Background: an optimization exercise with open tools, aiming at small area. Do not read the settings as production practice.
Where RTL was checked, it was by simulation tests only, not by an equivalence proof against the original.
Not every run is shown, and edits may drop behaviour that the tests do not exercise.
The RTL of runs 2 and 3 was laid out without a check of its function.
Power is estimated from default activity; no workload was simulated.

**Run 1: placement view**

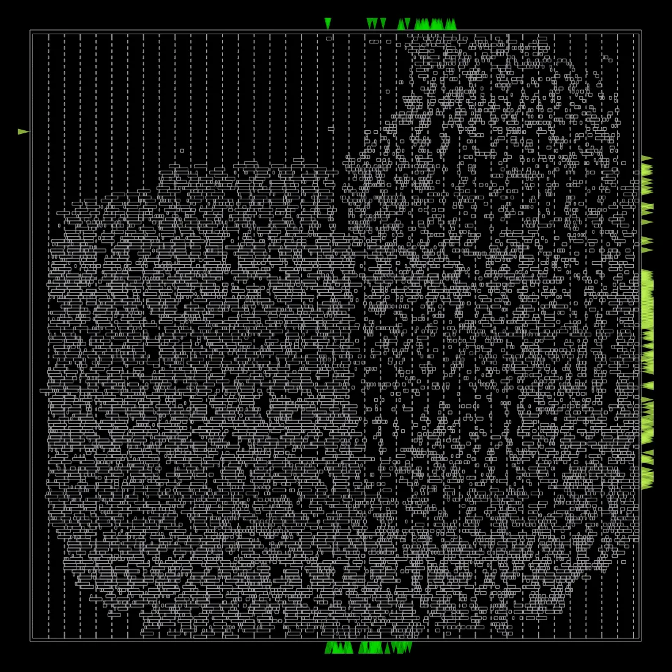
**Run 1: local utilization**

The die is cut into 27 by 27 equal tiles; dark blue is low, red is high, 0 to 100% covered.
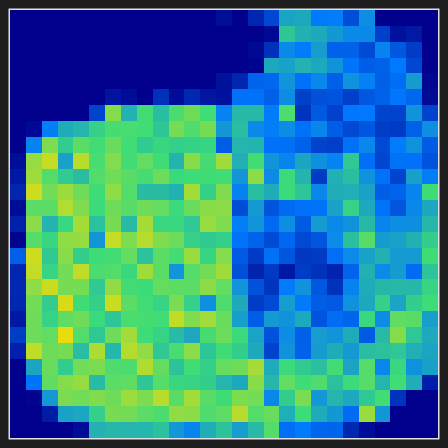
**Run 1: metal layers overlaid**

Only two layers are drawn.
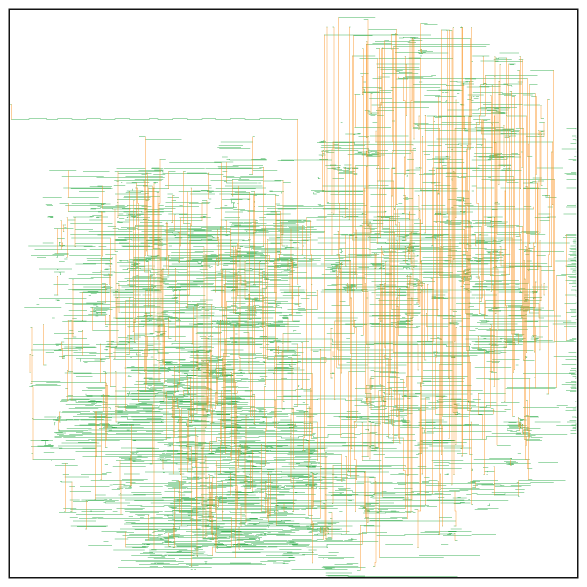
**Run 1: sequential cells coloured by instance or generate block**

The bar under the picture is 200 um long. Other sequential cells in the stronger grey, the rest of the logic in the fainter grey.
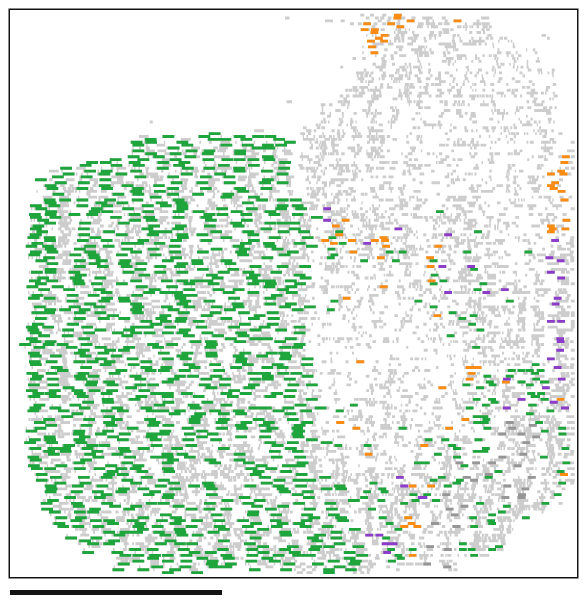
**config.mk**
```make
export PLATFORM = sky130hd
export DESIGN_NAME = mips_top
export DESIGN_NICKNAME = mips_top
export VERILOG_FILES = /design/flow/design.v
export SDC_FILE = /design/flow/constraint.sdc
export NUM_CORES = 4
export LEC_CHECK = 0
export CAP_MARGIN = 20
export CORE_MARGIN = 2
export CORE_UTILIZATION = 30
export PLACE_DENSITY = 0.5
export SLEW_MARGIN = 20
```
**constraint.sdc**
```tcl
create_clock -name core_clock -period 12.0 [get_ports {clock}]
set_input_delay 2.4000 -clock core_clock [delete_from_list [all_inputs] [get_ports {clock}]]
set_output_delay 2.4000 -clock core_clock [all_outputs]
set_load 0.01 [all_outputs]
```
**design.v**
```verilog
module ALU (	OpA,
		OpB,
		ALUOp,
		OpCode,
		ShiftA,
		ALUOut
	  );
input [31:0]	OpA;
input [31:0]	OpB;
input [5:0]	ALUOp;
input [5:0]	OpCode;
input [4:0]	ShiftA;
output [31:0]	ALUOut;
 reg [32:0]	Xout;
    always @(OpA or OpB or ALUOp or OpCode)
	    casex ({OpCode, ALUOp})
		    {6'h00,6'h20}  : Xout = OpA + OpB;
		    {6'h08,6'hxx} : Xout = OpA + OpB;
		    {6'h09,6'hxx}: Xout = {1'b0, OpA + OpB};
		    {6'h00,6'h21} : Xout = {1'b0, OpA + OpB};
		    {6'h00,6'h24}  : Xout = {1'b0, OpA & OpB};
		    {6'h0C,6'hxx} : Xout = {1'b0, OpA & OpB};
		    {6'h23,6'hxx}   : Xout = OpA + OpB;
		    {6'h00,6'h27}  : Xout = {1'b0, ~(OpA | OpB)};
		    {6'h00,6'h25}   : Xout = {1'b0,  (OpA | OpB)};
		    {6'h0D,6'hxx}  : Xout = {1'b0,  (OpA | OpB)};
		    {6'h00,6'h2A}  : Xout = (OpA < OpB) ? 32'h1 : 32'h0;
		    {6'h0A,6'hxx} : Xout = (OpA < OpB) ? 32'h1 : 32'h0;
		    {6'h0B,6'hxx}: Xout = (OpA < OpB) ? 32'h1 : 32'h0;
		    {6'h00,6'h2B} : Xout = (OpA < OpB) ? 32'h1 : 32'h0;
		    {6'h00,6'h00}  : Xout = OpA << ShiftA;
		    {6'h00,6'h02}  : Xout = OpA >> ShiftA;
		    {6'h2B,6'hxx}   : Xout = OpA + OpB;
		    {6'h00,6'h22}  : Xout = OpA - OpB;
		    {6'h00,6'h23} : Xout = {1'b0, (OpA - OpB)};
		    {6'h0F,6'hxx}  : Xout = {OpB[15:0],16'b0};
		   default: Xout = {1'b0,OpB}; 
	    endcase
 assign ALUOut = Xout[31:0];
endmodule
module branch_unit (
		RFOutA,
		RFOutB,
		id_ALUOut,
		ex_ALUOut,
		wr_Data,
		OpCode,
		ALUOp,
		ex_MemRd,
		ex_RegDest,
		id_RegDest,
		wr_RegDest,
		ex_RegWriteSel,
		id_RegWriteSel,
		wr_RegWriteSel,
		RS,
		RT,
		if_PCSrcSel,      
 		BranchInstr,
		JumpRegInstr,
		JumpLnkInstr,
		JBInstr,
		BranchTaken
		);
input [31:0]	RFOutA;
input [31:0]	RFOutB;
input [31:0]	id_ALUOut;
input [31:0]	ex_ALUOut;
input [31:0]	wr_Data;
input [5:0]	OpCode;
input [5:0]	ALUOp;
input		ex_MemRd;
input [4:0]	ex_RegDest;
input [4:0]	id_RegDest;
input [4:0]	wr_RegDest;
input		ex_RegWriteSel;
input		id_RegWriteSel;
input		wr_RegWriteSel;
input [4:0]	RS;
input [4:0]	RT;
output [2:0]	if_PCSrcSel;   
output		BranchInstr;
output		JumpRegInstr;  		
output          JumpLnkInstr;
output		JBInstr;
output          BranchTaken;
wire [1:0]	BForwardA;
wire [1:0]	BForwardB;
reg [31:0]	BRFOutA;
reg [31:0]	BRFOutB;
reg		CondTrue;
assign 	BranchInstr  = (OpCode == 6'h04) || (OpCode == 6'h05) || (OpCode == 6'h01 && RT==1) || (OpCode == 6'h07 && RT==0) || (OpCode == 6'h06 && RT==0) || (OpCode == 6'h01 && RT==0);
wire 	JumpInstr    = (OpCode == 6'h02);
assign 	JumpLnkInstr = (OpCode == 6'h03);
assign 	JumpRegInstr = (OpCode == 6'h00	 && ALUOp == 6'h8);
wire 	JInstr  = JumpInstr || JumpLnkInstr || JumpRegInstr;
assign	JBInstr = BranchInstr || JInstr;
wire  	RegDepInstr = BranchInstr || JumpRegInstr;
assign  BranchTaken = JBInstr && CondTrue;
 always @(RFOutA or id_ALUOut or ex_ALUOut or wr_Data or BForwardA)
	 case (BForwardA)
		 0: BRFOutA = RFOutA;
		 1: BRFOutA = id_ALUOut;
		 2: BRFOutA = ex_ALUOut;
		 3: BRFOutA = wr_Data;
	 endcase
  always @(RFOutB or id_ALUOut or ex_ALUOut or wr_Data or BForwardB)
	 case (BForwardB)
		 0: BRFOutB = RFOutB;
		 1: BRFOutB = id_ALUOut;
		 2: BRFOutB = ex_ALUOut;
		 3: BRFOutB = wr_Data;
	 endcase
 assign 
    BForwardA = (RegDepInstr && id_RegWriteSel && (id_RegDest == RS))              ? 1
              : (RegDepInstr && ex_RegWriteSel && (ex_RegDest == RS) && !ex_MemRd) ? 2
	      : (RegDepInstr && wr_RegWriteSel && (wr_RegDest == RS))              ? 3
		  							           : 0;
 assign 
    BForwardB = (RegDepInstr && id_RegWriteSel && (id_RegDest == RT))              ? 1
              : (RegDepInstr && ex_RegWriteSel && (ex_RegDest == RT) && !ex_MemRd) ? 2
	      : (RegDepInstr && wr_RegWriteSel && (wr_RegDest == RT))              ? 3
		  							           : 0;
 always @(OpCode or ALUOp or RT or BRFOutA or BRFOutB)
	case (OpCode)
	      6'h04  : CondTrue = (BRFOutA == BRFOutB); 
              6'h05  : CondTrue = (BRFOutA != BRFOutB);
	      6'h01 : begin
		       CondTrue = (BRFOutA >= 0) && RT == 1;  
		       CondTrue = (BRFOutA <  0) && RT == 0;  
	       	       end
              6'h07 : CondTrue = (BRFOutA >  0) && RT == 0;
              6'h06 : CondTrue = (BRFOutA <= 0) && RT == 0;
              6'h00   : CondTrue = ALUOp == 6'h08;
              6'h02  : CondTrue = 1;
              6'h03  : CondTrue = 1;
	      default: CondTrue = 0;
        endcase
 assign
	if_PCSrcSel = (BranchInstr  && CondTrue) ? 1
      		    : (JumpInstr    && CondTrue) ? 2
		    : (JumpLnkInstr && CondTrue) ? 2
	    	    : (JumpRegInstr && CondTrue) ? 3
					         : 0;	    
endmodule
module decode_stage (	clock, 
			reset,
		        if_instr,
			if_PC,
                        wr_RegWriteSel,
		        wr_Data,       
                        wr_RegDest,
			hz_clear,
			ex_MemRd,
			ex_RegDest,
			ex_RegWriteSel,
			id_ALUOut,
			ex_ALUOut,
	  		id_PC,
                        id_ALUOp,
			id_OpCode,
                        id_ALUSrcSel,
                        id_SHF,
                        id_RT,
                        id_RS,
                        id_RD,
                        id_RegDestSel,
			id_MemRegSel,
                        id_RegWriteSel,
			id_RFOutA,
			id_RFOutB,
			id_SignExtImm,
			id_ZeroExtImm,
			id_MemRd,
			id_MemWr,
			if_RFOutA,
			if_PCSrcSel,
			stall
		        );
input		clock;
input		reset;
input  [31:0]	if_instr;
input  [31:0]	if_PC;
input  		wr_RegWriteSel;
input  [31:0]	wr_Data;
input  [4:0]	wr_RegDest;   
input		hz_clear;
input  [4:0]	ex_RegDest;
input		ex_MemRd;
input  [31:0]	id_ALUOut;
input  [31:0]	ex_ALUOut;
input		ex_RegWriteSel;
output [31:0]	id_PC;
output [5:0]	id_ALUOp;
output [5:0]	id_OpCode;
output [1:0]	id_ALUSrcSel;
output [4:0]	id_SHF;
output [4:0]	id_RT;
output [4:0]	id_RS;
output [4:0]	id_RD;
output		id_RegDestSel;
output		id_MemRegSel;
output		id_RegWriteSel;
output [31:0]	id_RFOutA;
output [31:0]	id_RFOutB;
output [31:0]	id_SignExtImm;
output [31:0]	id_ZeroExtImm;
output 		id_MemWr;
output		id_MemRd;
output [31:0]	if_RFOutA;
output [2:0]	if_PCSrcSel;
output		stall;
integer		i,j;
reg 		RFormat;
reg		JFormat;
reg		FFormat;
reg		IFormat;
reg		MemRd;
reg		MemWr;
reg [ 5:0]	id_ALUOp     ;
reg [ 4:0]	id_SHF       ;
reg [ 4:0]	id_RD        ;
reg [ 4:0]	id_RT        ;
reg [ 4:0]	id_RS        ;
reg [ 5:0]	id_OpCode    ;
reg 		id_RegDestSel;
reg [ 4:0] 	id_RegDest   ;
reg [ 1:0] 	id_ALUSrcSel ;
reg 		id_MemRegSel ;
reg 		id_RegWriteSel;
reg [31:0]	id_RFOutA    ;
reg [31:0]	id_RFOutB    ;
reg [31:0]	id_PC	     ;
reg 		id_MemRd     ;
reg		id_MemWr     ;
reg [31:0]	id_SignExtImm;
reg [31:0]	id_ZeroExtImm;
reg [1:0]	ALUSrcSel    ;
reg [31:0]	SignExtImm   ;
reg             BranchTaken_q;
reg             clear_q      ;
reg [31:0]	rf_mem[0:31] ;
wire[31:0]      rf_zero = rf_mem[00];
wire[31:0]      rf_at   = rf_mem[01];
wire[31:0]      rf_v0   = rf_mem[02];
wire[31:0]      rf_v1   = rf_mem[03];
wire[31:0]      rf_a0   = rf_mem[04];
wire[31:0]      rf_a1   = rf_mem[05];
wire[31:0]      rf_a2   = rf_mem[06];
wire[31:0]      rf_a3   = rf_mem[07];
wire[31:0]      rf_t0   = rf_mem[08];
wire[31:0]      rf_t1   = rf_mem[09];
wire[31:0]      rf_t2   = rf_mem[10];
wire[31:0]      rf_t3   = rf_mem[11];
wire[31:0]      rf_t4   = rf_mem[12];
wire[31:0]      rf_t5   = rf_mem[13];
wire[31:0]      rf_t6   = rf_mem[14];
wire[31:0]      rf_t7   = rf_mem[15];
wire[31:0]      rf_s0   = rf_mem[16];
wire[31:0]      rf_s1   = rf_mem[17];
wire[31:0]      rf_s2   = rf_mem[18];
wire[31:0]      rf_s3   = rf_mem[19];
wire[31:0]      rf_s4   = rf_mem[20];
wire[31:0]      rf_s5   = rf_mem[21];
wire[31:0]      rf_s6   = rf_mem[22];
wire[31:0]      rf_s7   = rf_mem[23];
wire[31:0]      rf_t8   = rf_mem[24];
wire[31:0]      rf_t9   = rf_mem[25];
wire[31:0]      rf_k0   = rf_mem[26];
wire[31:0]      rf_k1   = rf_mem[27];
wire[31:0]      rf_gp   = rf_mem[28];
wire[31:0]      rf_sp   = rf_mem[29];
wire[31:0]      rf_fp   = rf_mem[30];
wire[31:0]      rf_ra   = rf_mem[31];
wire[31:0]	RFOutA;
wire[31:0]	RFOutB;
wire 		LwForwardRS;
wire		LwForwardRT;
wire		stall1;
wire		stall2;
wire            stall3;
wire 		BranchInstr;
wire 		JumpRegInstr;
wire            JumpLnkInstr;
wire		JInstr;
wire            BranchTaken;
wire [5:0]	ALUOp    = if_instr[5:0]  ;
wire [4:0]	SHF      = if_instr[10:6] ;
wire [4:0]	RD       = if_instr[15:11];
wire [4:0]	RT       = (JumpLnkInstr) ? 31 : if_instr[20:16];
wire [4:0] 	RS       = if_instr[25:21];
wire [5:0]	OpCode   = if_instr[31:26];
wire [15:0]	Imm      = if_instr[15:0] ;
wire 		RegDestSel = RFormat;
wire		MemRegSel  = MemRd;
assign		if_RFOutA = RFOutA;
wire [31:0]	ZeroExtImm = {16'b0,Imm[15:0]};
 always @(Imm)
 	begin
	SignExtImm[15:0] = Imm[15:0];
	for (j=16;j<=31;j=j+1)
	     SignExtImm[j] = Imm[15];
     	end
  always @(OpCode)
	  begin
	  RFormat = 0;
	  JFormat = 0;
	  FFormat = 0;
	  IFormat = 0;
	  casex (OpCode)
		  6'b00_0000: RFormat = 1;
		  6'b00_001x: JFormat = 1;
		  6'b01_00xx: FFormat = 1;
		  default   : IFormat = 1;
	  endcase
	  end
 always @(IFormat or RFormat or ALUOp or OpCode)
	 if (IFormat)
		 case (OpCode)
			 6'h0C,
			 6'h0D,
			 6'h0f : ALUSrcSel = 2'b10;
		      default : ALUSrcSel = 2'b01;
		 endcase
	else
		ALUSrcSel = 2'b00;
 always @(OpCode)
	case (OpCode)
		6'h24,
		6'h25,
		6'h23 : begin
		      MemRd = 1;
		      MemWr = 0;
	      	      end
		6'h28,
		6'h29,
		6'h2B : begin
		      MemWr = 1;
		      MemRd = 0;
	              end
	     default: begin
		      MemRd = 0;
		      MemWr = 0;
	      	      end
	endcase
 branch_unit branch (
		.RFOutA		(RFOutA),
		.RFOutB		(RFOutB),
		.id_ALUOut	(id_ALUOut),
		.ex_ALUOut	(ex_ALUOut),
		.wr_Data	(wr_Data),
		.OpCode		(OpCode),
		.ALUOp		(ALUOp),
		.ex_MemRd	(ex_MemRd),
		.ex_RegDest	(ex_RegDest),
		.id_RegDest	(id_RegDest),
		.wr_RegDest	(wr_RegDest),
		.ex_RegWriteSel (ex_RegWriteSel),
		.id_RegWriteSel (id_RegWriteSel),
		.wr_RegWriteSel (wr_RegWriteSel),
		.RS		(RS),
		.RT		(RT),
		.if_PCSrcSel	(if_PCSrcSel),
		.JBInstr	(JBInstr),
		.BranchInstr  	(BranchInstr),
		.JumpRegInstr	(JumpRegInstr),
		.JumpLnkInstr   (JumpLnkInstr),
		.BranchTaken    (BranchTaken)
		);
wire 	RegWriteEn = !(MemWr || JBInstr) || JumpLnkInstr; 
wire [4:0]  RegDest =  (RegDestSel)  ? RD : RT;
 always @(posedge clock)
	if (reset)
	    for (i=0;i<=31;i=i+1)
		    rf_mem[i] = 0;
	else
	   if (wr_RegWriteSel)
	       rf_mem[wr_RegDest] = wr_Data;
 assign       
	 RFOutA = (LwForwardRS) ? wr_Data : rf_mem[RS],
 	 RFOutB = (JumpLnkInstr) ? if_PC + 4
	        : (LwForwardRT)  ? wr_Data 
		                 : rf_mem[RT];
 assign
 	stall1 = id_MemRd && (id_RT == RS || id_RT == RT),
	stall2 =    ex_MemRd
       		&& (BranchInstr || JumpRegInstr)	
		&& (ex_RegDest == RS || ex_RegDest == RT),
	stall  = stall1 || stall2;
 assign
       	LwForwardRS = (wr_RegDest == RS) && wr_RegWriteSel,
       	LwForwardRT = (wr_RegDest == RT) && wr_RegWriteSel;
 wire	clear = BranchTaken && !BranchTaken_q;
 always @(posedge clock)
       if (reset)
          begin
          id_ALUOp     <= 0;
          id_SHF       <= 0;
          id_RD        <= 0;
          id_RT        <= 0;
          id_RS        <= 0;
          id_OpCode    <= 0;
          id_RegDestSel<= 0;
          id_ALUSrcSel <= 0;
          id_MemRegSel <= 0;
          id_RegWriteSel<= 0;
	  id_RFOutA    <= 0;
	  id_RFOutB    <= 0;
          id_PC        <= 0;
	  id_SignExtImm<= 0;
	  id_ZeroExtImm<= 0;
	  id_MemWr     <= 0;
	  id_MemRd     <= 0;
	  id_RegDest   <= 0;
          end
       else
	  begin
	  id_PC <= if_PC;
	  BranchTaken_q <= BranchTaken;
	  clear_q <= clear;
          if (hz_clear || stall)  
	     begin
             id_ALUOp     <= 0;
             id_SHF       <= 0;
             id_RD        <= 0;
             id_RT        <= 0;
             id_RS        <= 0;
             id_OpCode    <= 0;
             id_RegDestSel<= 0;
             id_ALUSrcSel <= 0;
             id_MemRegSel <= 0;
             id_RegWriteSel<= 0;
	     id_RFOutA    <= 0;
	     id_RFOutB    <= 0;
             id_SignExtImm<= 0;
	     id_ZeroExtImm<= 0;
	     id_MemWr     <= 0;
	     id_MemRd     <= 0;
	     id_RegDest   <= 0;
             end
	  else
	     begin
             id_ALUOp     <= ALUOp;
             id_SHF       <= SHF;
             id_RD        <= RD;
             id_RT        <= RT;
             id_RS        <= RS;
             id_OpCode    <= OpCode;
             id_RegDestSel<= RegDestSel;
             id_ALUSrcSel <= ALUSrcSel;
             id_MemRegSel <= MemRegSel;
             id_RegWriteSel<= RegWriteEn;
	     id_RFOutA    <= RFOutA;
	     id_RFOutB    <= RFOutB;
	     id_SignExtImm<= SignExtImm;
             id_ZeroExtImm<= ZeroExtImm;
	     id_MemWr     <= MemWr;
	     id_MemRd     <= MemRd;
	     id_RegDest   <= RegDest;
	     end
          end
endmodule       
module execute_stage (	clock, 
			reset, 
                        id_ALUOp,
			id_OpCode,
                        id_ALUSrcSel,
                        id_SHF,
                        id_RT,
                        id_RS,
                        id_RD,
                        id_RegDestSel,
			id_MemRegSel,
                        id_RegWriteSel,
			id_RFOutA,
			id_RFOutB,
			id_SignExtImm,
			id_ZeroExtImm,
			id_MemRd,
			id_MemWr,
			me_Data,
			wr_Data,
			me_RegDest,
			me_RegWriteSel,
			ex_MemWr,
                        ex_MemRd,
                        ex_ALUOut,
                        id_ALUOut,
                        ex_OpB_pre,
                        ex_RegDest,
                        ex_MemRegSel,
                        ex_RegWriteSel
		     );
input		clock;
input		reset;
input [5:0]	id_ALUOp;
input [5:0]	id_OpCode;
input [1:0] 	id_ALUSrcSel;
input [4:0]	id_SHF;
input [4:0]	id_RT;
input [4:0]	id_RS;
input [4:0]	id_RD;
input		id_RegDestSel;
input		id_MemRegSel;
input		id_RegWriteSel;
input [31:0]	id_RFOutA;
input [31:0]	id_RFOutB;
input [31:0]	id_SignExtImm;
input [31:0]	id_ZeroExtImm;
input [31:0]	me_Data;
input [31:0]	wr_Data;
input [4:0]	me_RegDest;
input		me_RegWriteSel;
input		id_MemWr;
input		id_MemRd;
output 		ex_MemWr;
output 		ex_MemRd;
output [31:0]	ex_ALUOut;
output [31:0]	id_ALUOut;
output [31:0]	ex_OpB_pre;
output [4:0]	ex_RegDest;
output 		ex_MemRegSel;
output 		ex_RegWriteSel;
reg  [31:0]	OpA;
reg  [31:0]	OpB;
reg  [31:0]	OpB_pre;
reg		ex_MemWr;
reg		ex_MemRd;
reg  [31:0]	ex_ALUOut;
reg  [31:0]	ex_OpB_pre;
reg  [4:0]	ex_RegDest;
reg		ex_MemRegSel;
reg		ex_RegWriteSel;
wire [31:0]	ALUOut;
wire [1:0]      ForwardA;
wire [1:0]      ForwardB;
assign		id_ALUOut = ALUOut;
 always @(ForwardA or ex_ALUOut or wr_Data or id_RFOutA)
	 case (ForwardA)
		2'b00: OpA = id_RFOutA;
	        2'b01: OpA = ex_ALUOut;
		2'b10: OpA = wr_Data;
	      default: OpA = id_RFOutA;
        endcase
 always @(ForwardB or ex_ALUOut or wr_Data or id_RFOutB)
 	case (ForwardB)
       		2'b00: OpB_pre = id_RFOutB;
		2'b01: OpB_pre = ex_ALUOut;
		2'b10: OpB_pre = wr_Data;
	     default : OpB_pre = id_RFOutB;
         endcase
 always @(id_ALUSrcSel or OpB_pre or id_SignExtImm or id_ZeroExtImm)
	 case(id_ALUSrcSel)
		 2'b00: OpB = OpB_pre;
		 2'b01: OpB = id_SignExtImm;
		 2'b10: OpB = id_ZeroExtImm;
	     default  : OpB = OpB_pre;
          endcase
 ALU ALU (
	 .OpA	(OpA),
	 .OpB	(OpB),
	 .ALUOp (id_ALUOp),
	 .OpCode(id_OpCode),
	 .ShiftA(id_SHF),
	 .ALUOut(ALUOut)
 	 );
wire [4:0]  RegDest = (id_RegDestSel) ? id_RD : id_RT;
 assign ForwardA = (ex_RegWriteSel && (ex_RegDest == id_RS))   ? 2'b01
                 : (ex_RegWriteSel && (ex_RegDest == RegDest)) ? 2'b01
 		 : (me_RegWriteSel && (me_RegDest == id_RS))   ? 2'b10
		                                               : 2'b00;
 assign ForwardB = (ex_RegWriteSel && (ex_RegDest == id_RT)) ? 2'b01
 		 : (me_RegWriteSel && (me_RegDest == id_RT)) ? 2'b10
		                                             : 2'b00;
 always @(posedge clock)
	 if (reset)
	     begin
	     ex_MemWr       <= 0;
	     ex_MemRd       <= 0;
	     ex_ALUOut      <= 0;
	     ex_OpB_pre     <= 0;
	     ex_RegDest     <= 0;
	     ex_MemRegSel   <= 0;
	     ex_RegWriteSel <= 0;
             end
	 else
 	     begin
 	     ex_MemWr       <= id_MemWr;
	     ex_MemRd       <= id_MemRd;
	     ex_ALUOut	    <= ALUOut;
	     ex_OpB_pre     <= OpB_pre;
	     ex_RegDest     <= RegDest;
	     ex_MemRegSel   <= id_MemRegSel;
	     ex_RegWriteSel <= id_RegWriteSel;
  	     end
endmodule       
module fetch_stage (	clock, 
			reset, 
			if_instr, 
			id_PC,
			if_PCSrcSel,
			if_RFOutA,
			stall,
			if_PC);
input		clock;
input		reset;
input  [31:0]	if_instr;
input  [31:0]	id_PC;
input  [2:0]	if_PCSrcSel;
input  [31:0]	if_RFOutA;
input		stall;
output [31:0]	if_PC;
integer i;
reg  [31:0]	PCMuxOut;
reg  [31:0]	PCReg;
reg  [31:0]	BranchAddr;
reg  [31:0]	AddrSignExtend;
wire [15:0] 	ImmAddr     = if_instr[15:0];
wire [25:0]	JAddr       = if_instr[25:0];
wire [31:0] 	JumpAddr    = {id_PC[31:28],JAddr,2'b00};
assign		if_PC       = PCReg;
 always @(id_PC or ImmAddr)
 	 begin
	 AddrSignExtend[17:0] = {ImmAddr,2'b00};
	 for (i=18;i<=31;i=i+1)
		 AddrSignExtend[i] = ImmAddr[15];
	 BranchAddr = id_PC + 4 + AddrSignExtend;
 	 end
 always @(if_PCSrcSel or  BranchAddr or JumpAddr or PCReg or if_RFOutA)
	  case (if_PCSrcSel)
 		  2'b00: PCMuxOut = PCReg + 4;
		  2'b01: PCMuxOut = BranchAddr;
		  2'b10: PCMuxOut = JumpAddr;
		  3'b11: PCMuxOut = if_RFOutA;
		default: PCMuxOut = PCReg;
	  endcase
 always @(posedge clock)
	if (reset)
	    PCReg <= 0;
	else
	   if (!stall)
	       PCReg <= PCMuxOut;
endmodule       
module memory_stage (	 
		clock,
		reset,
		ex_MemWr,
		ex_MemRd,
		ex_ALUOut,
		ex_OpB_pre,
		ex_RegDest,
		ex_MemRegSel,
		ex_RegWriteSel,
		me_ExtMemAddr,
		me_ExtMemWrData,
		me_ExtMemWrEn,
		me_ExtMemRdEn,
		me_MemRegSel,
		me_RegWriteSel,
		me_RegDest,
		me_ByData        
		);
input  		clock;
input  		reset;
input  		ex_MemWr;
input  		ex_MemRd;
input  [31:0]	ex_ALUOut;
input  [31:0]	ex_OpB_pre;
input  [4:0]	ex_RegDest;
input  		ex_MemRegSel;
input		ex_RegWriteSel;
output [31:0]	me_ExtMemAddr;
output [31:0]	me_ExtMemWrData;
output 		me_ExtMemWrEn;
output 		me_ExtMemRdEn;
output 		me_MemRegSel;
output 		me_RegWriteSel;
output [4:0]	me_RegDest;
output [31:0]	me_ByData;
reg 		me_MemRegSel;
reg 		me_RegWriteSel;
reg [4:0]	me_RegDest;
reg [31:0]	me_ByData;
assign		me_ExtMemAddr   = ex_ALUOut;
assign 		me_ExtMemWrData = ex_OpB_pre;
assign		me_ExtMemWrEn   = ex_MemWr;
assign		me_ExtMemRdEn   = ex_MemRd;
 always @(posedge clock)
	 if (reset)
	    begin
	    me_MemRegSel    <= 0;
            me_RegWriteSel  <= 0;
            me_RegDest      <= 0;
	    me_ByData       <= 0;            
  	    end
	 else
	    begin
	    me_MemRegSel    <= ex_MemRegSel;
            me_RegWriteSel  <= ex_RegWriteSel;
            me_RegDest      <= ex_RegDest;
            me_ByData       <= ex_ALUOut; 
	    end
endmodule       
module wback_stage (	 
		me_ExtMemRdData,
		me_MemRegSel,
		me_RegWriteSel,
		me_RegDest,
		me_ByData,
		wr_RegDest,
		wr_Data,
		wr_RegWriteSel	
		);
input  [31:0]	me_ExtMemRdData;
input 		me_MemRegSel;
input 		me_RegWriteSel;
input  [4:0]	me_RegDest;
input  [31:0]	me_ByData;
output [4:0]	wr_RegDest;
output [31:0]	wr_Data;
output 		wr_RegWriteSel;
 assign	  wr_Data = (me_MemRegSel) ? me_ExtMemRdData
 				   : me_ByData;
 assign   wr_RegDest     = me_RegDest;
 assign   wr_RegWriteSel = me_RegWriteSel;
endmodule       
module mips_top (	
		clock, 
		reset,
		instr_data,
		me_ExtMemRdData,
		instr_addr,
		instr_en,
		me_ExtMemWrData,
		me_ExtMemAddr,
		me_ExtMemWrEn,
		me_ExtMemRdEn
	    );
input 		clock;
input		reset;
input  [31:0]	instr_data;
input  [31:0]	me_ExtMemRdData;
output [31:0]	instr_addr;
output		instr_en;
output		me_ExtMemWrEn;
output		me_ExtMemRdEn;
output [31:0]	me_ExtMemWrData;
output [31:0]	me_ExtMemAddr;
wire		clock;
wire		reset;
wire  [31:0]	if_instr = instr_data;
wire  [31:0]	if_PC;
wire  [2:0]	if_PCSrcSel;
wire  [31:0]	if_RFOutA;
wire [31:0]	id_PC;
wire [5:0]	id_ALUOp;
wire [5:0]	id_OpCode;
wire [1:0]	id_ALUSrcSel;
wire [4:0]	id_SHF;
wire [4:0]	id_RT;
wire [4:0]	id_RS;
wire [4:0]	id_RD;
wire		id_RegDestSel;
wire		id_MemRegSel;
wire		id_RegWriteSel;
wire [31:0]	id_RFOutA;
wire [31:0]	id_RFOutB;
wire [31:0]	id_SignExtImm;
wire [31:0]	id_ZeroExtImm;
wire		ex_MemWr;      
wire 		ex_MemRd;      
wire  [31:0]	ex_ALUOut;     
wire  [31:0]	id_ALUOut;     
wire  [31:0]	ex_OpB_pre;    
wire  [4:0]	ex_RegDest;   
wire 		ex_MemRegSel;  
wire 		ex_RegWriteSel;
wire  [31:0]	me_Data = me_ExtMemAddr;
wire 		me_MemRegSel;
wire 		me_RegWriteSel;
wire  [4:0]	me_RegDest;
wire  [31:0]	me_ByData;
wire  		wr_RegWriteSel;
wire  [31:0]	wr_Data;
wire  [4:0]	wr_RegDest;
wire		hz_clear = 0;
wire 		stall;
assign          instr_addr = if_PC;
assign          instr_en   = !stall;
 fetch_stage fetch_stage (
	 	.clock 		(clock		),
		.reset 		(reset		),
		.if_instr 	(if_instr	),
		.id_PC 		(id_PC		),
		.if_PCSrcSel	(if_PCSrcSel	),
		.if_RFOutA      (if_RFOutA      ),
		.stall		(stall	        ),
		.if_PC		(if_PC		)
		);
 decode_stage decode_stage (
		.clock		(clock	       ), 
		.reset		(reset	       ),
		.if_instr	(if_instr      ),
		.if_PC		(if_PC	       ),
                .wr_RegWriteSel (wr_RegWriteSel),
		.wr_Data	(wr_Data       ),       
                .wr_RegDest	(wr_RegDest    ),
		.hz_clear	(hz_clear      ),
		.ex_MemRd 	(ex_MemRd      ),
		.ex_RegDest	(ex_RegDest    ),
		.ex_RegWriteSel (ex_RegWriteSel),
		.ex_ALUOut	(ex_ALUOut     ),
		.id_ALUOut	(id_ALUOut     ),
	  	.id_PC		(id_PC	       ),
                .id_ALUOp	(id_ALUOp      ),
		.id_OpCode	(id_OpCode     ),
                .id_ALUSrcSel	(id_ALUSrcSel  ),
                .id_SHF		(id_SHF	       ),
                .id_RT		(id_RT	       ),
                .id_RS		(id_RS	       ),
                .id_RD		(id_RD	       ),
                .id_RegDestSel	(id_RegDestSel ),
		.id_MemRegSel	(id_MemRegSel  ),
                .id_RegWriteSel (id_RegWriteSel),
		.id_RFOutA      (id_RFOutA     ),
		.id_RFOutB      (id_RFOutB     ),
		.id_SignExtImm  (id_SignExtImm ),
		.id_ZeroExtImm  (id_ZeroExtImm ),
		.id_MemWr	(id_MemWr      ),
		.id_MemRd	(id_MemRd      ),
		.if_PCSrcSel    (if_PCSrcSel   ),
		.if_RFOutA      (if_RFOutA     ),
		.stall		(stall	       )
		);	 	
execute_stage execute_stage (	
		.clock		(clock	       ), 
		.reset		(reset	       ), 
                .id_ALUOp	(id_ALUOp      ),
		.id_OpCode	(id_OpCode     ),
                .id_ALUSrcSel	(id_ALUSrcSel  ),
                .id_SHF		(id_SHF	       ),
                .id_RT		(id_RT	       ),
                .id_RS		(id_RS	       ),
                .id_RD		(id_RD	       ),
                .id_RegDestSel	(id_RegDestSel ),
		.id_MemRegSel	(id_MemRegSel  ),
                .id_RegWriteSel	(id_RegWriteSel),
		.id_RFOutA	(id_RFOutA     ),
		.id_RFOutB	(id_RFOutB     ),
		.id_SignExtImm	(id_SignExtImm ),
		.id_ZeroExtImm	(id_ZeroExtImm ),
		.id_MemRd	(id_MemRd      ),
		.id_MemWr	(id_MemWr      ),
		.me_Data	(me_Data       ),
		.wr_Data	(wr_Data       ),
		.me_RegDest	(me_RegDest    ),
		.me_RegWriteSel (me_RegWriteSel),
		.ex_MemWr	(ex_MemWr      ),
                .ex_MemRd	(ex_MemRd      ),
                .ex_ALUOut	(ex_ALUOut     ),
		.id_ALUOut	(id_ALUOut     ),
                .ex_OpB_pre	(ex_OpB_pre    ),
                .ex_RegDest	(ex_RegDest    ),
                .ex_MemRegSel	(ex_MemRegSel  ),
                .ex_RegWriteSel (ex_RegWriteSel)
		);
memory_stage memory_stage (
		.clock		(clock		),
		.reset		(reset		),
		.ex_MemWr	(ex_MemWr	),
		.ex_MemRd	(ex_MemRd	),
		.ex_ALUOut	(ex_ALUOut	),
		.ex_OpB_pre	(ex_OpB_pre	),
		.ex_RegDest	(ex_RegDest	),
		.ex_MemRegSel   (ex_MemRegSel	),
		.ex_RegWriteSel (ex_RegWriteSel ),
		.me_ExtMemAddr	(me_ExtMemAddr	),
		.me_ExtMemWrData(me_ExtMemWrData),
		.me_ExtMemWrEn	(me_ExtMemWrEn	),
		.me_ExtMemRdEn	(me_ExtMemRdEn	),
		.me_MemRegSel   (me_MemRegSel   ),
		.me_RegWriteSel (me_RegWriteSel ),
		.me_RegDest     (me_RegDest     ),
		.me_ByData      (me_ByData      )
		);
wback_stage wback_stage (
		.me_ExtMemRdData(me_ExtMemRdData),
		.me_MemRegSel   (me_MemRegSel   ),
		.me_RegWriteSel (me_RegWriteSel ),
		.me_RegDest     (me_RegDest     ),
		.me_ByData	(me_ByData	),
		.wr_RegDest	(wr_RegDest	),
		.wr_Data	(wr_Data	),
		.wr_RegWriteSel (wr_RegWriteSel )
		);
endmodule       
```
**run.sh**
```bash
#!/bin/bash
# synth_recipe.tcl (not shown) runs the flow's synth.tcl, then flattens the netlist and writes it again
# the make line also repeats each setting of config.mk as NAME=value (left out here)
make -C /OpenROAD-flow-scripts/flow DESIGN_CONFIG=/design/flow/config.mk WORK_HOME=/design/flow/orfs CLKGATE_MAP_FILE= SYNTH_SCRIPT=/design/flow/synth_recipe.tcl finish
```
==> impl_metrics.toml, run 1 <==
[clock_network]
cts_buffer_depth = 4
clock-sinks = 1306
postCtsSetupBuffers = 0
h_tree_levels = 4
cts_made_buffers = 163
cts_tree = "yes"
post_cts_resize_count = 0
clkLatencyLatePin_ps = 920
clk_pin_slew_worst_paths_ps = 60
hold_buffers = 0
clk_root_buffer_cell = "clkbuf_16"

[floorplan]
io_pins = 165
chipWidth_um = 534
effective_utilization_at_floorplan_pct = 30.1
die_h_um = 534
core.rowCount = 194

[finish]
final_common_cell = "nor2_1"
highest_count_cells_in_the_layout_ignoring_fill_and_taps = "nor2_1 (1538), edfxtp_1 (1024), nand2_1 (454), buf_4 (413), a21oi_1 (366)"
area_delta_synth_final_pct = 15.2
drive_above_1_share_pct = 17.4
fin_nets = 8545

[route]
remaining_drc_errors = 0
drt_first_iter_violations = 13900
detail_route.first_pass.iterations = 10
via_per_inst = 6.57
ant_nets = 0

[yosys]
yosys_most_used_dff = "edfxtp_1"
syn-instance-count = 8350
mappedNetlistArea_mm2 = 0.0842
synth.yosys.seq_area_share_pct = 43.2
yosys_register_bits = 1306
number_of_synthesized_flops_with_an_enable_pin = 1024
synth-warning-count = 9
syn_avg_cell_area_um2 = 10.1
asyncSetResetFlopFracSynth_pct = 0
yosys.cell_types.count = 110

[sta]
worst_slew_pin_slew_ps = 1290
grt_setup_unrepaired = "no"
timing.final.max_slew_violations = 0
timing.final.crit_share_pct = 93.1
setup_viol = 0
finalHoldViolations = 0
setup_total_negative_slack_ps = 0
clock_skew_after_layout_ps = 97.4
max_freq_mhz = 89.5
max_slew_margin_pct = 13.5
layout_min_cycle_time_ps = 11170

[pwr]
ir_drop_v = 0.000104
power.density_cell_area_mw_per_mm2 = 138
static-leakage-power_nw = 33.6

[worst_setup_path]
logic_depth_of_the_worst_register_to_register_path = 33
cp_max_fo = 20
required_ps = 12690
worst_setup_path_start_kind = "flop"
critical_path.endpoint_type = "flop"
slowest_stage = "xnor2_1"
rrSetupSlack_ps = 830
worstReg2RegStart = "memory_stage.me_RegDest[0]$_SDFF_PP0_"
critical-path-max-stage-delay_ps = 1030
critical_path_class = "flop to flop"
crit-reg2reg-capture = "fetch_stage.PCReg[19]$_SDFFE_PP0P_"
cp_data_arrival_time_ps = 11860

[grt]
largest_net_degree_at_the_start_of_global_routing = 118
number_of_global_route_vias_before_repair = 75400
grt_antenna_before_repair = 47
first_pass_grt_wire_length_mm = 699
global_route.overflow_total = 0

[worst_hold_path]
min_delay_worst_endpoint = "execute_stage.ex_MemRegSel$_SDFF_PP0_"
min_path_type = "flop to flop"
worstHoldPathCells = 1
hold_path_startpoint = "decode_stage.id_MemRegSel$_SDFF_PP0_"

[placement]
port_buffers = 164
globalplace.congestion = 1.05
dp_hpwl_mm = 371

[run_status]
status = "no timing/DRC/antenna violations"

[flow_run]
timing.max_cap.violations = 0
## Picture notes: 'placement view'
tap cell instance count: 3724
final sequential cell count: 1306

## Picture notes: 'local utilization'
- densest ninth of the die: west
- fullest tile: 72%
- emptiest ninth of the die: north-west
standard cell core area: 0.279 mm2
Post-Route Utilization: 34.7%

## Picture notes: 'metal layers overlaid'
- met3: green (wire length 64.6 mm)
- met4: orange (wire length 42.1 mm)
WL per Instance: 43.3 um
Total Routed Length: 527 mm
total number of vias: 80.0k
overall global routing resource usage: 35.7%

## Picture notes: 'sequential cells coloured by instance or generate block'
- execute_stage: orange (flops 72)
- decode_stage: green (flops 1163)
- memory_stage: purple (flops 39)
floorplan die area: 0.285 mm2
number of non-filler instances in the completed layout: 12.2k

[run 1: synth_stat cells (84+ instances only)]
master | instances | area (um2)
buf_1 | 106 | 398
nor2_1 | 1549 | 5810
o211ai_1 | 84 | 631
nand3_1 | 140 | 701
nor3_1 | 122 | 611
ha_1 | 162 | 2030
a21oi_1 | 372 | 1860
a221oi_1 | 127 | 1110
nor2b_1 | 133 | 832
clkbuf_1 | 523 | 1960
edfxtp_1 | 1024 | 30700
nand2b_1 | 92 | 576
o22ai_1 | 110 | 688
buf_2 | 129 | 646
mux4_2 | 362 | 8150
o221ai_1 | 106 | 928
o21ai_0 | 301 | 1510
mux2_2 | 176 | 1980
inv_1 | 181 | 679
a22oi_1 | 110 | 826
a211oi_1 | 103 | 773
nand2_1 | 488 | 1830
dfxtp_1 | 282 | 5650
mux2i_1 | 326 | 3260
[run 1: worst max path at each step]
stage | startpoint | endpoint | slack, ps
finish | memory_stage.me_RegDest[0]$_SDFF_PP0_ | fetch_stage.PCReg[19]$_SDFFE_PP0P_ | 830
global route | memory_stage.me_RegDest[0]$_SDFF_PP0_ | fetch_stage.PCReg[19]$_SDFFE_PP0P_ | 860
global placement | me_ExtMemRdData[0] | fetch_stage.PCReg[20]$_SDFFE_PP0P_ | 430
detailed placement | me_ExtMemRdData[0] | fetch_stage.PCReg[19]$_SDFFE_PP0P_ | 450
floorplan | decode_stage.id_RegDestSel$_SDFF_PP0_ | fetch_stage.PCReg[11]$_SDFFE_PP0P_ | 3390
CTS | decode_stage.id_SignExtImm[15]$_SDFF_PP0_ | fetch_stage.PCReg[19]$_SDFFE_PP0P_ | 1230
[run 1: through the flow]
stage | hold WS (ps) | area [um2] | std cells | total power, W | setup slack, ps
after CTS | 540 | 96900 | 12200 | 0.0133 | 1230
after global placement | 529 | 91700 | 11900 | 0.00833 | 429
after floorplan | 414 | 84200 | 8350 | 0.00674 | 3390
after global routing | 543 | 97000 | 12200 | 0.0136 | 862
final | 555 | 97000 | 12200 | 0.0134 | 833
after detailed placement | 528 | 91800 | 11900 | 0.00832 | 449
[run 1: worst max-delay path: cells and delay by family, from the launching register on]
family                   cells  cell delay, ps
buffers and inverters        6            1040
AND/OR/NAND/NOR              8            3240
adder cells (fa/ha/maj)      2             680
flip-flops                   1             530
AO/OA/AOI/OAI               16            4470
XOR/XNOR                     1            1030
[run 1: cells by family (layout without fill, tap and decap cells)]
family                     count (synthesis)  after routing  share of synthesized area (%)
and+or+nand+nor                         2917           2917                           15.6
AOI/OAI and AO/OA                       1979           1979                           16.6
DFF                                     1306           1306                           43.2
buffers and inverters                    983           1064                           4.79
muxes                                    876            876                           16.1
adders and majority gates                165            165                           2.48
xor gates and xnor gates                 124            124                           1.29
other                                      0             19                              0
[run 1: sequential cells by signal (all words and copies together) (netlist names), 32 cells and up]
register,flops
decode_stage.id_PC,32
decode_stage.id_RFOutA,32
decode_stage.id_RFOutB,32
decode_stage.rf_mem,1024
execute_stage.ex_ALUOut,32
execute_stage.ex_OpB_pre,32
fetch_stage.PCReg,32
memory_stage.me_ByData,32
[run 1: routing by layer]
metal	vias up	part of all wire, %	global-route usage (%)
met5	-	0.035	0
met4	30	8.0	23.6
met3	1409	12	10.3
met2	6433	42	52.6
met1	40500	38	45.5
li1	31600	-	-
[run 1: cell type report]
type,instances,area [um2]
Fill cell,28000,182000
Clock buffer,199,4320
Clock inverter,83,830
Inverter,186,703
Sequential cell,1306,36400
Timing Repair Buffer,596,5150
Antenna cell,19,47.5
Tap cell,3724,4660
Multi-Input combinational cell,6061,44900
[run 1: power by group]
| group | internal [W] | switching [W] |
|---|---|---|
| clock network | 0.00286 | 0.00217 |
| registers | 0.00505 | 0.000195 |
| logic | 0.000929 | 0.00222 |
**Run 1: sequential cells grouped by signal name**

Other sequential cells in the stronger grey, the rest of the logic in the fainter grey.
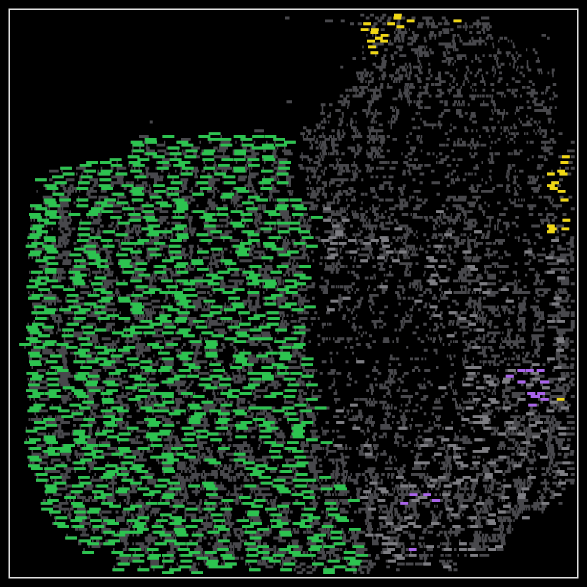

--- run 2 (changed files replaced; the others as in run 1) ---
==> design.v <==
module mips_top (
		clock,
		reset,
		instr_data,
		me_ExtMemRdData,
		instr_addr,
		instr_en,
		me_ExtMemWrData,
		me_ExtMemAddr,
		me_ExtMemWrEn,
		me_ExtMemRdEn
	    );
input 		clock;
input		reset;
input  [31:0]	instr_data;
input  [31:0]	me_ExtMemRdData;
output [31:0]	instr_addr;
output		instr_en;
output		me_ExtMemWrEn;
output		me_ExtMemRdEn;
output [31:0]	me_ExtMemWrData;
output [31:0]	me_ExtMemAddr;
reg  [31:0]	PCReg;
reg		id_RegWriteSel;		 
reg		id_MemRd;		 
reg		id_MemWr;		 
reg  [31:0]	id_PCp4;		 
reg  [31:0]	id_OpA;			 
reg  [31:0]	id_OpB;			 
reg		id_LdA;			 
reg		id_LdB;			 
reg  [15:0]	id_Imm;
reg  [4:0]	id_RegDest;
reg  [1:0]	id_BSel;		 
reg		id_Sub;
reg		id_Right;
reg  [2:0]	id_RSel;		 
reg		ex_RegWriteSel;
reg		ex_MemRd;
reg		ex_MemWr;
reg  [31:0]	ex_ALUOut;
reg  [31:0]	ex_OpB;
reg  [4:0]	ex_RegDest;
reg		me_RegWriteSel;
reg		me_MemRegSel;
reg  [4:0]	me_RegDest;
reg  [31:0]	me_ByData;
reg  [31:0]	rf [0:31];
wire [1023:0]	rf_flat;
 genvar gf;
 generate
	for (gf = 0; gf < 32; gf = gf + 1) begin : rff
	    assign rf_flat[gf*32 +: 32] = rf[gf];
	end
 endgenerate
wire [31:0]	wr_Data = me_MemRegSel ? me_ExtMemRdData : me_ByData;
wire [31:0]	instr  = instr_data;
wire [5:0]	OpCode = instr[31:26];
wire [4:0]	RS     = instr[25:21];
wire [4:0]	RTraw  = instr[20:16];
wire [4:0]	RD     = instr[15:11];
wire [5:0]	Funct  = instr[5:0];
wire [15:0]	Imm    = instr[15:0];
wire		opR    = (OpCode == 6'h00);
wire		opJAL  = (OpCode == 6'h03);
wire		opJ    = (OpCode[5:1] == 5'b00001);
wire		opF    = (OpCode[5:2] == 4'b0100);
wire		opI    = !(opR || opJ || opF);
wire [4:0]	RT     = RTraw | {5{opJAL}};
wire		rt0    = (RTraw == 5'd0);
wire		opBEQ  = (OpCode == 6'h04);
wire		opBNE  = (OpCode == 6'h05);
wire		opBLEZ = (OpCode == 6'h06) && rt0;
wire		opBGTZ = (OpCode == 6'h07) && rt0;
wire		opB01  = (OpCode == 6'h01) && (RTraw[4:1] == 4'd0);
wire		JR     = opR && (Funct == 6'h08);
wire		BranchInstr = opBEQ || opBNE || opBLEZ || opBGTZ || opB01;
wire		RegDep = BranchInstr || JR;
wire		JBInstr = BranchInstr || opJ || JR;
wire		MemRd  = (OpCode == 6'h23) || (OpCode == 6'h24) || (OpCode == 6'h25);
wire		MemWr  = (OpCode == 6'h28) || (OpCode == 6'h29) || (OpCode == 6'h2B);
wire		RegWriteEn = !(MemWr || JBInstr) || opJAL;
wire [4:0]	RegDest = opR ? RD : RT;
wire		opZX   = (OpCode == 6'h0C) || (OpCode == 6'h0D);
wire		opLUI  = (OpCode == 6'h0F);
wire [1:0]	BSel   = !opI ? 2'd0 : opLUI ? 2'd3 : opZX ? 2'd2 : 2'd1;
wire		aADD = (opR && (Funct == 6'h20 || Funct == 6'h21))
		     || OpCode == 6'h08 || OpCode == 6'h09
		     || OpCode == 6'h23 || OpCode == 6'h2B;
wire		aSUB = opR && (Funct == 6'h22 || Funct == 6'h23);
wire		aAND = (opR && Funct == 6'h24) || OpCode == 6'h0C;
wire		aOR  = (opR && Funct == 6'h25) || OpCode == 6'h0D;
wire		aNOR = opR && Funct == 6'h27;
wire		aSLT = (opR && (Funct == 6'h2A || Funct == 6'h2B))
		     || OpCode == 6'h0A || OpCode == 6'h0B;
wire		aSLL = opR && Funct == 6'h00;
wire		aSRL = opR && Funct == 6'h02;
wire [2:0]	RSel = aADD || aSUB ? 3'd0
		     : aAND ? 3'd1
		     : aOR  ? 3'd2
		     : aNOR ? 3'd3
		     : aSLT ? 3'd4
		     : (aSLL || aSRL) ? 3'd5
		     : 3'd7;
wire		Sub  = aSUB || aSLT;
wire [31:0]	ALUOut;
wire [31:0]	PCp4 = PCReg + 32'd4;
wire		wbA = me_RegWriteSel && (me_RegDest == RS);
wire		wbB = me_RegWriteSel && (me_RegDest == RT);
wire		idA = id_RegWriteSel && ((id_RegDest == RS) || (!RegDep && id_RegDest == RegDest));
wire		exA = ex_RegWriteSel && (ex_RegDest == RS);
wire		idB = id_RegWriteSel && (id_RegDest == RT);
wire		exB = ex_RegWriteSel && (ex_RegDest == RT);
wire		sA_id = idA && !JR;
wire		sA_ex = !sA_id && exA && !ex_MemRd && !JR;
wire		sA_wb = !sA_id && !sA_ex && wbA;
wire		sA_rf = !sA_id && !sA_ex && !wbA;
wire		sB_id = idB;
wire		sB_ex = !idB && exB && !ex_MemRd;
wire		sB_pc = !sB_id && !sB_ex && opJAL;
wire		sB_wb = !sB_id && !sB_ex && !opJAL && wbB;
wire		sB_rf = !sB_id && !sB_ex && !opJAL && !wbB;
wire		LdA  = !idA && exA && ex_MemRd;
wire		LdB  = !idB && exB && ex_MemRd;
wire [35:0]	selA, selB;
 genvar g;
 generate
	for (g = 0; g < 32; g = g + 1) begin : dec
	    assign selA[g] = sA_rf && (RS == g);
	    assign selB[g] = sB_rf && (RT == g);
	end
 endgenerate
assign selA[35:32] = {1'b0, sA_ex, sA_id, sA_wb};
assign selB[35:32] = {sB_pc, sB_ex, sB_id, sB_wb};
wire [31:0]	FwdA, FwdB;
 rf_port portA (.rf(rf_flat), .wb(wr_Data), .idv(ALUOut), .exv(ex_ALUOut), .xv(32'd0),
		.sel(selA), .out(FwdA));
 rf_port portB (.rf(rf_flat), .wb(wr_Data), .idv(ALUOut), .exv(ex_ALUOut), .xv(PCp4),
		.sel(selB), .out(FwdB));
wire [31:0]	RFOutA = FwdA;
wire		eqAB = (FwdA == FwdB);
wire		zA   = (FwdA == 32'd0);
wire		Taken = (opBEQ && eqAB) || (opBNE && !eqAB)
		      || (opBGTZ && !zA) || (opBLEZ && zA);
wire		stall1 = id_MemRd && (id_RegDest == RS || id_RegDest == RT);
wire		stall2 = ex_MemRd && RegDep && (ex_RegDest == RS || ex_RegDest == RT);
wire		stall  = stall1 || stall2;
wire [3:0]	idPCHi = (id_PCp4[27:2] == 26'd0) ? id_PCp4[31:28] - 4'd1 : id_PCp4[31:28];
wire [31:0]	BranchAddr = id_PCp4 + {{14{Imm[15]}}, Imm, 2'b00};
wire [31:0]	JumpAddr = {idPCHi, instr[25:0], 2'b00};
wire [31:0]	PCNext = Taken ? BranchAddr
		       : opJ   ? JumpAddr
		       : JR    ? RFOutA
		               : PCp4;
 always @(posedge clock)
	if (reset)
	    PCReg <= 0;
	else if (!stall)
	    PCReg <= PCNext;
 always @(posedge clock)
	if (reset) begin
	    id_RegWriteSel <= 0;
	    id_MemRd       <= 0;
	    id_MemWr       <= 0;
	    id_PCp4        <= 32'd4;
	end else begin
	    id_RegWriteSel <= RegWriteEn && !stall;
	    id_MemRd       <= MemRd && !stall;
	    id_MemWr       <= MemWr && !stall;
	    id_PCp4        <= PCp4;
	end
 always @(posedge clock) begin
	id_OpA     <= FwdA;
	id_OpB     <= FwdB;
	id_LdA     <= LdA;
	id_LdB     <= LdB;
	id_Imm     <= Imm;
	id_RegDest <= RegDest;
	id_BSel    <= BSel;
	id_Sub     <= Sub;
	id_Right   <= aSRL;
	id_RSel    <= RSel;
 end
wire [31:0]	OpA  = id_LdA ? me_ExtMemRdData : id_OpA;
wire [31:0]	OpBp = id_LdB ? me_ExtMemRdData : id_OpB;
wire [31:0]	OpB  = (id_BSel == 2'd0) ? OpBp
		     : (id_BSel == 2'd1) ? {{16{id_Imm[15]}}, id_Imm}
		     : (id_BSel == 2'd2) ? {16'd0, id_Imm}
		                         : {id_Imm, 16'd0};
wire [32:0]	Sum  = {1'b0, OpA} + {1'b0, OpB ^ {32{id_Sub}}} + {32'd0, id_Sub};
wire		Less = !Sum[32];
wire [4:0]	ShA  = id_Imm[10:6];
wire [31:0]	Shift = id_Right ? (OpA >> ShA) : (OpA << ShA);
 assign ALUOut = (id_RSel == 3'd0) ? Sum[31:0]
		: (id_RSel == 3'd1) ? (OpA & OpB)
		: (id_RSel == 3'd2) ? (OpA | OpB)
		: (id_RSel == 3'd3) ? ~(OpA | OpB)
		: (id_RSel == 3'd4) ? {31'd0, Less}
		: (id_RSel == 3'd5) ? Shift
		:                     OpB;
 always @(posedge clock)
	if (reset) begin
	    ex_RegWriteSel <= 0;
	    ex_MemRd       <= 0;
	    ex_MemWr       <= 0;
	end else begin
	    ex_RegWriteSel <= id_RegWriteSel;
	    ex_MemRd       <= id_MemRd;
	    ex_MemWr       <= id_MemWr;
	end
 always @(posedge clock) begin
	ex_ALUOut  <= ALUOut;
	ex_OpB     <= OpBp;
	ex_RegDest <= id_RegDest;
 end
 always @(posedge clock)
	if (reset)
	    me_RegWriteSel <= 0;
	else
	    me_RegWriteSel <= ex_RegWriteSel;
 always @(posedge clock) begin
	me_MemRegSel <= ex_MemRd;
	me_RegDest   <= ex_RegDest;
	me_ByData    <= ex_ALUOut;
 end
wire [31:0]	wd = reset ? 32'd0 : wr_Data;
 generate
	for (g = 0; g < 32; g = g + 1) begin : rfw
	    always @(posedge clock)
		if (reset || (me_RegWriteSel && me_RegDest == g))
		    rf[g] <= wd;
	end
 endgenerate
assign instr_addr      = PCReg;
assign instr_en        = !stall;
assign me_ExtMemAddr   = ex_ALUOut;
assign me_ExtMemWrData = ex_OpB;
assign me_ExtMemWrEn   = ex_MemWr;
assign me_ExtMemRdEn   = ex_MemRd;
endmodule
module rf_port (rf, wb, idv, exv, xv, sel, out);
input  [1023:0]	rf;
input  [31:0]	wb, idv, exv, xv;
input  [35:0]	sel;
output [31:0]	out;
 genvar b, r;
 generate
	for (b = 0; b < 32; b = b + 1) begin : bt
	    wire [35:0] d;
	    for (r = 0; r < 32; r = r + 1) begin : row
		assign d[r] = rf[r*32 + b];
	    end
	    assign d[35:32] = {xv[b], exv[b], idv[b], wb[b]};
	    ao36 u (.d(d), .s(sel), .y(out[b]));
	end
 endgenerate
endmodule
module ao36 (d, s, y);
input  [35:0]	d;
input  [35:0]	s;
output		y;
wire   [11:0]	t;
 genvar k;
 generate
	for (k = 0; k < 12; k = k + 1) begin : g
	    aoi222 u (.a1(d[3*k]), .a2(s[3*k]), .b1(d[3*k+1]), .b2(s[3*k+1]),
		      .c1(d[3*k+2]), .c2(s[3*k+2]), .y(t[k]));
	end
 endgenerate
assign y = ~&t;
endmodule
module aoi222 (a1, a2, b1, b2, c1, c2, y);
input  a1, a2, b1, b2, c1, c2;
output y;
assign y = ~((a1 & a2) | (b1 & b2) | (c1 & c2));
endmodule
==> config.mk <==
export PLATFORM = sky130hd
export DESIGN_NAME = mips_top
export DESIGN_NICKNAME = mips_top
export VERILOG_FILES = /design/flow/design.v
export SDC_FILE = /design/flow/constraint.sdc
export NUM_CORES = 4
export LEC_CHECK = 0
export CAP_MARGIN = 20
export CORE_MARGIN = 2
export CORE_UTILIZATION = 30
export PLACE_DENSITY = 0.5
export SLEW_MARGIN = 20
export SYNTH_HIERARCHICAL = 1
**Run 2: sequential cells grouped by signal name**

Other sequential cells in the stronger grey, the rest of the logic in the fainter grey.
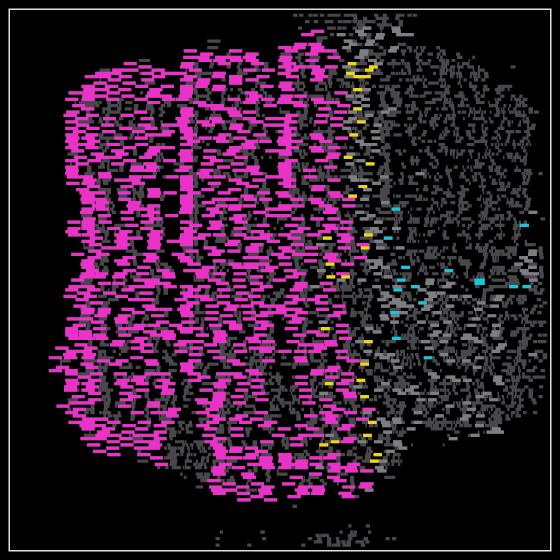
- rf: magenta (flops 1024)
- id_Imm: cyan (flops 16; where east)
- ex_ALUOut: yellow (flops 32)
- not coloured: 224
power drawn by the sequential cells: 0.00574 W
area used by sequential logic in the layout: 0.0362 mm2
proportion of cell area occupied by registers: 49.9%

**Run 2: the routed nets**

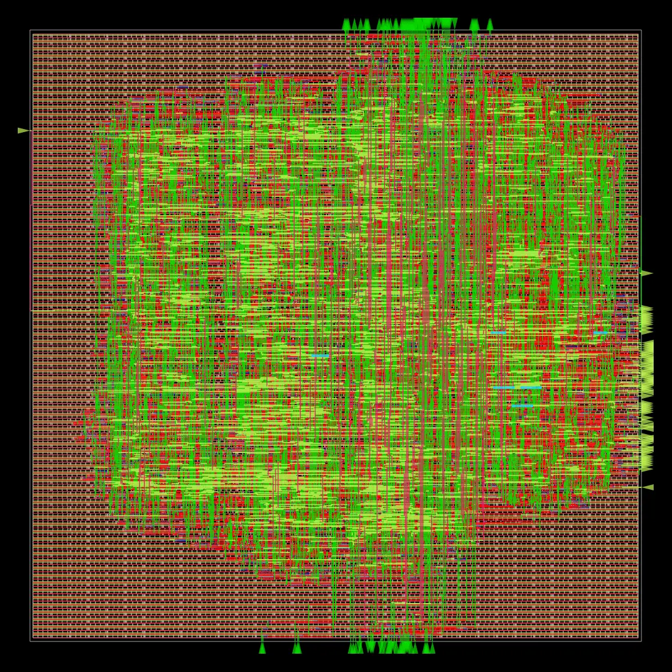
total number of vias: 51.6k
met1 WL: 106 mm
met3 routed WL: 35.5 mm
overall global routing resource usage: 26.5%

==> run 2 against run 1 <==
Effect of this change:
- still clean on timing, DRC and antenna
- non-clock buffer count decreased by 231
- critical endpoint is now PCReg[0]$_SDFFE_PP0P_
- synthesized area fell by 28%
- final area shrank 25%
- hold slack lost 160 ps
- clock-buffer cell count shrank 19
- die area down 28%
- via count decreased by 35%
- global-route usage down 9.2 points
- highest routed layer unchanged
- total power fell by 7.5%
- worst setup slack worse by 1.1 ps
- critical path depth decreased by 8
- sequential cell count shrank 10
==> impl_metrics.toml, run 2 <==
[run_status]
status = "no timing/DRC/antenna violations"

[pwr]
ir_drop_v = 0.000130
power.density_cell_area_mw_per_mm2 = 171
static-leakage-power_nw = 25.4

[sta]
worst_slew_pin_slew_ps = 1250
max_freq_mhz = 89.5
layout_min_cycle_time_ps = 11170
hold_slack_ps = 397
clock_skew_after_layout_ps = 63.5
setup_total_negative_slack_ps = 0
timing.final.crit_share_pct = 93.1
max_slew_margin_pct = 16.8
finalHoldViolations = 0
timing.final.max_slew_violations = 0
setup_viol = 0
grt_setup_unrepaired = "no"

[floorplan]
floorplan.die_area_mm2 = 0.207
core.rowCount = 165
core_region_area_mm2 = 0.202
io_pins = 165
die_h_um = 455
chipWidth_um = 455
effective_utilization_at_floorplan_pct = 30.2

[finish]
highest_count_cells_in_the_layout_ignoring_fill_and_taps = "edfxtp_1 (1024), a222oi_1 (768), dfxtp_1 (262), nor2_1 (212), nand4_1 (208)"
area_delta_synth_final_pct = 19.2
fin_nets = 5170
final_core_utilization_pct = 35.9
total_area_of_multi_input_combinational_cells_mm2 = 0.0246
final_common_cell = "edfxtp_1"
largest_register_ffs = 1024
n_fill_cell = 19600
drive_above_1_share_pct = 14.8

[yosys]
number_of_synthesized_flops_with_an_enable_pin = 1024
post_synth_most_frequent_cells = "edfxtp_1 (1024), a222oi_1 (768), dfxtp_1 (272)"
yosys.cell_types.count = 85
synth.yosys.seq_area_share_pct = 59.4
synth-warning-count = 8
asyncSetResetFlopFracSynth_pct = 0
yosysTopAreaCell = "edfxtp_1"
syn_avg_cell_area_um2 = 13.1
yosys.cell_count.top_type = "edfxtp_1"
yosys_most_used_dff = "edfxtp_1"
synth_top_area_share_pct = 50.5
ys_top_cells_by_area = "edfxtp_1 (50%), a222oi_1 (13%), dfxtp_1 (8.9%)"
syn-instance-count = 4649
mappedNetlistArea_mm2 = 0.0609
yosys_register_bits = 1296

[placement]
port_buffers = 164
globalplace.congestion = 0.950
dp_hpwl_mm = 200

[grt]
grt_antenna_before_repair = 29
globalRoute.busiestLayer = "met2"
first_pass_grt_wire_length_mm = 388
groute.layer.met3.usage_pct = 6.88
largest_net_degree_at_the_start_of_global_routing = 66
use_met2_pct = 41.9
global_route.overflow_total = 0
grt_use_met1_pct = 34.1
number_of_global_route_vias_before_repair = 48100

[clock_network]
cts_tree = "yes"
postCtsSetupBuffers = 0
cts_buffer_depth = 3
cts_made_buffers = 146
post_cts_resize_count = 0
clock-sinks = 1296
clkLatencyLatePin_ps = 820
h_tree_levels = 4
hold_buffers = 0
clk_root_buffer_cell = "clkbuf_16"
clk_pin_slew_worst_paths_ps = 60

[worst_setup_path]
logic_depth_of_the_worst_register_to_register_path = 30
worst_setup_path_start_kind = "primary input"
slowest_stage = "nor4_1"
crit-reg2reg-capture = "PCReg[0]$_SDFFE_PP0P_"
crit_start = "instr_data[31]"
rrSetupSlack_ps = 2840
worstReg2RegStart = "id_BSel[1]$_SDFF_PP0_"
required_ps = 12690
critical_path.endpoint_type = "flop"
cp_data_arrival_time_ps = 11860
critical-path-max-stage-delay_ps = 820
cp_max_fo = 25
critical_path_class = "primary input to flop"
setup.worst_path.end = "PCReg[0]$_SDFFE_PP0P_"

[route]
via_per_inst = 6.58
drt_first_iter_violations = 11700
detail_route.first_pass.iterations = 15
ant_nets = 0
remaining_drc_errors = 0

[flow_run]
timing.max_cap.violations = 0

[worst_hold_path]
min_path_type = "flop to flop"
**Run 2: signal metal coverage by tile**

The bar under the picture is 100 um long. The die is cut into 23 by 23 equal tiles; dark blue is low, red is high, scaled to the fullest tile. Values are wire area over tile area, all layers added.
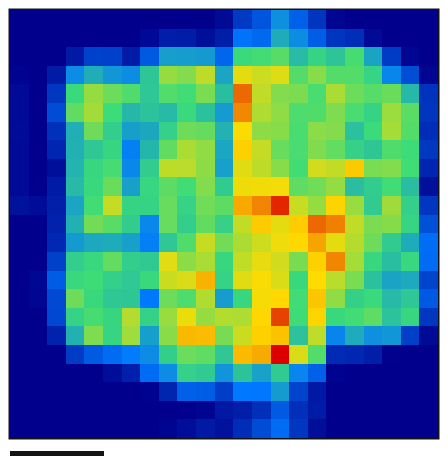
- densest ninth of the die: centre
- nearly empty tiles: 23%
- mean over tiles: 0.24
- fullest tile: 0.70
WL per Instance: 36.5 um
Total Routed Length: 286 mm

==> run 2: cell count changes in the layout (fill, tap and decap cells not counted), moves of 109 or more <==
cell      change
mux4_2      -322
a222oi_1    +749
nand2_1     -254
nor2_1     -1326
nand4_1     +153
a221oi_1    -109
mux2i_1     -172
buf_4       -216
a21oi_1     -184
o21ai_0     -151
==> run 2: worst max-delay path, delay by kind of cell <==
family / cells / cell delay, ps
xor+xnor: 2 / 350
buf+inv: 3 / 1280
mux: 1 / 370
compound gates: 7 / 2330
simple gates: 12 / 5080
==> run 2: area by class of cell <==
type / instances / area share, %
inverter: 87 / 0.452
sequential: 1296 / 49.9
clock buffer: 180 / 5.35
timing repair buffer: 365 / 4.39
antenna: 14 / 0.0483
clock inverter: 86 / 1.34
tap: 2672 / 4.61
multi-input combinational: 3144 / 33.9
==> run 2: power by group <==
group,switching (W),total [W],leakage [nW],internal (W)
Combinational,0.00147,0.00214,10.4,0.000670
Sequential,0.000338,0.00574,12.7,0.00540
Clock,0.00195,0.00453,2.37,0.00258
Total,0.00376,0.0124,25.4,0.00865
==> run 2: cell families (layout without fill, tap and decap cells) <==
| logic type | Yosys count | after routing | synth area share [%] |
|---|---|---|---|
| multiplexers | 301 | 301 | 6.06 |
| buffers and inverters | 272 | 718 | 1.73 |
| other | 1 | 78 | 0.00616 |
| flip-flops | 1296 | 1296 | 59.4 |
| AND/OR/NAND/NOR | 1088 | 1088 | 9.10 |
| adder cells (fa/ha/maj) | 64 | 64 | 1.34 |
| XOR/XNOR | 163 | 163 | 2.34 |
| AO/OA/AOI/OAI | 1464 | 1464 | 20.0 |
==> run 2: modules after synthesis (local to each module, per instance), a selection <==
| module | flip-flops and latches | times used | cells | area, um2 |
|---|---|---|---|---|
| aoi222 | 0 | 768 | 1 | 10.0 |
| ao36 | 0 | 64 | 4 | 25.0 |
| mips_top | 1296 | 1 | 3625 | 51600 |
==> run 2: worst min path at each step <==
stage,to,cells past startpoint,slack (ps),start
final,me_RegDest[1]$_DFF_P_,0,400,ex_RegDest[1]$_DFF_P_
after global routing,me_RegDest[1]$_DFF_P_,0,400,ex_RegDest[1]$_DFF_P_
after CTS,me_RegDest[1]$_DFF_P_,0,390,ex_RegDest[1]$_DFF_P_
after detailed placement,me_RegDest[2]$_DFF_P_,0,390,ex_RegDest[2]$_DFF_P_
after global placement,me_RegDest[2]$_DFF_P_,0,390,ex_RegDest[2]$_DFF_P_
after floorplan,me_RegDest[1]$_DFF_P_,0,370,ex_RegDest[1]$_DFF_P_
==> run 2: layer usage <==
metal  vias to the layer above  share of wire [%]
met3                       628                 12
met4                        12                5.2
met1                     26000                 37
met5                         -              0.024
li1                      21000                  -
met2                      3943                 45
==> run 2: per-stage QoR <==
| stage | power [W] | setup slack [ps] | instance area (um2) | instances |
|---|---|---|---|---|
| floorplan | 0.00677 | 2880 | 61100 | 4712 |
| global placement | 0.00787 | 507 | 67600 | 7562 |
| detailed placement | 0.00788 | 448 | 67700 | 7564 |
| CTS | 0.0124 | 1240 | 72500 | 7830 |
| global route | 0.0127 | 797 | 72500 | 7831 |
| finish | 0.0124 | 832 | 72600 | 7844 |
**Run 2: local utilization**

The die is cut into 23 by 23 equal tiles; dark blue is low, red is high, 0 to 100% covered.
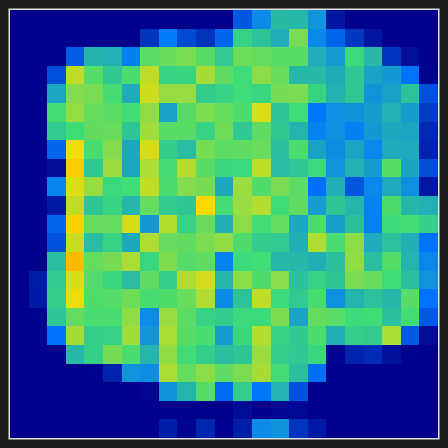

## Run 3: files that changed since run 2, shown whole
removed: run.sh
==> design.v <==
module mips_top (
		clock,
		reset,
		instr_data,
		me_ExtMemRdData,
		instr_addr,
		instr_en,
		me_ExtMemWrData,
		me_ExtMemAddr,
		me_ExtMemWrEn,
		me_ExtMemRdEn
	    );
input 		clock;
input		reset;
input  [31:0]	instr_data;
input  [31:0]	me_ExtMemRdData;
output [31:0]	instr_addr;
output		instr_en;
output		me_ExtMemWrEn;
output		me_ExtMemRdEn;
output [31:0]	me_ExtMemWrData;
output [31:0]	me_ExtMemAddr;
reg  [31:0]	PCReg;
reg		id_RegWriteSel;		 
reg		id_MemRd;		 
reg		id_MemWr;		 
reg  [31:0]	id_PC;			 
reg  [31:0]	id_OpA;			 
reg  [31:0]	id_OpB;			 
reg		id_LdA;			 
reg		id_LdB;			 
reg  [15:0]	id_Imm;
reg  [4:0]	id_RegDest;
reg  [1:0]	id_BSel;		 
reg		id_Sub;
reg		id_Right;
reg		id_SelSum, id_SelShL, id_SelShR, id_SelSlt;
reg  [3:0]	id_Lutn;		 
reg		ex_RegWriteSel;
reg		ex_MemRd;
reg		ex_MemWr;
reg  [31:0]	ex_ALUOut;
reg  [31:0]	ex_OpB;
reg  [4:0]	ex_RegDest;
reg		me_RegWriteSel;
reg		me_MemRegSel;
reg  [4:0]	me_RegDest;
reg  [31:0]	me_ByData;
reg  [31:0]	rf [0:31];
wire [1023:0]	rf_flat;
 genvar gf;
 generate
	for (gf = 0; gf < 32; gf = gf + 1) begin : rff
	    assign rf_flat[gf*32 +: 32] = rf[gf];
	end
 endgenerate
wire [31:0]	wd;
wire		wdRd = !reset && me_MemRegSel;
wire		wdBy = !reset && !me_MemRegSel;
 genvar gw;
 generate
	for (gw = 0; gw < 32; gw = gw + 1) begin : wdm
	    c_ao2 W (.a1(wdRd), .a2(me_ExtMemRdData[gw]), .b1(wdBy), .b2(me_ByData[gw]), .y(wd[gw]));
	end
 endgenerate
wire [31:0]	instr  = instr_data;
wire [5:0]	OpCode = instr[31:26];
wire [4:0]	RS     = instr[25:21];
wire [4:0]	RTraw  = instr[20:16];
wire [4:0]	RD     = instr[15:11];
wire [5:0]	Funct  = instr[5:0];
wire [15:0]	Imm    = instr[15:0];
wire		opR    = (OpCode == 6'h00);
wire		opJAL  = (OpCode == 6'h03);
wire		opJ    = (OpCode[5:1] == 5'b00001);
wire		opF    = (OpCode[5:2] == 4'b0100);
wire		opI    = !(opR || opJ || opF);
wire [4:0]	RT     = RTraw | {5{opJAL}};
wire		rt0    = (RTraw == 5'd0);
wire		opBEQ  = (OpCode == 6'h04);
wire		opBNE  = (OpCode == 6'h05);
wire		opBLEZ = (OpCode == 6'h06) && rt0;
wire		opBGTZ = (OpCode == 6'h07) && rt0;
wire		opB01  = (OpCode == 6'h01) && (RTraw[4:1] == 4'd0);
wire		JR     = opR && (Funct == 6'h08);
wire		BranchInstr = opBEQ || opBNE || opBLEZ || opBGTZ || opB01;
wire		RegDep = BranchInstr || JR;
wire		JBInstr = BranchInstr || opJ || JR;
wire		MemRd  = (OpCode == 6'h23) || (OpCode == 6'h24) || (OpCode == 6'h25);
wire		MemWr  = (OpCode == 6'h28) || (OpCode == 6'h29) || (OpCode == 6'h2B);
wire		RegWriteEn = !(MemWr || JBInstr) || opJAL;
wire [4:0]	RegDest = opR ? RD : RT;
wire		opZX   = (OpCode == 6'h0C) || (OpCode == 6'h0D);
wire		opLUI  = (OpCode == 6'h0F);
wire [1:0]	BSel   = !opI ? 2'd0 : opLUI ? 2'd3 : opZX ? 2'd2 : 2'd1;
wire		aADD = (opR && (Funct == 6'h20 || Funct == 6'h21))
		     || OpCode == 6'h08 || OpCode == 6'h09
		     || OpCode == 6'h23 || OpCode == 6'h2B;
wire		aSUB = opR && (Funct == 6'h22 || Funct == 6'h23);
wire		aAND = (opR && Funct == 6'h24) || OpCode == 6'h0C;
wire		aOR  = (opR && Funct == 6'h25) || OpCode == 6'h0D;
wire		aNOR = opR && Funct == 6'h27;
wire		aSLT = (opR && (Funct == 6'h2A || Funct == 6'h2B))
		     || OpCode == 6'h0A || OpCode == 6'h0B;
wire		aSLL = opR && Funct == 6'h00;
wire		aSRL = opR && Funct == 6'h02;
wire		selSum = aADD || aSUB;
wire		selShL = aSLL;
wire		selShR = aSRL;
wire		selSlt = aSLT;
wire		aPASS = !(aADD || aSUB || aAND || aOR || aNOR || aSLT || aSLL || aSRL);
wire [3:0]	lut  = aAND ? 4'b1000 : aOR ? 4'b1110 : aNOR ? 4'b0001
		     : aPASS ? 4'b1010 : 4'b0000;
wire		Sub  = aSUB || aSLT;
wire [31:0]	ALUOut;
wire [31:0]	PCp4;
wire		wbA = me_RegWriteSel && (me_RegDest == RS);
wire		wbB = me_RegWriteSel && (me_RegDest == RT);
wire		idA = id_RegWriteSel && ((id_RegDest == RS) || (!RegDep && id_RegDest == RegDest));
wire		exA = ex_RegWriteSel && (ex_RegDest == RS);
wire		idB = id_RegWriteSel && (id_RegDest == RT);
wire		exB = ex_RegWriteSel && (ex_RegDest == RT);
wire		sA_id = idA && !JR;
wire		sA_ex = !sA_id && exA && !ex_MemRd && !JR;
wire		sA_wb = !sA_id && !sA_ex && wbA;
wire		sA_rf = !sA_id && !sA_ex && !wbA;
wire		sB_id = idB;
wire		sB_ex = !idB && exB && !ex_MemRd;
wire		sB_pc = !sB_id && !sB_ex && opJAL;
wire		sB_wb = !sB_id && !sB_ex && !opJAL && wbB;
wire		sB_rf = !sB_id && !sB_ex && !opJAL && !wbB;
wire		LdA  = !idA && exA && ex_MemRd;
wire		LdB  = !idB && exB && ex_MemRd;
wire [35:0]	selA, selB;
 genvar g;
 generate
	for (g = 0; g < 32; g = g + 1) begin : dec
	    assign selA[g] = sA_rf && (RS == g);
	    assign selB[g] = sB_rf && (RT == g);
	end
 endgenerate
assign selA[35:32] = {1'b0, sA_ex, sA_id, sA_wb};
assign selB[35:32] = {sB_pc, sB_ex, sB_id, sB_wb};
wire [31:0]	FwdA, FwdB;
 rf_port portA (.rf(rf_flat), .wb(wd), .idv(ALUOut), .exv(ex_ALUOut), .xv(32'd0),
		.sel(selA), .out(FwdA));
 rf_port portB (.rf(rf_flat), .wb(wd), .idv(ALUOut), .exv(ex_ALUOut), .xv(PCp4),
		.sel(selB), .out(FwdB));
wire [31:0]	RFOutA = FwdA;
wire		eqAB = (FwdA == FwdB);
wire		zA   = (FwdA == 32'd0);
wire		Taken = (opBEQ && eqAB) || (opBNE && !eqAB)
		      || (opBGTZ && !zA) || (opBLEZ && zA);
wire		stall1 = id_MemRd && (id_RegDest == RS || id_RegDest == RT);
wire		stall2 = ex_MemRd && RegDep && (ex_RegDest == RS || ex_RegDest == RT);
wire		stall  = stall1 || stall2;
wire		sH = !reset && stall;
wire		sG = !reset && !stall;
wire		sB = sG && Taken;
wire		sJ = sG && opJ;
wire		sR = sG && JR;
wire		sP = sG && !Taken && !opJ && !JR;
wire [31:0]	PCNext;
 pcu PCU (.PC(PCReg), .idPC(id_PC), .jt(instr[25:0]), .FwdA(FwdA),
	  .sH(sH), .sB(sB), .sJ(sJ), .sR(sR), .sP(sP), .PCNext(PCNext), .PCp4(PCp4));
 always @(posedge clock)
	PCReg <= PCNext;
 always @(posedge clock)
	if (reset) begin
	    id_RegWriteSel <= 0;
	    id_MemRd       <= 0;
	    id_MemWr       <= 0;
	    id_PC          <= 32'd0;
	end else begin
	    id_RegWriteSel <= RegWriteEn && !stall;
	    id_MemRd       <= MemRd && !stall;
	    id_MemWr       <= MemWr && !stall;
	    id_PC          <= PCReg;
	end
 always @(posedge clock) begin
	id_OpA     <= FwdA;
	id_OpB     <= FwdB;
	id_LdA     <= LdA;
	id_LdB     <= LdB;
	id_Imm     <= Imm;
	id_RegDest <= RegDest;
	id_BSel    <= BSel;
	id_Sub     <= Sub;
	id_Right   <= aSRL;
	id_SelSum  <= selSum;
	id_SelShL  <= selShL;
	id_SelShR  <= selShR;
	id_SelSlt  <= selSlt;
	id_Lutn    <= ~lut;
 end
wire [31:0]	OpBp;
 alu ALU (.id_OpA(id_OpA), .id_OpB(id_OpB), .rd(me_ExtMemRdData), .LdA(id_LdA), .LdB(id_LdB),
	  .BSel(id_BSel), .Imm(id_Imm), .Sub(id_Sub), .Right(id_Right),
	  .selSum(id_SelSum), .selShL(id_SelShL), .selShR(id_SelShR), .selSlt(id_SelSlt),
	  .lutn(id_Lutn), .ALUOut(ALUOut), .OpBp(OpBp));
 always @(posedge clock)
	if (reset) begin
	    ex_RegWriteSel <= 0;
	    ex_MemRd       <= 0;
	    ex_MemWr       <= 0;
	end else begin
	    ex_RegWriteSel <= id_RegWriteSel;
	    ex_MemRd       <= id_MemRd;
	    ex_MemWr       <= id_MemWr;
	end
 always @(posedge clock) begin
	ex_ALUOut  <= ALUOut;
	ex_OpB     <= OpBp;
	ex_RegDest <= id_RegDest;
 end
 always @(posedge clock)
	if (reset)
	    me_RegWriteSel <= 0;
	else
	    me_RegWriteSel <= ex_RegWriteSel;
 always @(posedge clock) begin
	me_MemRegSel <= ex_MemRd;
	me_RegDest   <= ex_RegDest;
	me_ByData    <= ex_ALUOut;
 end
 generate
	for (g = 0; g < 32; g = g + 1) begin : rfw
	    always @(posedge clock)
		if (reset || (me_RegWriteSel && me_RegDest == g))
		    rf[g] <= wd;
	end
 endgenerate
assign instr_addr      = PCReg;
assign instr_en        = !stall;
assign me_ExtMemAddr   = ex_ALUOut;
assign me_ExtMemWrData = ex_OpB;
assign me_ExtMemWrEn   = ex_MemWr;
assign me_ExtMemRdEn   = ex_MemRd;
endmodule
module rf_port (rf, wb, idv, exv, xv, sel, out);
input  [1023:0]	rf;
input  [31:0]	wb, idv, exv, xv;
input  [35:0]	sel;
output [31:0]	out;
 genvar b, r;
 generate
	for (b = 0; b < 32; b = b + 1) begin : bt
	    wire [35:0] d;
	    for (r = 0; r < 32; r = r + 1) begin : row
		assign d[r] = rf[r*32 + b];
	    end
	    assign d[35:32] = {xv[b], exv[b], idv[b], wb[b]};
	    ao36 u (.d(d), .s(sel), .y(out[b]));
	end
 endgenerate
endmodule
module ao36 (d, s, y);
input  [35:0]	d;
input  [35:0]	s;
output		y;
wire   [11:0]	t;
 genvar k;
 generate
	for (k = 0; k < 12; k = k + 1) begin : g
	    aoi222 u (.a1(d[3*k]), .a2(s[3*k]), .b1(d[3*k+1]), .b2(s[3*k+1]),
		      .c1(d[3*k+2]), .c2(s[3*k+2]), .y(t[k]));
	end
 endgenerate
assign y = ~&t;
endmodule
module aoi222 (a1, a2, b1, b2, c1, c2, y);
input  a1, a2, b1, b2, c1, c2;
output y;
assign y = ~((a1 & a2) | (b1 & b2) | (c1 & c2));
endmodule
module alu (id_OpA, id_OpB, rd, LdA, LdB, BSel, Imm, Sub, Right,
	    selSum, selShL, selShR, selSlt, lutn, ALUOut, OpBp);
input  [31:0]	id_OpA, id_OpB, rd;
input		LdA, LdB;
input  [1:0]	BSel;
input  [15:0]	Imm;
input		Sub, Right, selSum, selShL, selShR, selSlt;
input  [3:0]	lutn;
output [31:0]	ALUOut, OpBp;
wire [31:0]	OpA, OpB, Sum, ShL;
wire		Less;
 opsel OPS (.id_OpA(id_OpA), .id_OpB(id_OpB), .rd(rd), .LdA(LdA), .LdB(LdB),
	    .BSel(BSel), .Imm(Imm), .OpA(OpA), .OpBp(OpBp), .OpB(OpB));
 adder ADD (.a(OpA), .b(OpB), .sub(Sub), .sum(Sum), .less(Less));
 shifter SH (.a(OpA), .right(Right), .sh(Imm[10:6]), .y(ShL));
 genvar i;
 generate
	for (i = 0; i < 32; i = i + 1) begin : rb
	    wire lgn, ao;
	    c_mx4 LG (.a0(lutn[0]), .a1(lutn[1]), .a2(lutn[2]), .a3(lutn[3]),
		      .s0(OpB[i]), .s1(OpA[i]), .y(lgn));
	    aoi222 AO (.a1(selSum), .a2(Sum[i]), .b1(selShL), .b2(ShL[i]),
		       .c1(selShR), .c2(ShL[31-i]), .y(ao));
	    if (i == 0) begin : b0
		wire sl;
		c_nd2 SL (.a(selSlt), .b(Less), .y(sl));
		c_nd3 O (.a(ao), .b(lgn), .c(sl), .y(ALUOut[i]));
	    end else begin : bn
		c_nd2 O (.a(ao), .b(lgn), .y(ALUOut[i]));
	    end
	end
 endgenerate
endmodule
module opsel (id_OpA, id_OpB, rd, LdA, LdB, BSel, Imm, OpA, OpBp, OpB);
input  [31:0]	id_OpA, id_OpB, rd;
input		LdA, LdB;
input  [1:0]	BSel;		 
input  [15:0]	Imm;
output [31:0]	OpA, OpBp, OpB;
wire		nLdA = !LdA;
wire		nLdB = !LdB;
wire		sR = (BSel == 2'd0);		 
wire		sI = (BSel == 2'd1) || (BSel == 2'd2);	 
wire		sS = (BSel == 2'd1) && Imm[15];	 
wire		sU = (BSel == 2'd3);		 
 genvar i;
 generate
	for (i = 0; i < 32; i = i + 1) begin : b
	    c_ao2 A (.a1(LdA), .a2(rd[i]), .b1(nLdA), .b2(id_OpA[i]), .y(OpA[i]));
	    c_ao2 B (.a1(LdB), .a2(rd[i]), .b1(nLdB), .b2(id_OpB[i]), .y(OpBp[i]));
	    if (i < 16) begin : lo
		c_ao2 S (.a1(sR), .a2(OpBp[i]), .b1(sI), .b2(Imm[i]), .y(OpB[i]));
	    end else begin : hi
		c_ao3 S (.a1(sR), .a2(OpBp[i]), .b1(sU), .b2(Imm[i-16]), .c1(sS), .c2(1'b1), .y(OpB[i]));
	    end
	end
 endgenerate
endmodule
module c_ao2 (a1, a2, b1, b2, y);
input a1, a2, b1, b2; output y;
assign y = (a1 & a2) | (b1 & b2);
endmodule
module adder (a, b, sub, sum, less);
input  [31:0]	a, b;
input		sub;
output [31:0]	sum;
output		less;
wire   [33:0]	t = {1'b0, a, 1'b1} + {1'b0, b ^ {32{sub}}, sub};
assign sum  = t[32:1];
assign less = !t[33];
endmodule
module shifter (a, right, sh, y);
input  [31:0]	a;
input		right;
input  [4:0]	sh;
output [31:0]	y;
wire   [31:0]	l0, l1, l2, l3, l4, l5;
wire		sh1n, sh3n;
 c_inv I1 (.a(sh[1]), .y(sh1n));
 c_inv I3 (.a(sh[3]), .y(sh3n));
 genvar i;
 generate
	for (i = 0; i < 32; i = i + 1) begin : s
	    c_mx2i R (.a0(a[i]), .a1(a[31-i]), .s(right), .y(l0[i]));
	    if (i >= 1) begin : m1 c_mx2i M (.a0(l0[i]), .a1(l0[i-1]), .s(sh[0]), .y(l1[i])); end
	    else        begin : z1 c_nr2  Z (.a(l0[i]), .b(sh[0]), .y(l1[i])); end
	    if (i >= 2) begin : m2 c_mx2i M (.a0(l1[i]), .a1(l1[i-2]), .s(sh[1]), .y(l2[i])); end
	    else        begin : z2 c_nd2  Z (.a(l1[i]), .b(sh1n), .y(l2[i])); end
	    if (i >= 4) begin : m3 c_mx2i M (.a0(l2[i]), .a1(l2[i-4]), .s(sh[2]), .y(l3[i])); end
	    else        begin : z3 c_nr2  Z (.a(l2[i]), .b(sh[2]), .y(l3[i])); end
	    if (i >= 8) begin : m4 c_mx2i M (.a0(l3[i]), .a1(l3[i-8]), .s(sh[3]), .y(l4[i])); end
	    else        begin : z4 c_nd2  Z (.a(l3[i]), .b(sh3n), .y(l4[i])); end
	    if (i >= 16) begin : m5 c_mx2i M (.a0(l4[i]), .a1(l4[i-16]), .s(sh[4]), .y(l5[i])); end
	    else         begin : z5 c_nr2  Z (.a(l4[i]), .b(sh[4]), .y(l5[i])); end
	end
 endgenerate
assign y = l5;
endmodule
module c_inv (a, y);
input a; output y;
assign y = ~a;
endmodule
module c_nd2 (a, b, y);
input a, b; output y;
assign y = ~(a & b);
endmodule
module c_nr2 (a, b, y);
input a, b; output y;
assign y = ~(a | b);
endmodule
module c_nd3 (a, b, c, y);
input a, b, c; output y;
assign y = ~(a & b & c);
endmodule
module c_mx2i (a0, a1, s, y);
input a0, a1, s; output y;
assign y = ~(s ? a1 : a0);
endmodule
module c_mx4 (a0, a1, a2, a3, s0, s1, y);
input a0, a1, a2, a3, s0, s1; output y;
assign y = s1 ? (s0 ? a3 : a2) : (s0 ? a1 : a0);
endmodule
module pcu (PC, idPC, jt, FwdA, sH, sB, sJ, sR, sP, PCNext, PCp4);
input  [31:0]	PC, idPC, FwdA;
input  [25:0]	jt;		 
input		sH, sB, sJ, sR, sP;
output [31:0]	PCNext, PCp4;
wire [31:0]	inc_c;
assign PCp4[1:0] = PC[1:0];
 c_inv PI (.a(PC[2]), .y(PCp4[2]));
assign inc_c[3] = PC[2];
 genvar i;
 generate
	for (i = 3; i < 32; i = i + 1) begin : pinc
	    if (i < 31) begin : h
		c_ha H (.a(PC[i]), .b(inc_c[i]), .s(PCp4[i]), .c(inc_c[i+1]));
	    end else begin : x
		c_xr2 X (.a(PC[i]), .b(inc_c[i]), .y(PCp4[i]));
	    end
	end
 endgenerate
wire [18:2]	bc;
wire [17:2]	BA;
 c_xn2 B2S (.a(idPC[2]), .b(jt[0]), .y(BA[2]));
 c_or2 B2C (.a(idPC[2]), .b(jt[0]), .y(bc[3]));
 generate
	for (i = 3; i < 18; i = i + 1) begin : badd
	    c_fa F (.a(idPC[i]), .b(jt[i-2]), .ci(bc[i]), .s(BA[i]), .co(bc[i+1]));
	end
 endgenerate
wire [31:18]	U = idPC[31:18];
wire [31:18]	Ui, Ud;
wire [32:18]	ic, nb;		 
 c_inv UI (.a(U[18]), .y(Ui[18]));
 c_inv UD (.a(U[18]), .y(Ud[18]));
assign ic[19] = U[18];
assign nb[19] = U[18];
 generate
	for (i = 19; i < 32; i = i + 1) begin : ud
	    c_ha H (.a(U[i]), .b(ic[i]), .s(Ui[i]), .c(ic[i+1]));
	    c_xn2 D (.a(U[i]), .b(nb[i]), .y(Ud[i]));
	    c_or2 DB (.a(U[i]), .b(nb[i]), .y(nb[i+1]));
	end
 endgenerate
wire		s  = jt[15];
wire		c18 = bc[18];
wire		sBU = sB && (s == c18);
wire		sBI = sB && !s && c18;
wire		sBD = sB && s && !c18;
wire		sHP = sH || sP;
wire		sBUJ = sBU || sJ;
 generate
	for (i = 0; i < 32; i = i + 1) begin : nx
	    if (i < 2) begin : lo
		c_ao3 A (.a1(sHP), .a2(PC[i]), .b1(sB), .b2(idPC[i]), .c1(sR), .c2(FwdA[i]),
			 .y(PCNext[i]));
	    end else if (i < 18) begin : ba
		c_ao5 A (.a1(sH), .a2(PC[i]), .b1(sB), .b2(BA[i]), .c1(sJ), .c2(jt[i-2]),
			 .d1(sR), .d2(FwdA[i]), .e1(sP), .e2(PCp4[i]), .y(PCNext[i]));
	    end else if (i < 28) begin : up
		c_ao7 A (.a1(sH), .a2(PC[i]), .b1(sBU), .b2(U[i]), .c1(sBI), .c2(Ui[i]),
			 .d1(sBD), .d2(Ud[i]), .e1(sJ), .e2(jt[i-2]),
			 .f1(sR), .f2(FwdA[i]), .g1(sP), .g2(PCp4[i]), .y(PCNext[i]));
	    end else begin : hi
		c_ao6 A (.a1(sH), .a2(PC[i]), .b1(sBUJ), .b2(U[i]), .c1(sBI), .c2(Ui[i]),
			 .d1(sBD), .d2(Ud[i]), .e1(sR), .e2(FwdA[i]), .f1(sP), .f2(PCp4[i]),
			 .y(PCNext[i]));
	    end
	end
 endgenerate
endmodule
module c_ha (a, b, s, c);
input a, b; output s, c;
assign s = a ^ b;
assign c = a & b;
endmodule
module c_fa (a, b, ci, s, co);
input a, b, ci; output s, co;
assign s  = a ^ b ^ ci;
assign co = (a & b) | (ci & (a ^ b));
endmodule
module c_xr2 (a, b, y);
input a, b; output y;
assign y = a ^ b;
endmodule
module c_xn2 (a, b, y);
input a, b; output y;
assign y = ~(a ^ b);
endmodule
module c_or2 (a, b, y);
input a, b; output y;
assign y = a | b;
endmodule
module c_ao3 (a1, a2, b1, b2, c1, c2, y);
input a1, a2, b1, b2, c1, c2; output y;
assign y = (a1 & a2) | (b1 & b2) | (c1 & c2);
endmodule
module c_ao5 (a1, a2, b1, b2, c1, c2, d1, d2, e1, e2, y);
input a1, a2, b1, b2, c1, c2, d1, d2, e1, e2; output y;
assign y = (a1 & a2) | (b1 & b2) | (c1 & c2) | (d1 & d2) | (e1 & e2);
endmodule
module c_ao6 (a1, a2, b1, b2, c1, c2, d1, d2, e1, e2, f1, f2, y);
input a1, a2, b1, b2, c1, c2, d1, d2, e1, e2, f1, f2; output y;
assign y = (a1 & a2) | (b1 & b2) | (c1 & c2) | (d1 & d2) | (e1 & e2) | (f1 & f2);
endmodule
module c_ao7 (a1, a2, b1, b2, c1, c2, d1, d2, e1, e2, f1, f2, g1, g2, y);
input a1, a2, b1, b2, c1, c2, d1, d2, e1, e2, f1, f2, g1, g2; output y;
assign y = (a1 & a2) | (b1 & b2) | (c1 & c2) | (d1 & d2) | (e1 & e2) | (f1 & f2) | (g1 & g2);
endmodule
==> flow/run.sh <==
#!/bin/bash
# Standard layout, with two changes: ports are buffered with the
# smallest buffer, and the clock tree uses larger sink clusters and
# no dummy loads.  Make's output goes to flow_make.log.
set -euo pipefail
bash standard.sh \
  BUFFER_PORTS_ARGS="-buffer_cell sky130_fd_sc_hd__buf_2" \
  CTS_ARGS="-sink_clustering_enable -repair_clock_nets -sink_clustering_size 30 -sink_clustering_max_diameter 100 -buf_list {sky130_fd_sc_hd__clkbuf_8 sky130_fd_sc_hd__clkbuf_16} -dont_use_dummy_load" \
  finish > flow_make.log 2>&1
==> standard.sh <==
#!/bin/bash
# synth_recipe.tcl (not shown) runs the flow's synth.tcl, then flattens the netlist and writes it again
# the make line also repeats each setting of config.mk as NAME=value (left out here)
make -C /OpenROAD-flow-scripts/flow DESIGN_CONFIG=/design/flow/config.mk WORK_HOME=/design/flow/orfs CLKGATE_MAP_FILE= SYNTH_SCRIPT=/design/flow/synth_recipe.tcl "${@:-finish}"
**Run 3: local utilization**

The die is cut into 22 by 22 equal tiles; dark blue is low, red is high, 0 to 100% covered.
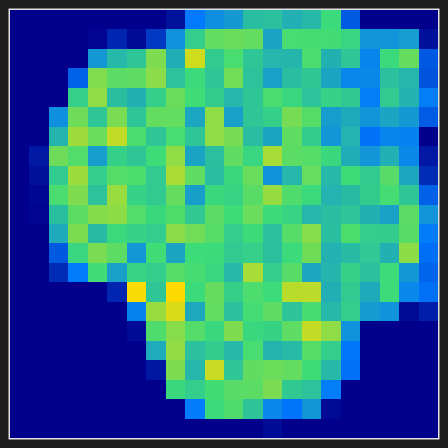
- mean over tiles: 32%
- fullest tile: 75%
- emptiest ninth of the die: south-west
- tiles over 75% full: 0.20%
- densest ninth of the die: centre
Post-Route Utilization: 34.1%
effective utilization at floorplan: 30.2%
standard cell core area: 0.188 mm2

**Run 3: sequential cells grouped by signal name**

Other sequential cells in the stronger grey, the rest of the logic in the fainter grey.
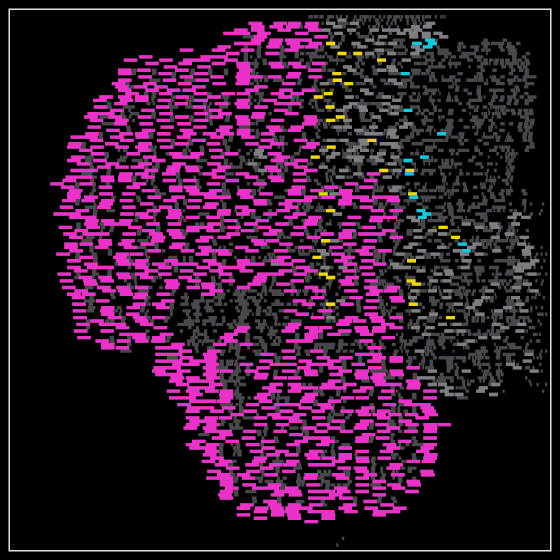
- ex_ALUOut: yellow (flops 32)
- id_Imm: cyan (flops 16)
- rf: magenta (flops 1024)
- not coloured: 228
power drawn by the sequential cells: 0.00565 W
proportion of cell area occupied by registers: 56.6%
area used by sequential logic in the layout: 0.0363 mm2

==> run 3 against run 2 <==
Effect of this change:
- global-route usage shrank 1.1 points
- sequential share of layout area grew 6.7 points
- hold slack lost 20 ps
- highest routed layer unchanged
- first-iteration DRC count shrank 0.32%
- final cell count shrank 15%
- sequential cell count grew 4
- die area shrank 6.6%
- largest cell class unchanged
- utilization shrank 1.8 points
- synthesized cell count shrank 19%
- critical endpoint is now PCReg[24]$_DFF_P_
- non-clock buffer count shrank 31
- total power shrank 23%
- clock power shrank 52%
==> impl_metrics.toml, run 3 <==
[clock_network]
cts_tree = "yes"
postCtsSetupBuffers = 0
cts_made_buffers = 53
post_cts_resize_count = 0
clk_pin_slew_worst_paths_ps = 120
clkLatencyLatePin_ps = 740
cts_buffer_depth = 3
hold_buffers = 0
clock-sinks = 1300
clk_root_buffer_cell = "clkbuf_16"
h_tree_levels = 2

[yosys]
asyncSetResetFlopFracSynth_pct = 0
ys_top_cells_by_area = "edfxtp_1 (54%), a222oi_1 (15%), dfxtp_1 (9.7%)"
synth_top_area_share_pct = 54.1
mappedNetlistArea_mm2 = 0.0568
post_synth_most_frequent_cells = "edfxtp_1 (1024), a222oi_1 (844), dfxtp_1 (276)"
synth-warning-count = 8
yosys_register_bits = 1300
synth.yosys.seq_area_share_pct = 63.8
number_of_synthesized_flops_with_an_enable_pin = 1024
syn-instance-count = 3773
yosys_most_used_dff = "edfxtp_1"
syn_avg_cell_area_um2 = 15.1

[route]
via_per_inst = 6.75
drt_first_iter_violations = 11700
detail_route.first_pass.iterations = 17
drt-wirelength-per-cell_um = 38.3
remaining_drc_errors = 0

[placement]
post-place-cells = 6617
port_buffers = 164
dp_hpwl_mm = 172
globalplace.congestion = 0.943

[worst_setup_path]
cp.buffers_inverters = 1
required_ps = 12620
crit-reg2reg-capture = "PCReg[24]$_DFF_P_"
cp_max_fo = 14
timing.critical_path.max_delay_family = "adder cells"
logic_depth_of_the_worst_register_to_register_path = 43
critical-path-max-stage-delay_ps = 820
worst_setup_path_start_kind = "flop"
rrSetupSlack_ps = 1180
critical_path_class = "flop to flop"
critical_path.endpoint_type = "flop"
slowest_stage = "nor2_1"
cp_data_arrival_time_ps = 11440
worstReg2RegStart = "PCReg[3]$_DFF_P_"

[grt]
globalRoute.busiestLayer = "met2"
grt_antenna_before_repair = 24
groute.usage.overall_pct = 25.4
use_met2_pct = 39.7
largest_net_degree_at_the_start_of_global_routing = 65
groute.layer.met3.usage_pct = 5.41
number_of_global_route_vias_before_repair = 42000
global_route.overflow_total = 0
grt_use_met1_pct = 33.6
first_pass_grt_wire_length_mm = 347

[worst_hold_path]
hold_path_startpoint = "ex_ALUOut[25]$_DFF_P_"
min_delay_worst_endpoint = "me_ByData[25]$_DFF_P_"
min_path_type = "flop to flop"

[finish]
highest_count_cells_in_the_layout_ignoring_fill_and_taps = "edfxtp_1 (1024), a222oi_1 (844), dfxtp_1 (271), nand4_1 (213), buf_4 (171)"
final_common_cell = "edfxtp_1"
area_delta_synth_final_pct = 12.9
fin_nets = 4334
largest_register_ffs = 1024
final_cell_count_no_fill = 6684
n_fill_cell = 18300

[sta]
worst_slew_pin_slew_ps = 1170
timing.final.max_slew_violations = 0
max_freq_mhz = 92.4
clock_skew_after_layout_ps = 107
max_slew_margin_pct = 21.7
timing.final.crit_share_pct = 90.2
setup_total_negative_slack_ps = 0
finalHoldViolations = 0
setup_viol = 0
grt_setup_unrepaired = "no"

[floorplan]
core.rowCount = 159
chipWidth_um = 439
die_h_um = 439
io_pins = 165
floorplan.die_area_mm2 = 0.193

[run_status]
status = "no timing/DRC/antenna violations"

[pwr]
ir_drop_v = 0.000121
power.density_cell_area_mw_per_mm2 = 150

[flow_run]
timing.max_cap.violations = 0
**Run 3: metal layers overlaid**

Only two layers are drawn.
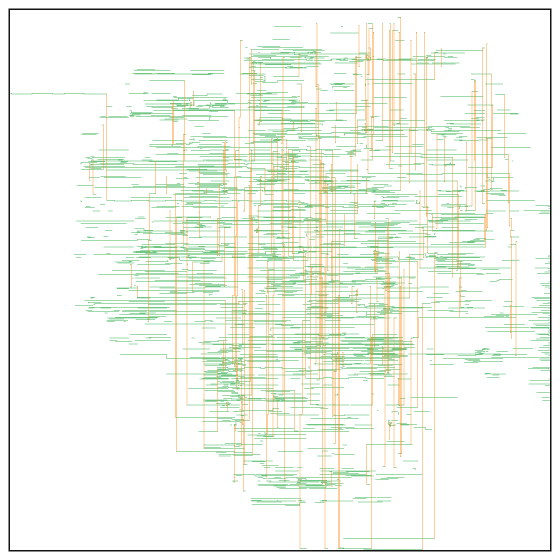
- met4: orange (wire length 14900 um)
- met3: green (wire length 30.0 mm)
Total Routed Length: 256 mm
total number of vias: 45.1k

-- run 3: per-module statistics from Yosys (local to each module, per instance), excerpt --
module,cell area (um2),cells
c_nd3,5.00,1
c_xr2,8.76,1
c_ha,12.5,1
mips_top,39400,1802
c_inv,3.75,1
pcu,61.3,9
c_ao6,27.5,4
aoi222,10.0,1
c_fa,20.0,1
c_ao2,8.76,1
c_ao3,13.8,2
c_or2,6.26,1
c_mx2i,10.0,1
c_nd2,3.75,1
-- run 3: through the flow --
stage	utilization (%)	hold slack, ps	setup WS (ps)	power [W]	area (um2)
finish	34.1	376	1180	0.00960	64200
detailed placement	33.4	373	936	0.00745	62800
floorplan	-	329	1090	0.00655	57100
global route	34.1	386	967	0.00985	64100
CTS	34.1	384	1400	0.00956	64100
global placement	33.4	373	977	0.00744	62800
-- run 3: worst max-delay path by stage --
stage,end,slack [ps],cells after the start
2_1_floorplan,PCReg[0]$_DFF_P_,1090,23
3_3_place_gp,PCReg[23]$_DFF_P_,980,23
3_5_place_dp,PCReg[24]$_DFF_P_,940,23
4_1_cts,PCReg[25]$_DFF_P_,1400,43
5_1_grt,PCReg[24]$_DFF_P_,970,23
6_report,PCReg[24]$_DFF_P_,1180,43
-- run 3: kinds of logic (layout without fill, tap and decap cells) --
family / count (synthesis) / count (layout) / synth area share (%)
flops: 1300 / 1300 / 63.8
compound gates: 1214 / 1214 / 19.8
simple gates: 731 / 731 / 7.19
mux: 194 / 194 / 4.12
xor+xnor: 131 / 131 / 2.02
buf+inv: 110 / 434 / 0.850
fa+ha+maj: 91 / 91 / 2.20
other cells: 2 / 94 / 0.0132
-- run 3: power by group --
group,switching (W),internal (W)
Clock,0.00139,0.000794
Sequential,0.000278,0.00537
Combinational,0.00127,0.000499
-- run 3: area by class of cell --
cell class / instances / area (um2) / area share (%)
sequential: 1300 / 36300 / 56.6
multi-input combinational: 2441 / 21100 / 32.9
tap: 2495 / 3120 / 4.87
timing repair buffer: 334 / 2100 / 3.27
clock buffer: 53 / 1330 / 2.07
inverter: 47 / 176 / 0.275
antenna: 14 / 35.0 / 0.0546
-- run 3: per-layer routing --
metal	up-vias	wire length, um	share of wire, %
met5	-	74	0.029
li1	18100	-	-
met4	12	14900	5.8
met1	23000	97000	38
met2	3482	114000	44
met3	482	30000	12
**Run 3: the routed nets**

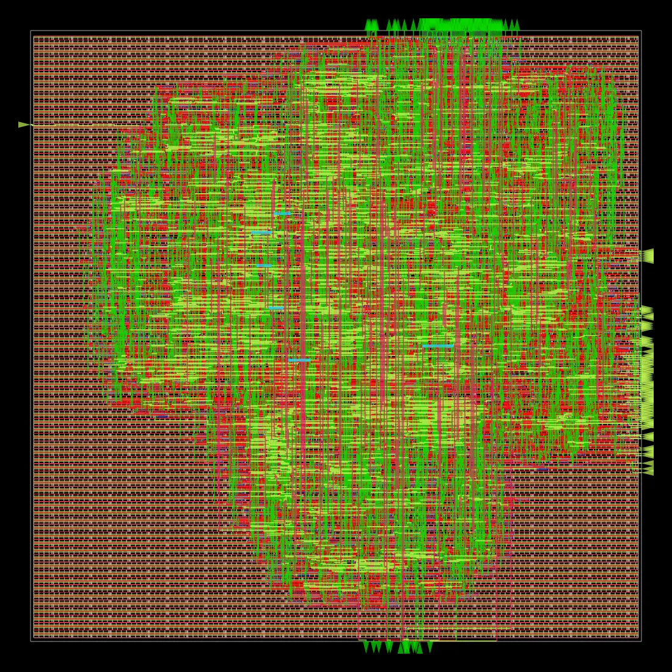

==> run 3 -> run 4 <==
--- a/design.v
+++ b/design.v
@@ -139,11 +139,11 @@
 	    assign selB[g] = sB_rf && (RT == g);
 	end
  endgenerate
-assign selA[35:32] = {1'b0, sA_ex, sA_id, sA_wb};
+assign selA[35:32] = {1'b0, sA_ex, sA_id, sA_wb};	 
 assign selB[35:32] = {sB_pc, sB_ex, sB_id, sB_wb};
 wire [31:0]	FwdA, FwdB;
- rf_port portA (.rf(rf_flat), .wb(wd), .idv(ALUOut), .exv(ex_ALUOut), .xv(32'd0),
-		.sel(selA), .out(FwdA));
+ rf_port35 portA (.rf(rf_flat), .wb(wd), .idv(ALUOut), .exv(ex_ALUOut),
+		.sel(selA[34:0]), .out(FwdA));
  rf_port portB (.rf(rf_flat), .wb(wd), .idv(ALUOut), .exv(ex_ALUOut), .xv(PCp4),
 		.sel(selB), .out(FwdB));
 wire [31:0]	RFOutA = FwdA;
@@ -254,6 +254,38 @@
 	end
  endgenerate
 endmodule
+module rf_port35 (rf, wb, idv, exv, sel, out);
+input  [1023:0]	rf;
+input  [31:0]	wb, idv, exv;
+input  [34:0]	sel;
+output [31:0]	out;
+ genvar b, r;
+ generate
+	for (b = 0; b < 32; b = b + 1) begin : bt
+	    wire [34:0] d;
+	    for (r = 0; r < 32; r = r + 1) begin : row
+		assign d[r] = rf[r*32 + b];
+	    end
+	    assign d[34:32] = {exv[b], idv[b], wb[b]};
+	    ao35 u (.d(d), .s(sel), .y(out[b]));
+	end
+ endgenerate
+endmodule
+module ao35 (d, s, y);
+input  [34:0]	d;
+input  [34:0]	s;
+output		y;
+wire   [11:0]	t;
+ genvar k;
+ generate
+	for (k = 0; k < 11; k = k + 1) begin : g
+	    aoi222 u (.a1(d[3*k]), .a2(s[3*k]), .b1(d[3*k+1]), .b2(s[3*k+1]),
+		      .c1(d[3*k+2]), .c2(s[3*k+2]), .y(t[k]));
+	end
+ endgenerate
+assign t[11] = ~((d[33] & s[33]) | (d[34] & s[34]));
+assign y = ~&t;
+endmodule
 module ao36 (d, s, y);
 input  [35:0]	d;
 input  [35:0]	s;
@@ -316,7 +348,7 @@
 wire		nLdB = !LdB;
 wire		sR = (BSel == 2'd0);		 
 wire		sI = (BSel == 2'd1) || (BSel == 2'd2);	 
-wire		sS = (BSel == 2'd1) && Imm[15];	 
+wire		sS = (BSel == 2'd1);		 
 wire		sU = (BSel == 2'd3);		 
  genvar i;
  generate
@@ -326,7 +358,7 @@
 	    if (i < 16) begin : lo
 		c_ao2 S (.a1(sR), .a2(OpBp[i]), .b1(sI), .b2(Imm[i]), .y(OpB[i]));
 	    end else begin : hi
-		c_ao3 S (.a1(sR), .a2(OpBp[i]), .b1(sU), .b2(Imm[i-16]), .c1(sS), .c2(1'b1), .y(OpB[i]));
+		c_ao3 S (.a1(sR), .a2(OpBp[i]), .b1(sU), .b2(Imm[i-16]), .c1(sS), .c2(Imm[15]), .y(OpB[i]));
 	    end
 	end
  endgenerate
==> flow/run.sh (replaced) <==
#!/bin/bash
# Standard layout (standard.sh) with two changes: the ports are
# buffered with the smallest buffer, and the clock tree uses larger sink
# clusters and no dummy loads.  Make's full output goes to flow_make.log;
# each ORFS step also keeps its own log under orfs/logs.
set -euo pipefail
bash standard.sh \
  BUFFER_PORTS_ARGS="-buffer_cell sky130_fd_sc_hd__buf_1" \
  CTS_ARGS="-sink_clustering_enable -repair_clock_nets -sink_clustering_size 20 -sink_clustering_max_diameter 80 -buf_list {sky130_fd_sc_hd__clkbuf_8 sky130_fd_sc_hd__clkbuf_16} -dont_use_dummy_load" \
  finish > flow_make.log 2>&1
--- a/config.mk
+++ b/config.mk
@@ -7,7 +7,7 @@
 export LEC_CHECK = 0
 export CAP_MARGIN = 20
 export CORE_MARGIN = 2
-export CORE_UTILIZATION = 30
-export PLACE_DENSITY = 0.5
+export CORE_UTILIZATION = 38
+export PLACE_DENSITY = 0.6
 export SLEW_MARGIN = 20
 export SYNTH_HIERARCHICAL = 1
**Run 4: the routed nets**

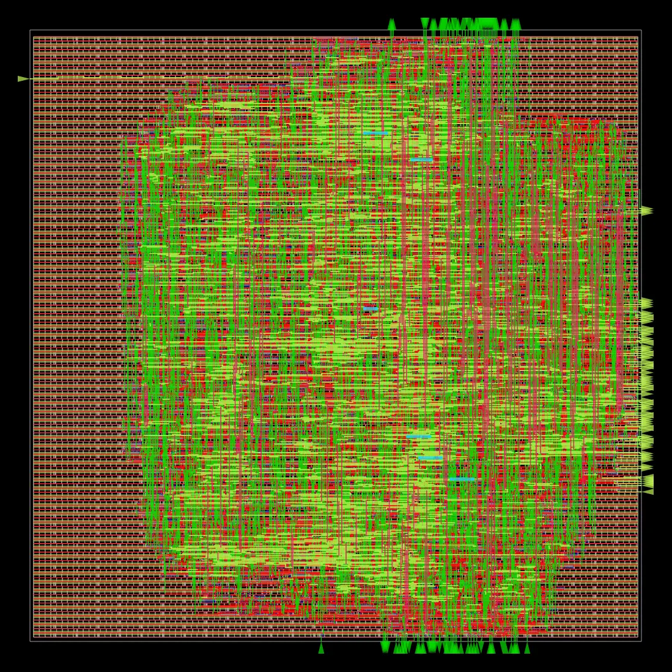
met1 WL: 83.9 mm
met3 routed WL: 32.8 mm
amount of wire on met2 after detailed routing: 107 mm
overall global routing resource usage: 30.0%
WL per Instance: 39.1 um

**Run 4: metal layers overlaid**

Only two layers are drawn.
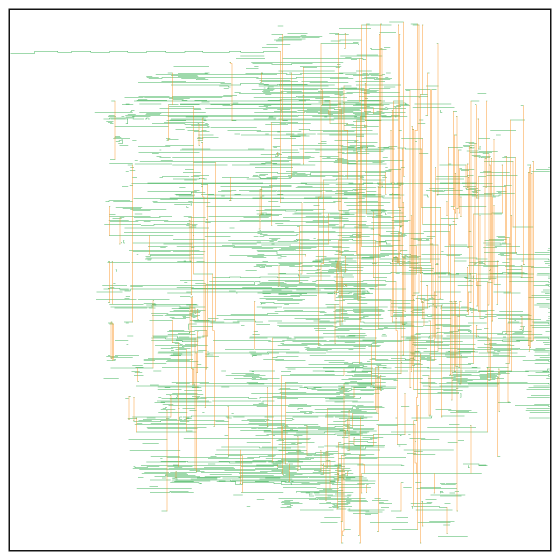
- met4: orange (wire length 14800 um)
- met3: green (wire length 32.8 mm)
Total Routed Length: 238 mm
total number of vias: 45.3k

==> run 4 against run 3 <==
Effect of this change:
- still clean on timing, DRC and antenna
- sequential share of layout area up 0.48 points
- synthesized cell count about the same
- via count is 0.43% higher
- critical path type unchanged
- highest routed layer unchanged
==> impl_metrics.toml, run 4 <==
[run_status]
status = "no timing/DRC/antenna violations"

[sta]
finalHoldViolations = 0
max_freq_mhz = 97.8
grt_setup_unrepaired = "no"
worst_slew_pin_slew_ps = 1040
clock_skew_after_layout_ps = 87.1
timing.final.crit_share_pct = 85.2
setup_total_negative_slack_ps = 0
timing.final.max_slew_violations = 0

[clock_network]
clock-sinks = 1300
cts_tree = "yes"
clk_pin_slew_worst_paths_ps = 90
hold_buffers = 0
clk_root_buffer_cell = "clkbuf_16"
postCtsSetupBuffers = 0
cts_made_buffers = 79
cts_buffer_depth = 3
h_tree_levels = 3
post_cts_resize_count = 0
clkLatencyLatePin_ps = 740

[worst_setup_path]
crit-reg2reg-capture = "PCReg[23]$_DFF_P_"
critical_path.endpoint_type = "flop"
worstReg2RegStart = "PCReg[2]$_DFF_P_"
critical_path_class = "flop to flop"
rrSetupSlack_ps = 1770
slowest_stage = "nor2_1"
worst_setup_path_start_kind = "flop"
required_ps = 12590
critical-path-max-stage-delay_ps = 760
cp_max_fo = 22
cp_data_arrival_time_ps = 10820

[yosys]
synth.yosys.seq_area_share_pct = 63.9
asyncSetResetFlopFracSynth_pct = 0
synth-simple-area-share_pct = 7.18
yosys_most_used_dff = "edfxtp_1"
yosys-mux-area-fraction_pct = 4.12
syn_avg_cell_area_um2 = 15.1
ys_top_cells_by_area = "edfxtp_1 (54%), a222oi_1 (14%), dfxtp_1 (9.7%)"
synth-warning-count = 8
synth_top_area_share_pct = 54.1
post_synth_most_frequent_cells = "edfxtp_1 (1024), a222oi_1 (812), dfxtp_1 (276)"
synth_xor_area_share_pct = 2.02
number_of_synthesized_flops_with_an_enable_pin = 1024
yosys_register_bits = 1300
main_combinational_cell_family_by_area_after_synthesis = "compound AO/OA/AOI/OAI gates"
synth_compound_gate_area_share_pct = 19.7

[route]
via_per_inst = 7.44
remaining_drc_errors = 0
ant_nets = 0
drt_first_iter_violations = 11900
detail_route.first_pass.iterations = 14

[finish]
highest_count_cells_in_the_layout_ignoring_fill_and_taps = "edfxtp_1 (1024), a222oi_1 (812), dfxtp_1 (271), buf_4 (199), nand4_1 (181)"
final_common_cell = "edfxtp_1"
area_delta_synth_final_pct = 12.0
final_cell_count_no_fill = 6084
fin_nets = 4310

[pwr]
power.density_cell_area_mw_per_mm2 = 159

[placement]
port_buffers = 164
dp_hpwl_mm = 170
post-place-cells = 6002

[grt]
global_route.overflow_total = 0
number_of_global_route_vias_before_repair = 42000
grt_antenna_before_repair = 14
largest_net_degree_at_the_start_of_global_routing = 51
first_pass_grt_wire_length_mm = 328

[worst_hold_path]
hold_path_startpoint = "ex_ALUOut[30]$_DFF_P_"
min_path_type = "flop to flop"
min_delay_worst_endpoint = "me_ByData[30]$_DFF_P_"

[floorplan]
chipWidth_um = 391
floorplan.die_area_mm2 = 0.153
io_pins = 165
core.rowCount = 141
die_h_um = 391

[flow_run]
timing.max_cap.violations = 0
**Run 4: local utilization**

The die is cut into 39 by 39 equal tiles; dark blue is low, red is high, 0 to 100% covered.
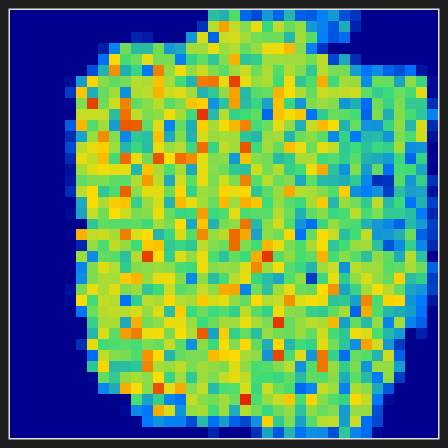
- nearly empty tiles: 25%
- fullest tile: 96%
- emptiest ninth of the die: south-west
- densest ninth of the die: centre
- tiles over 75% full: 8.2%
- mean over tiles: 40%
Post-Route Utilization: 43.0%
standard cell core area: 0.148 mm2
effective utilization at floorplan: 38.4%

run 4: cell types whose count changed in the layout (fill, tap and decap cells not counted), sizes merged:
cell	delta
or4	+32
and2	-1
or3	-32
nand4	-32
nand3	+32
diode	-11
conb	-80
clkbuf	+28
buf	+29
a222oi	-32
a22o	+32
run 4: worst max-delay path by stage:
stage	slack, ps	endpoint
floorplan	1080	PCReg[0]$_DFF_P_
global placement	1690	PCReg[21]$_DFF_P_
detailed placement	1700	PCReg[26]$_DFF_P_
CTS	1960	PCReg[23]$_DFF_P_
global route	1490	PCReg[24]$_DFF_P_
finish	1770	PCReg[23]$_DFF_P_
run 4: routing by layer:
metal / vias to the layer above / wire length, um / GRT usage, %
met5: - / 74 / 0
met4: 12 / 14800 / 16.0
met3: 599 / 32800 / 8.41
met2: 3812 / 107000 / 46.8
met1: 22800 / 83900 / 38.0
li1: 18100 / - / -
run 4: final cells by class:
class                           count  area (um2)
Timing Repair Buffer              365        2150
Fill cell                       13200       84400
Antenna cell                        3        7.51
Sequential cell                  1300       36300
Tap cell                         1930        2410
Clock buffer                       79        1980
Multi-Input combinational cell   2360       20600
Inverter                           47         176
run 4: per-module statistics from Yosys, one instance, submodules excluded, excerpt:
module,flip-flops and latches,cell area [um2],copies in the design
adder,0,2080,1
ao36,0,25.0,32
c_ao2,0,8.76,112
c_ao3,0,13.8,18
c_ao5,0,21.3,16
c_ao6,0,27.5,4
c_mx2i,0,10.0,161
c_mx4,0,22.5,32
c_nd2,0,3.75,42
c_nr2,0,3.75,21
c_or2,0,6.26,13
run 4: power breakdown:
part	total (W)	switching [W]	internal (W)
Combinational	0.00178	0.00127	0.000513
Sequential	0.00569	0.000286	0.00540
Clock	0.00263	0.00146	0.00117
run 4: cells by family after synthesis:
family          Yosys count
xor+xnor                131
simple gates            730
flops                  1300
compound gates         1214
fa+ha+maj                91
buf+inv                 110
mux                     194
run 4: stage by stage:
step	cell area, um2	hold WS [ps]	utilization [%]	worst slack, ps
floorplan	56800	329	-	1080
CTS	63600	387	43.0	1960
detailed placement	61600	382	41.6	1700
global placement	61600	378	41.6	1690
global route	63600	398	43.0	1490
finish	63600	394	43.0	1770
run 4: critical path: cells and delay by family (launching register included):
| family | cells | cell delay [ps] |
|---|---|---|
| xor+xnor | 2 | 650 |
| flops | 1 | 410 |
| buf+inv | 1 | 300 |
| fa+ha+maj | 28 | 5500 |
| simple gates | 10 | 2480 |
| compound gates | 3 | 780 |
**Run 4: signal metal coverage by tile**

The bar under the picture is 100 um long. The die is cut into 39 by 39 equal tiles; dark blue is low, red is high, scaled to the fullest tile. Values are wire area over tile area, all layers added.
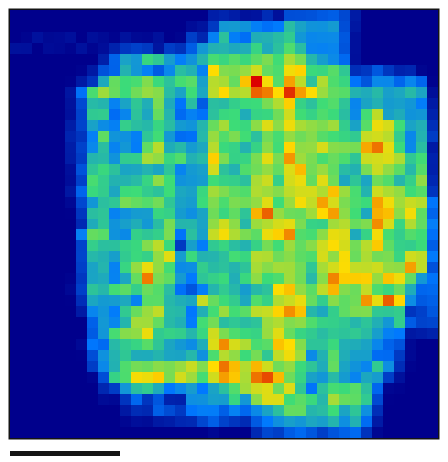

==> run 4 -> run 5 <==
--- a/config.mk
+++ b/config.mk
@@ -7,7 +7,7 @@
 export LEC_CHECK = 0
 export CAP_MARGIN = 20
 export CORE_MARGIN = 2
-export CORE_UTILIZATION = 38
-export PLACE_DENSITY = 0.6
+export CORE_UTILIZATION = 30
+export PLACE_DENSITY = 0.5
 export SLEW_MARGIN = 20
 export SYNTH_HIERARCHICAL = 1
**Run 5: signal metal coverage by tile**

The bar under the picture is 100 um long. The die is cut into 22 by 22 equal tiles; dark blue is low, red is high, scaled to the fullest tile. Values are wire area over tile area, all layers added.
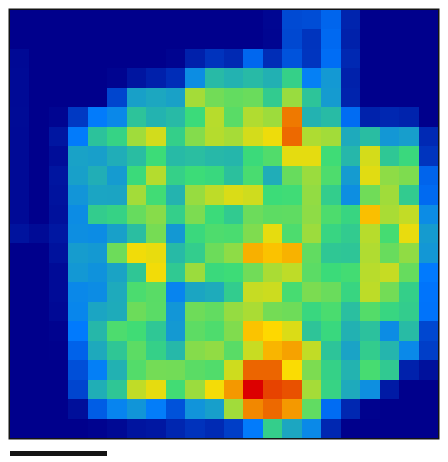
- emptiest ninth of the die: north-west
- nearly empty tiles: 24%
- mean over tiles: 0.24
- fullest tile: 0.72
- tiles over half the peak: 31%
overall global routing resource usage: 26.4%
Total Routed Length: 266 mm

**Run 5: local utilization**

The die is cut into 22 by 22 equal tiles; dark blue is low, red is high, 0 to 100% covered.
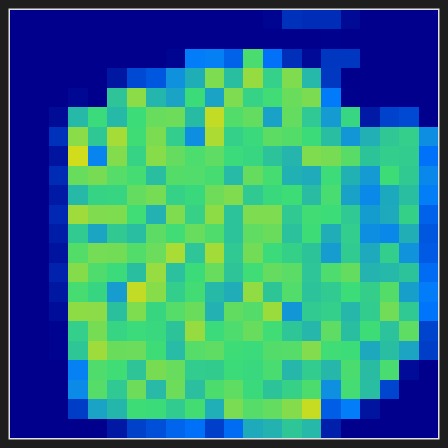
- nearly empty tiles: 26%
- emptiest ninth of the die: north-west
- fullest tile: 69%
- mean over tiles: 32%
standard cell core area: 0.188 mm2
effective utilization at floorplan: 30.2%
Post-Route Utilization: 34.3%

**Run 5: sequential cells grouped by signal name**

Other sequential cells in the stronger grey, the rest of the logic in the fainter grey.
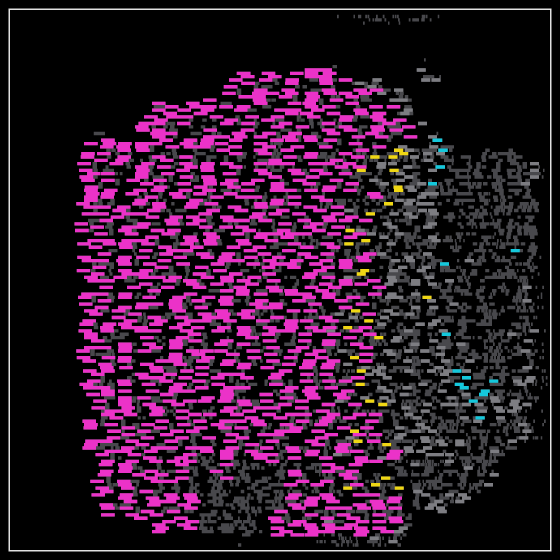
- ex_ALUOut: yellow (flops 32)
- id_Imm: cyan (flops 16)
- rf: magenta (flops 1024)
power drawn by the sequential cells: 0.00569 W
proportion of cell area occupied by registers: 56.3%

==> run 5 against run 4 <==
Effect of this change:
- clock power rose by 6%
- still clean
- final area rose by 1.2%
- sequential cell count did not move
- total power rose by 2.1%
- synthesized cell count did not move
- die area rose by 26%
- critical path type is now primary input to flop
==> impl_metrics.toml, run 5 <==
[run_status]
status = "no timing/DRC/antenna violations"

[yosys]
main_combinational_cell_family_by_area_after_synthesis = "compound AO/OA/AOI/OAI gates"
synth.yosys.seq_area_share_pct = 63.9
yosys_most_used_dff = "edfxtp_1"
synth_compound_gate_area_share_pct = 19.7
yosys_register_bits = 1300
yosys.cell_types.count = 82
syn_avg_cell_area_um2 = 15.1
synth_top_area_share_pct = 54.1
synth-warning-count = 8
synth_xor_area_share_pct = 2.02
synth-simple-area-share_pct = 7.18
yosys-mux-area-fraction_pct = 4.12

[finish]
drive_above_1_share_pct = 10.9
final_common_cell = "edfxtp_1"
stdcell_area_mm2 = 0.0644
fin_nets = 4291
highest_count_cells_in_the_layout_ignoring_fill_and_taps = "edfxtp_1 (1024), a222oi_1 (812), dfxtp_1 (271), nand4_1 (181), buf_4 (167)"

[clock_network]
post_cts_resize_count = 0
h_tree_levels = 3
hold_buffers = 0
cts_made_buffers = 86
clock-sinks = 1300
cts_tree = "yes"
clkLatencyLatePin_ps = 720
postCtsSetupBuffers = 0
clk_root_buffer_cell = "clkbuf_16"
clk_pin_slew_worst_paths_ps = 90
cts_buffer_depth = 3

[route]
via_per_inst = 6.90
routed-via-count = 45800
ant_nets = 0
remaining_drc_errors = 0
detail_route.first_pass.iterations = 14
drt-wirelength-per-cell_um = 40.0
drt_first_iter_violations = 12100

[floorplan]
io_pins = 165
chipWidth_um = 439
floorplan.die_area_mm2 = 0.193
die_h_um = 439

[sta]
clock_skew_after_layout_ps = 76.6
worst_slew_pin_slew_ps = 1310
max_freq_mhz = 93.8
setup_total_negative_slack_ps = 0
finalHoldViolations = 0
timing.final.crit_share_pct = 88.8
grt_setup_unrepaired = "no"
timing.final.max_slew_violations = 0

[grt]
first_pass_grt_wire_length_mm = 358
largest_net_degree_at_the_start_of_global_routing = 46
global_route.overflow_total = 0
number_of_global_route_vias_before_repair = 42200
grt_antenna_before_repair = 14

[worst_setup_path]
cp_max_fo = 31
crit-reg2reg-capture = "PCReg[1]$_DFF_P_"
rrSetupSlack_ps = 1370
critical_path_class = "primary input to flop"
timing.critical_path.max_delay_family = "compound AO/OA/AOI/OAI gates"
slowest_stage = "xnor2_1"
cp_data_arrival_time_ps = 11220
critical_path.endpoint_type = "flop"
cp.buffers_inverters = 3
critical-path-max-stage-delay_ps = 710
worst_setup_path_start_kind = "primary input"
required_ps = 12560
worstReg2RegStart = "PCReg[2]$_DFF_P_"

[placement]
dp_hpwl_mm = 180
port_buffers = 164
place_area_mm2 = 0.0622

[worst_hold_path]
hold_path_startpoint = "ex_ALUOut[4]$_DFF_P_"
min_delay_worst_endpoint = "me_ByData[4]$_DFF_P_"

[pwr]
power.density_cell_area_mw_per_mm2 = 160
static-leakage-power_nw = 22.2
-- run 5: cell count changes in the layout (fill, tap and decap cells not counted), moves of 2 or more --
cell,before,now
buf_4,199,167
nor2_2,34,24
nor2_4,2,12
a21o_1,26,18
a21o_2,0,8
clkbuf_16,79,86
diode_2,3,9
clkbuf_4,1,5
buf_12,2,4
-- run 5: worst max path at each step --
stage,start,end,cells after the start
after floorplan,instr_data[31],PCReg[0]$_DFF_P_,23
after global placement,me_ExtMemRdData[4],PCReg[1]$_DFF_P_,27
after detailed placement,me_ExtMemRdData[2],PCReg[1]$_DFF_P_,27
after CTS,PCReg[2]$_DFF_P_,PCReg[1]$_DFF_P_,43
after global routing,PCReg[3]$_DFF_P_,PCReg[1]$_DFF_P_,43
final,me_ExtMemRdData[2],PCReg[1]$_DFF_P_,28
-- run 5: layout make-up --
class	count	area (um2)
fillers	18200	124000
well taps	2495	3120
clock buffers	86	2150
inverters	47	176
repair buffers	339	1980
flip-flops and latches	1300	36300
multi-input cells	2360	20700
diodes	9	22.5
-- run 5: Yosys stat by module, one instance, submodules excluded, excerpt --
module    area (um2)  cells inside  times used  flip-flops and latches
mips_top       39400          1801           1                    1300
adder           2080           299           1                       0
opsel           52.6             7           1                       0
c_ao7           30.0             4          10                       0
c_ao6           27.5             4           4                       0
c_ao5           21.3             3          16                       0
c_ao3           13.8             2          18                       0
c_ha            12.5             1          41                       0
aoi222          10.0             1         768                       0
c_mx2i          10.0             1         161                       0
c_or2           6.26             1          13                       0
c_nd2           3.75             1          42                       0
c_inv           3.75             1           5                       0
-- run 5: logic make-up (layout without fill, tap and decap cells) --
family	count (synthesis)	in the layout
AOI/OAI and AO/OA	1214	1214
DFF	1300	1300
other	0	9
muxes	194	194
and+or+nand+nor	730	730
adders and majority gates	91	91
xor gates and xnor gates	131	131
buffers and inverters	110	472
-- run 5: routing by layer --
layer  GRT usage [%]  share of wire (%)  vias to the layer above  wire (um)
li1                -                  -                    18100          -
met2            42.2                 46                     3498     121000
met1            33.8                 37                    23700      98400
met4            10.5                4.6                        8      12300
met5           0.546              0.021                        -         56
met3            7.25                 13                      474      33500
-- run 5: per-stage QoR --
stage / hold WS (ps) / worst slack (ps) / std cells
finish: 411 / 1340 / 6636
global route: 410 / 1110 / 6630
CTS: 407 / 1560 / 6623
detailed placement: 394 / 1120 / 6537
global placement: 393 / 968 / 6537
floorplan: 329 / 1080 / 3770
-- run 5: where the power goes --
| group | total, W | switching (W) | internal, W |
|---|---|---|---|
| clock | 0.00278 | 0.00151 | 0.00127 |
| sequential | 0.00569 | 0.000286 | 0.00540 |
| combinational | 0.00184 | 0.00134 | 0.000506 |
| total | 0.0103 | 0.00313 | 0.00718 |

==> gallery <==
Placement view.
shot_01.png
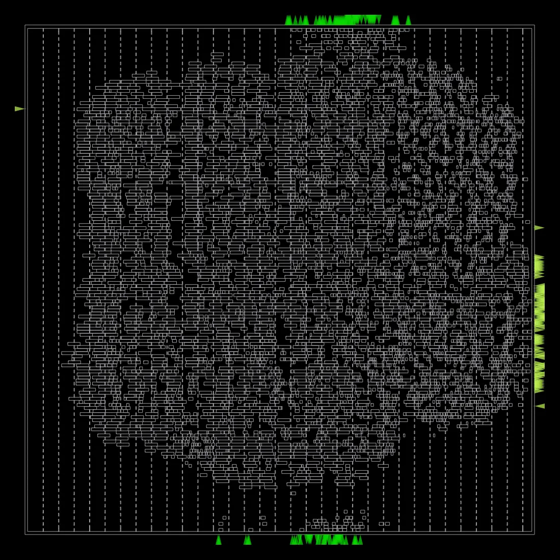
shot_02.png
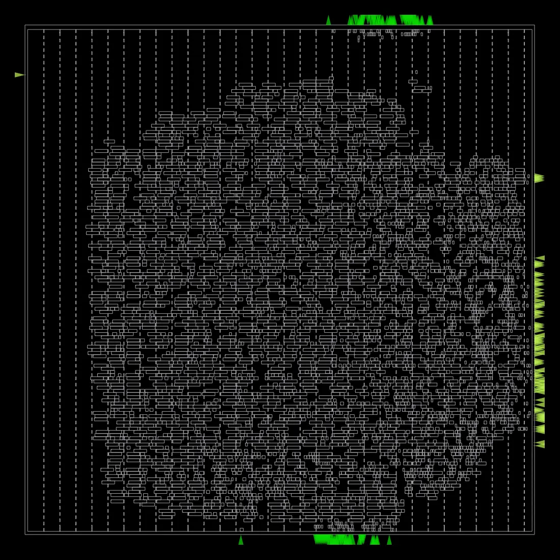
- shot_01.png = run 2
- shot_02.png = run 5
The one with the most cells is shot_01.png.

[port drivers added, routing unchanged]
In the flow no input, the clock included, has a driving cell. The finished layouts below were timed again as built, in two steps.
Step 1 (the two cells are an assumption about what drives the block):
set clk [get_ports {clock}]
set_driving_cell -lib_cell sky130_fd_sc_hd__clkbuf_16 $clk
set_driving_cell -lib_cell sky130_fd_sc_hd__buf_2 [delete_from_list [all_inputs] $clk]
Step 2, shift: input delay + t, output delay - t, t = (earliest + latest rising clock arrival at the registers) / 2. This alone moves slack from input paths to output paths.
Three values: no drivers, after step 1, after step 2; two values: the first two.
run	shift t [ns]	slack for setup (ns)	worst setup path at the end	worst slew at a driven data input, ns	cell pins on the clock port's net
run 1	0.943	0.833 / 0.833 / 0.028	input to register	0.12	1
run 2	0.864	0.832 / 0.884 / 0.020	input to register	0.17	1
run 3	0.773	1.182 / 1.182 / 0.482	input to register	0.17	1
run 4	0.774	1.771 / 1.771 / 1.202	input to register	0.06	1
run 5	0.761	1.342 / 1.373 / 0.635	input to register	0.22	1
After both steps every run listed still meets setup and hold. The setup slack of run 2, which loses most, moves by +0.052 ns with the drivers and by -0.812 ns with both steps.
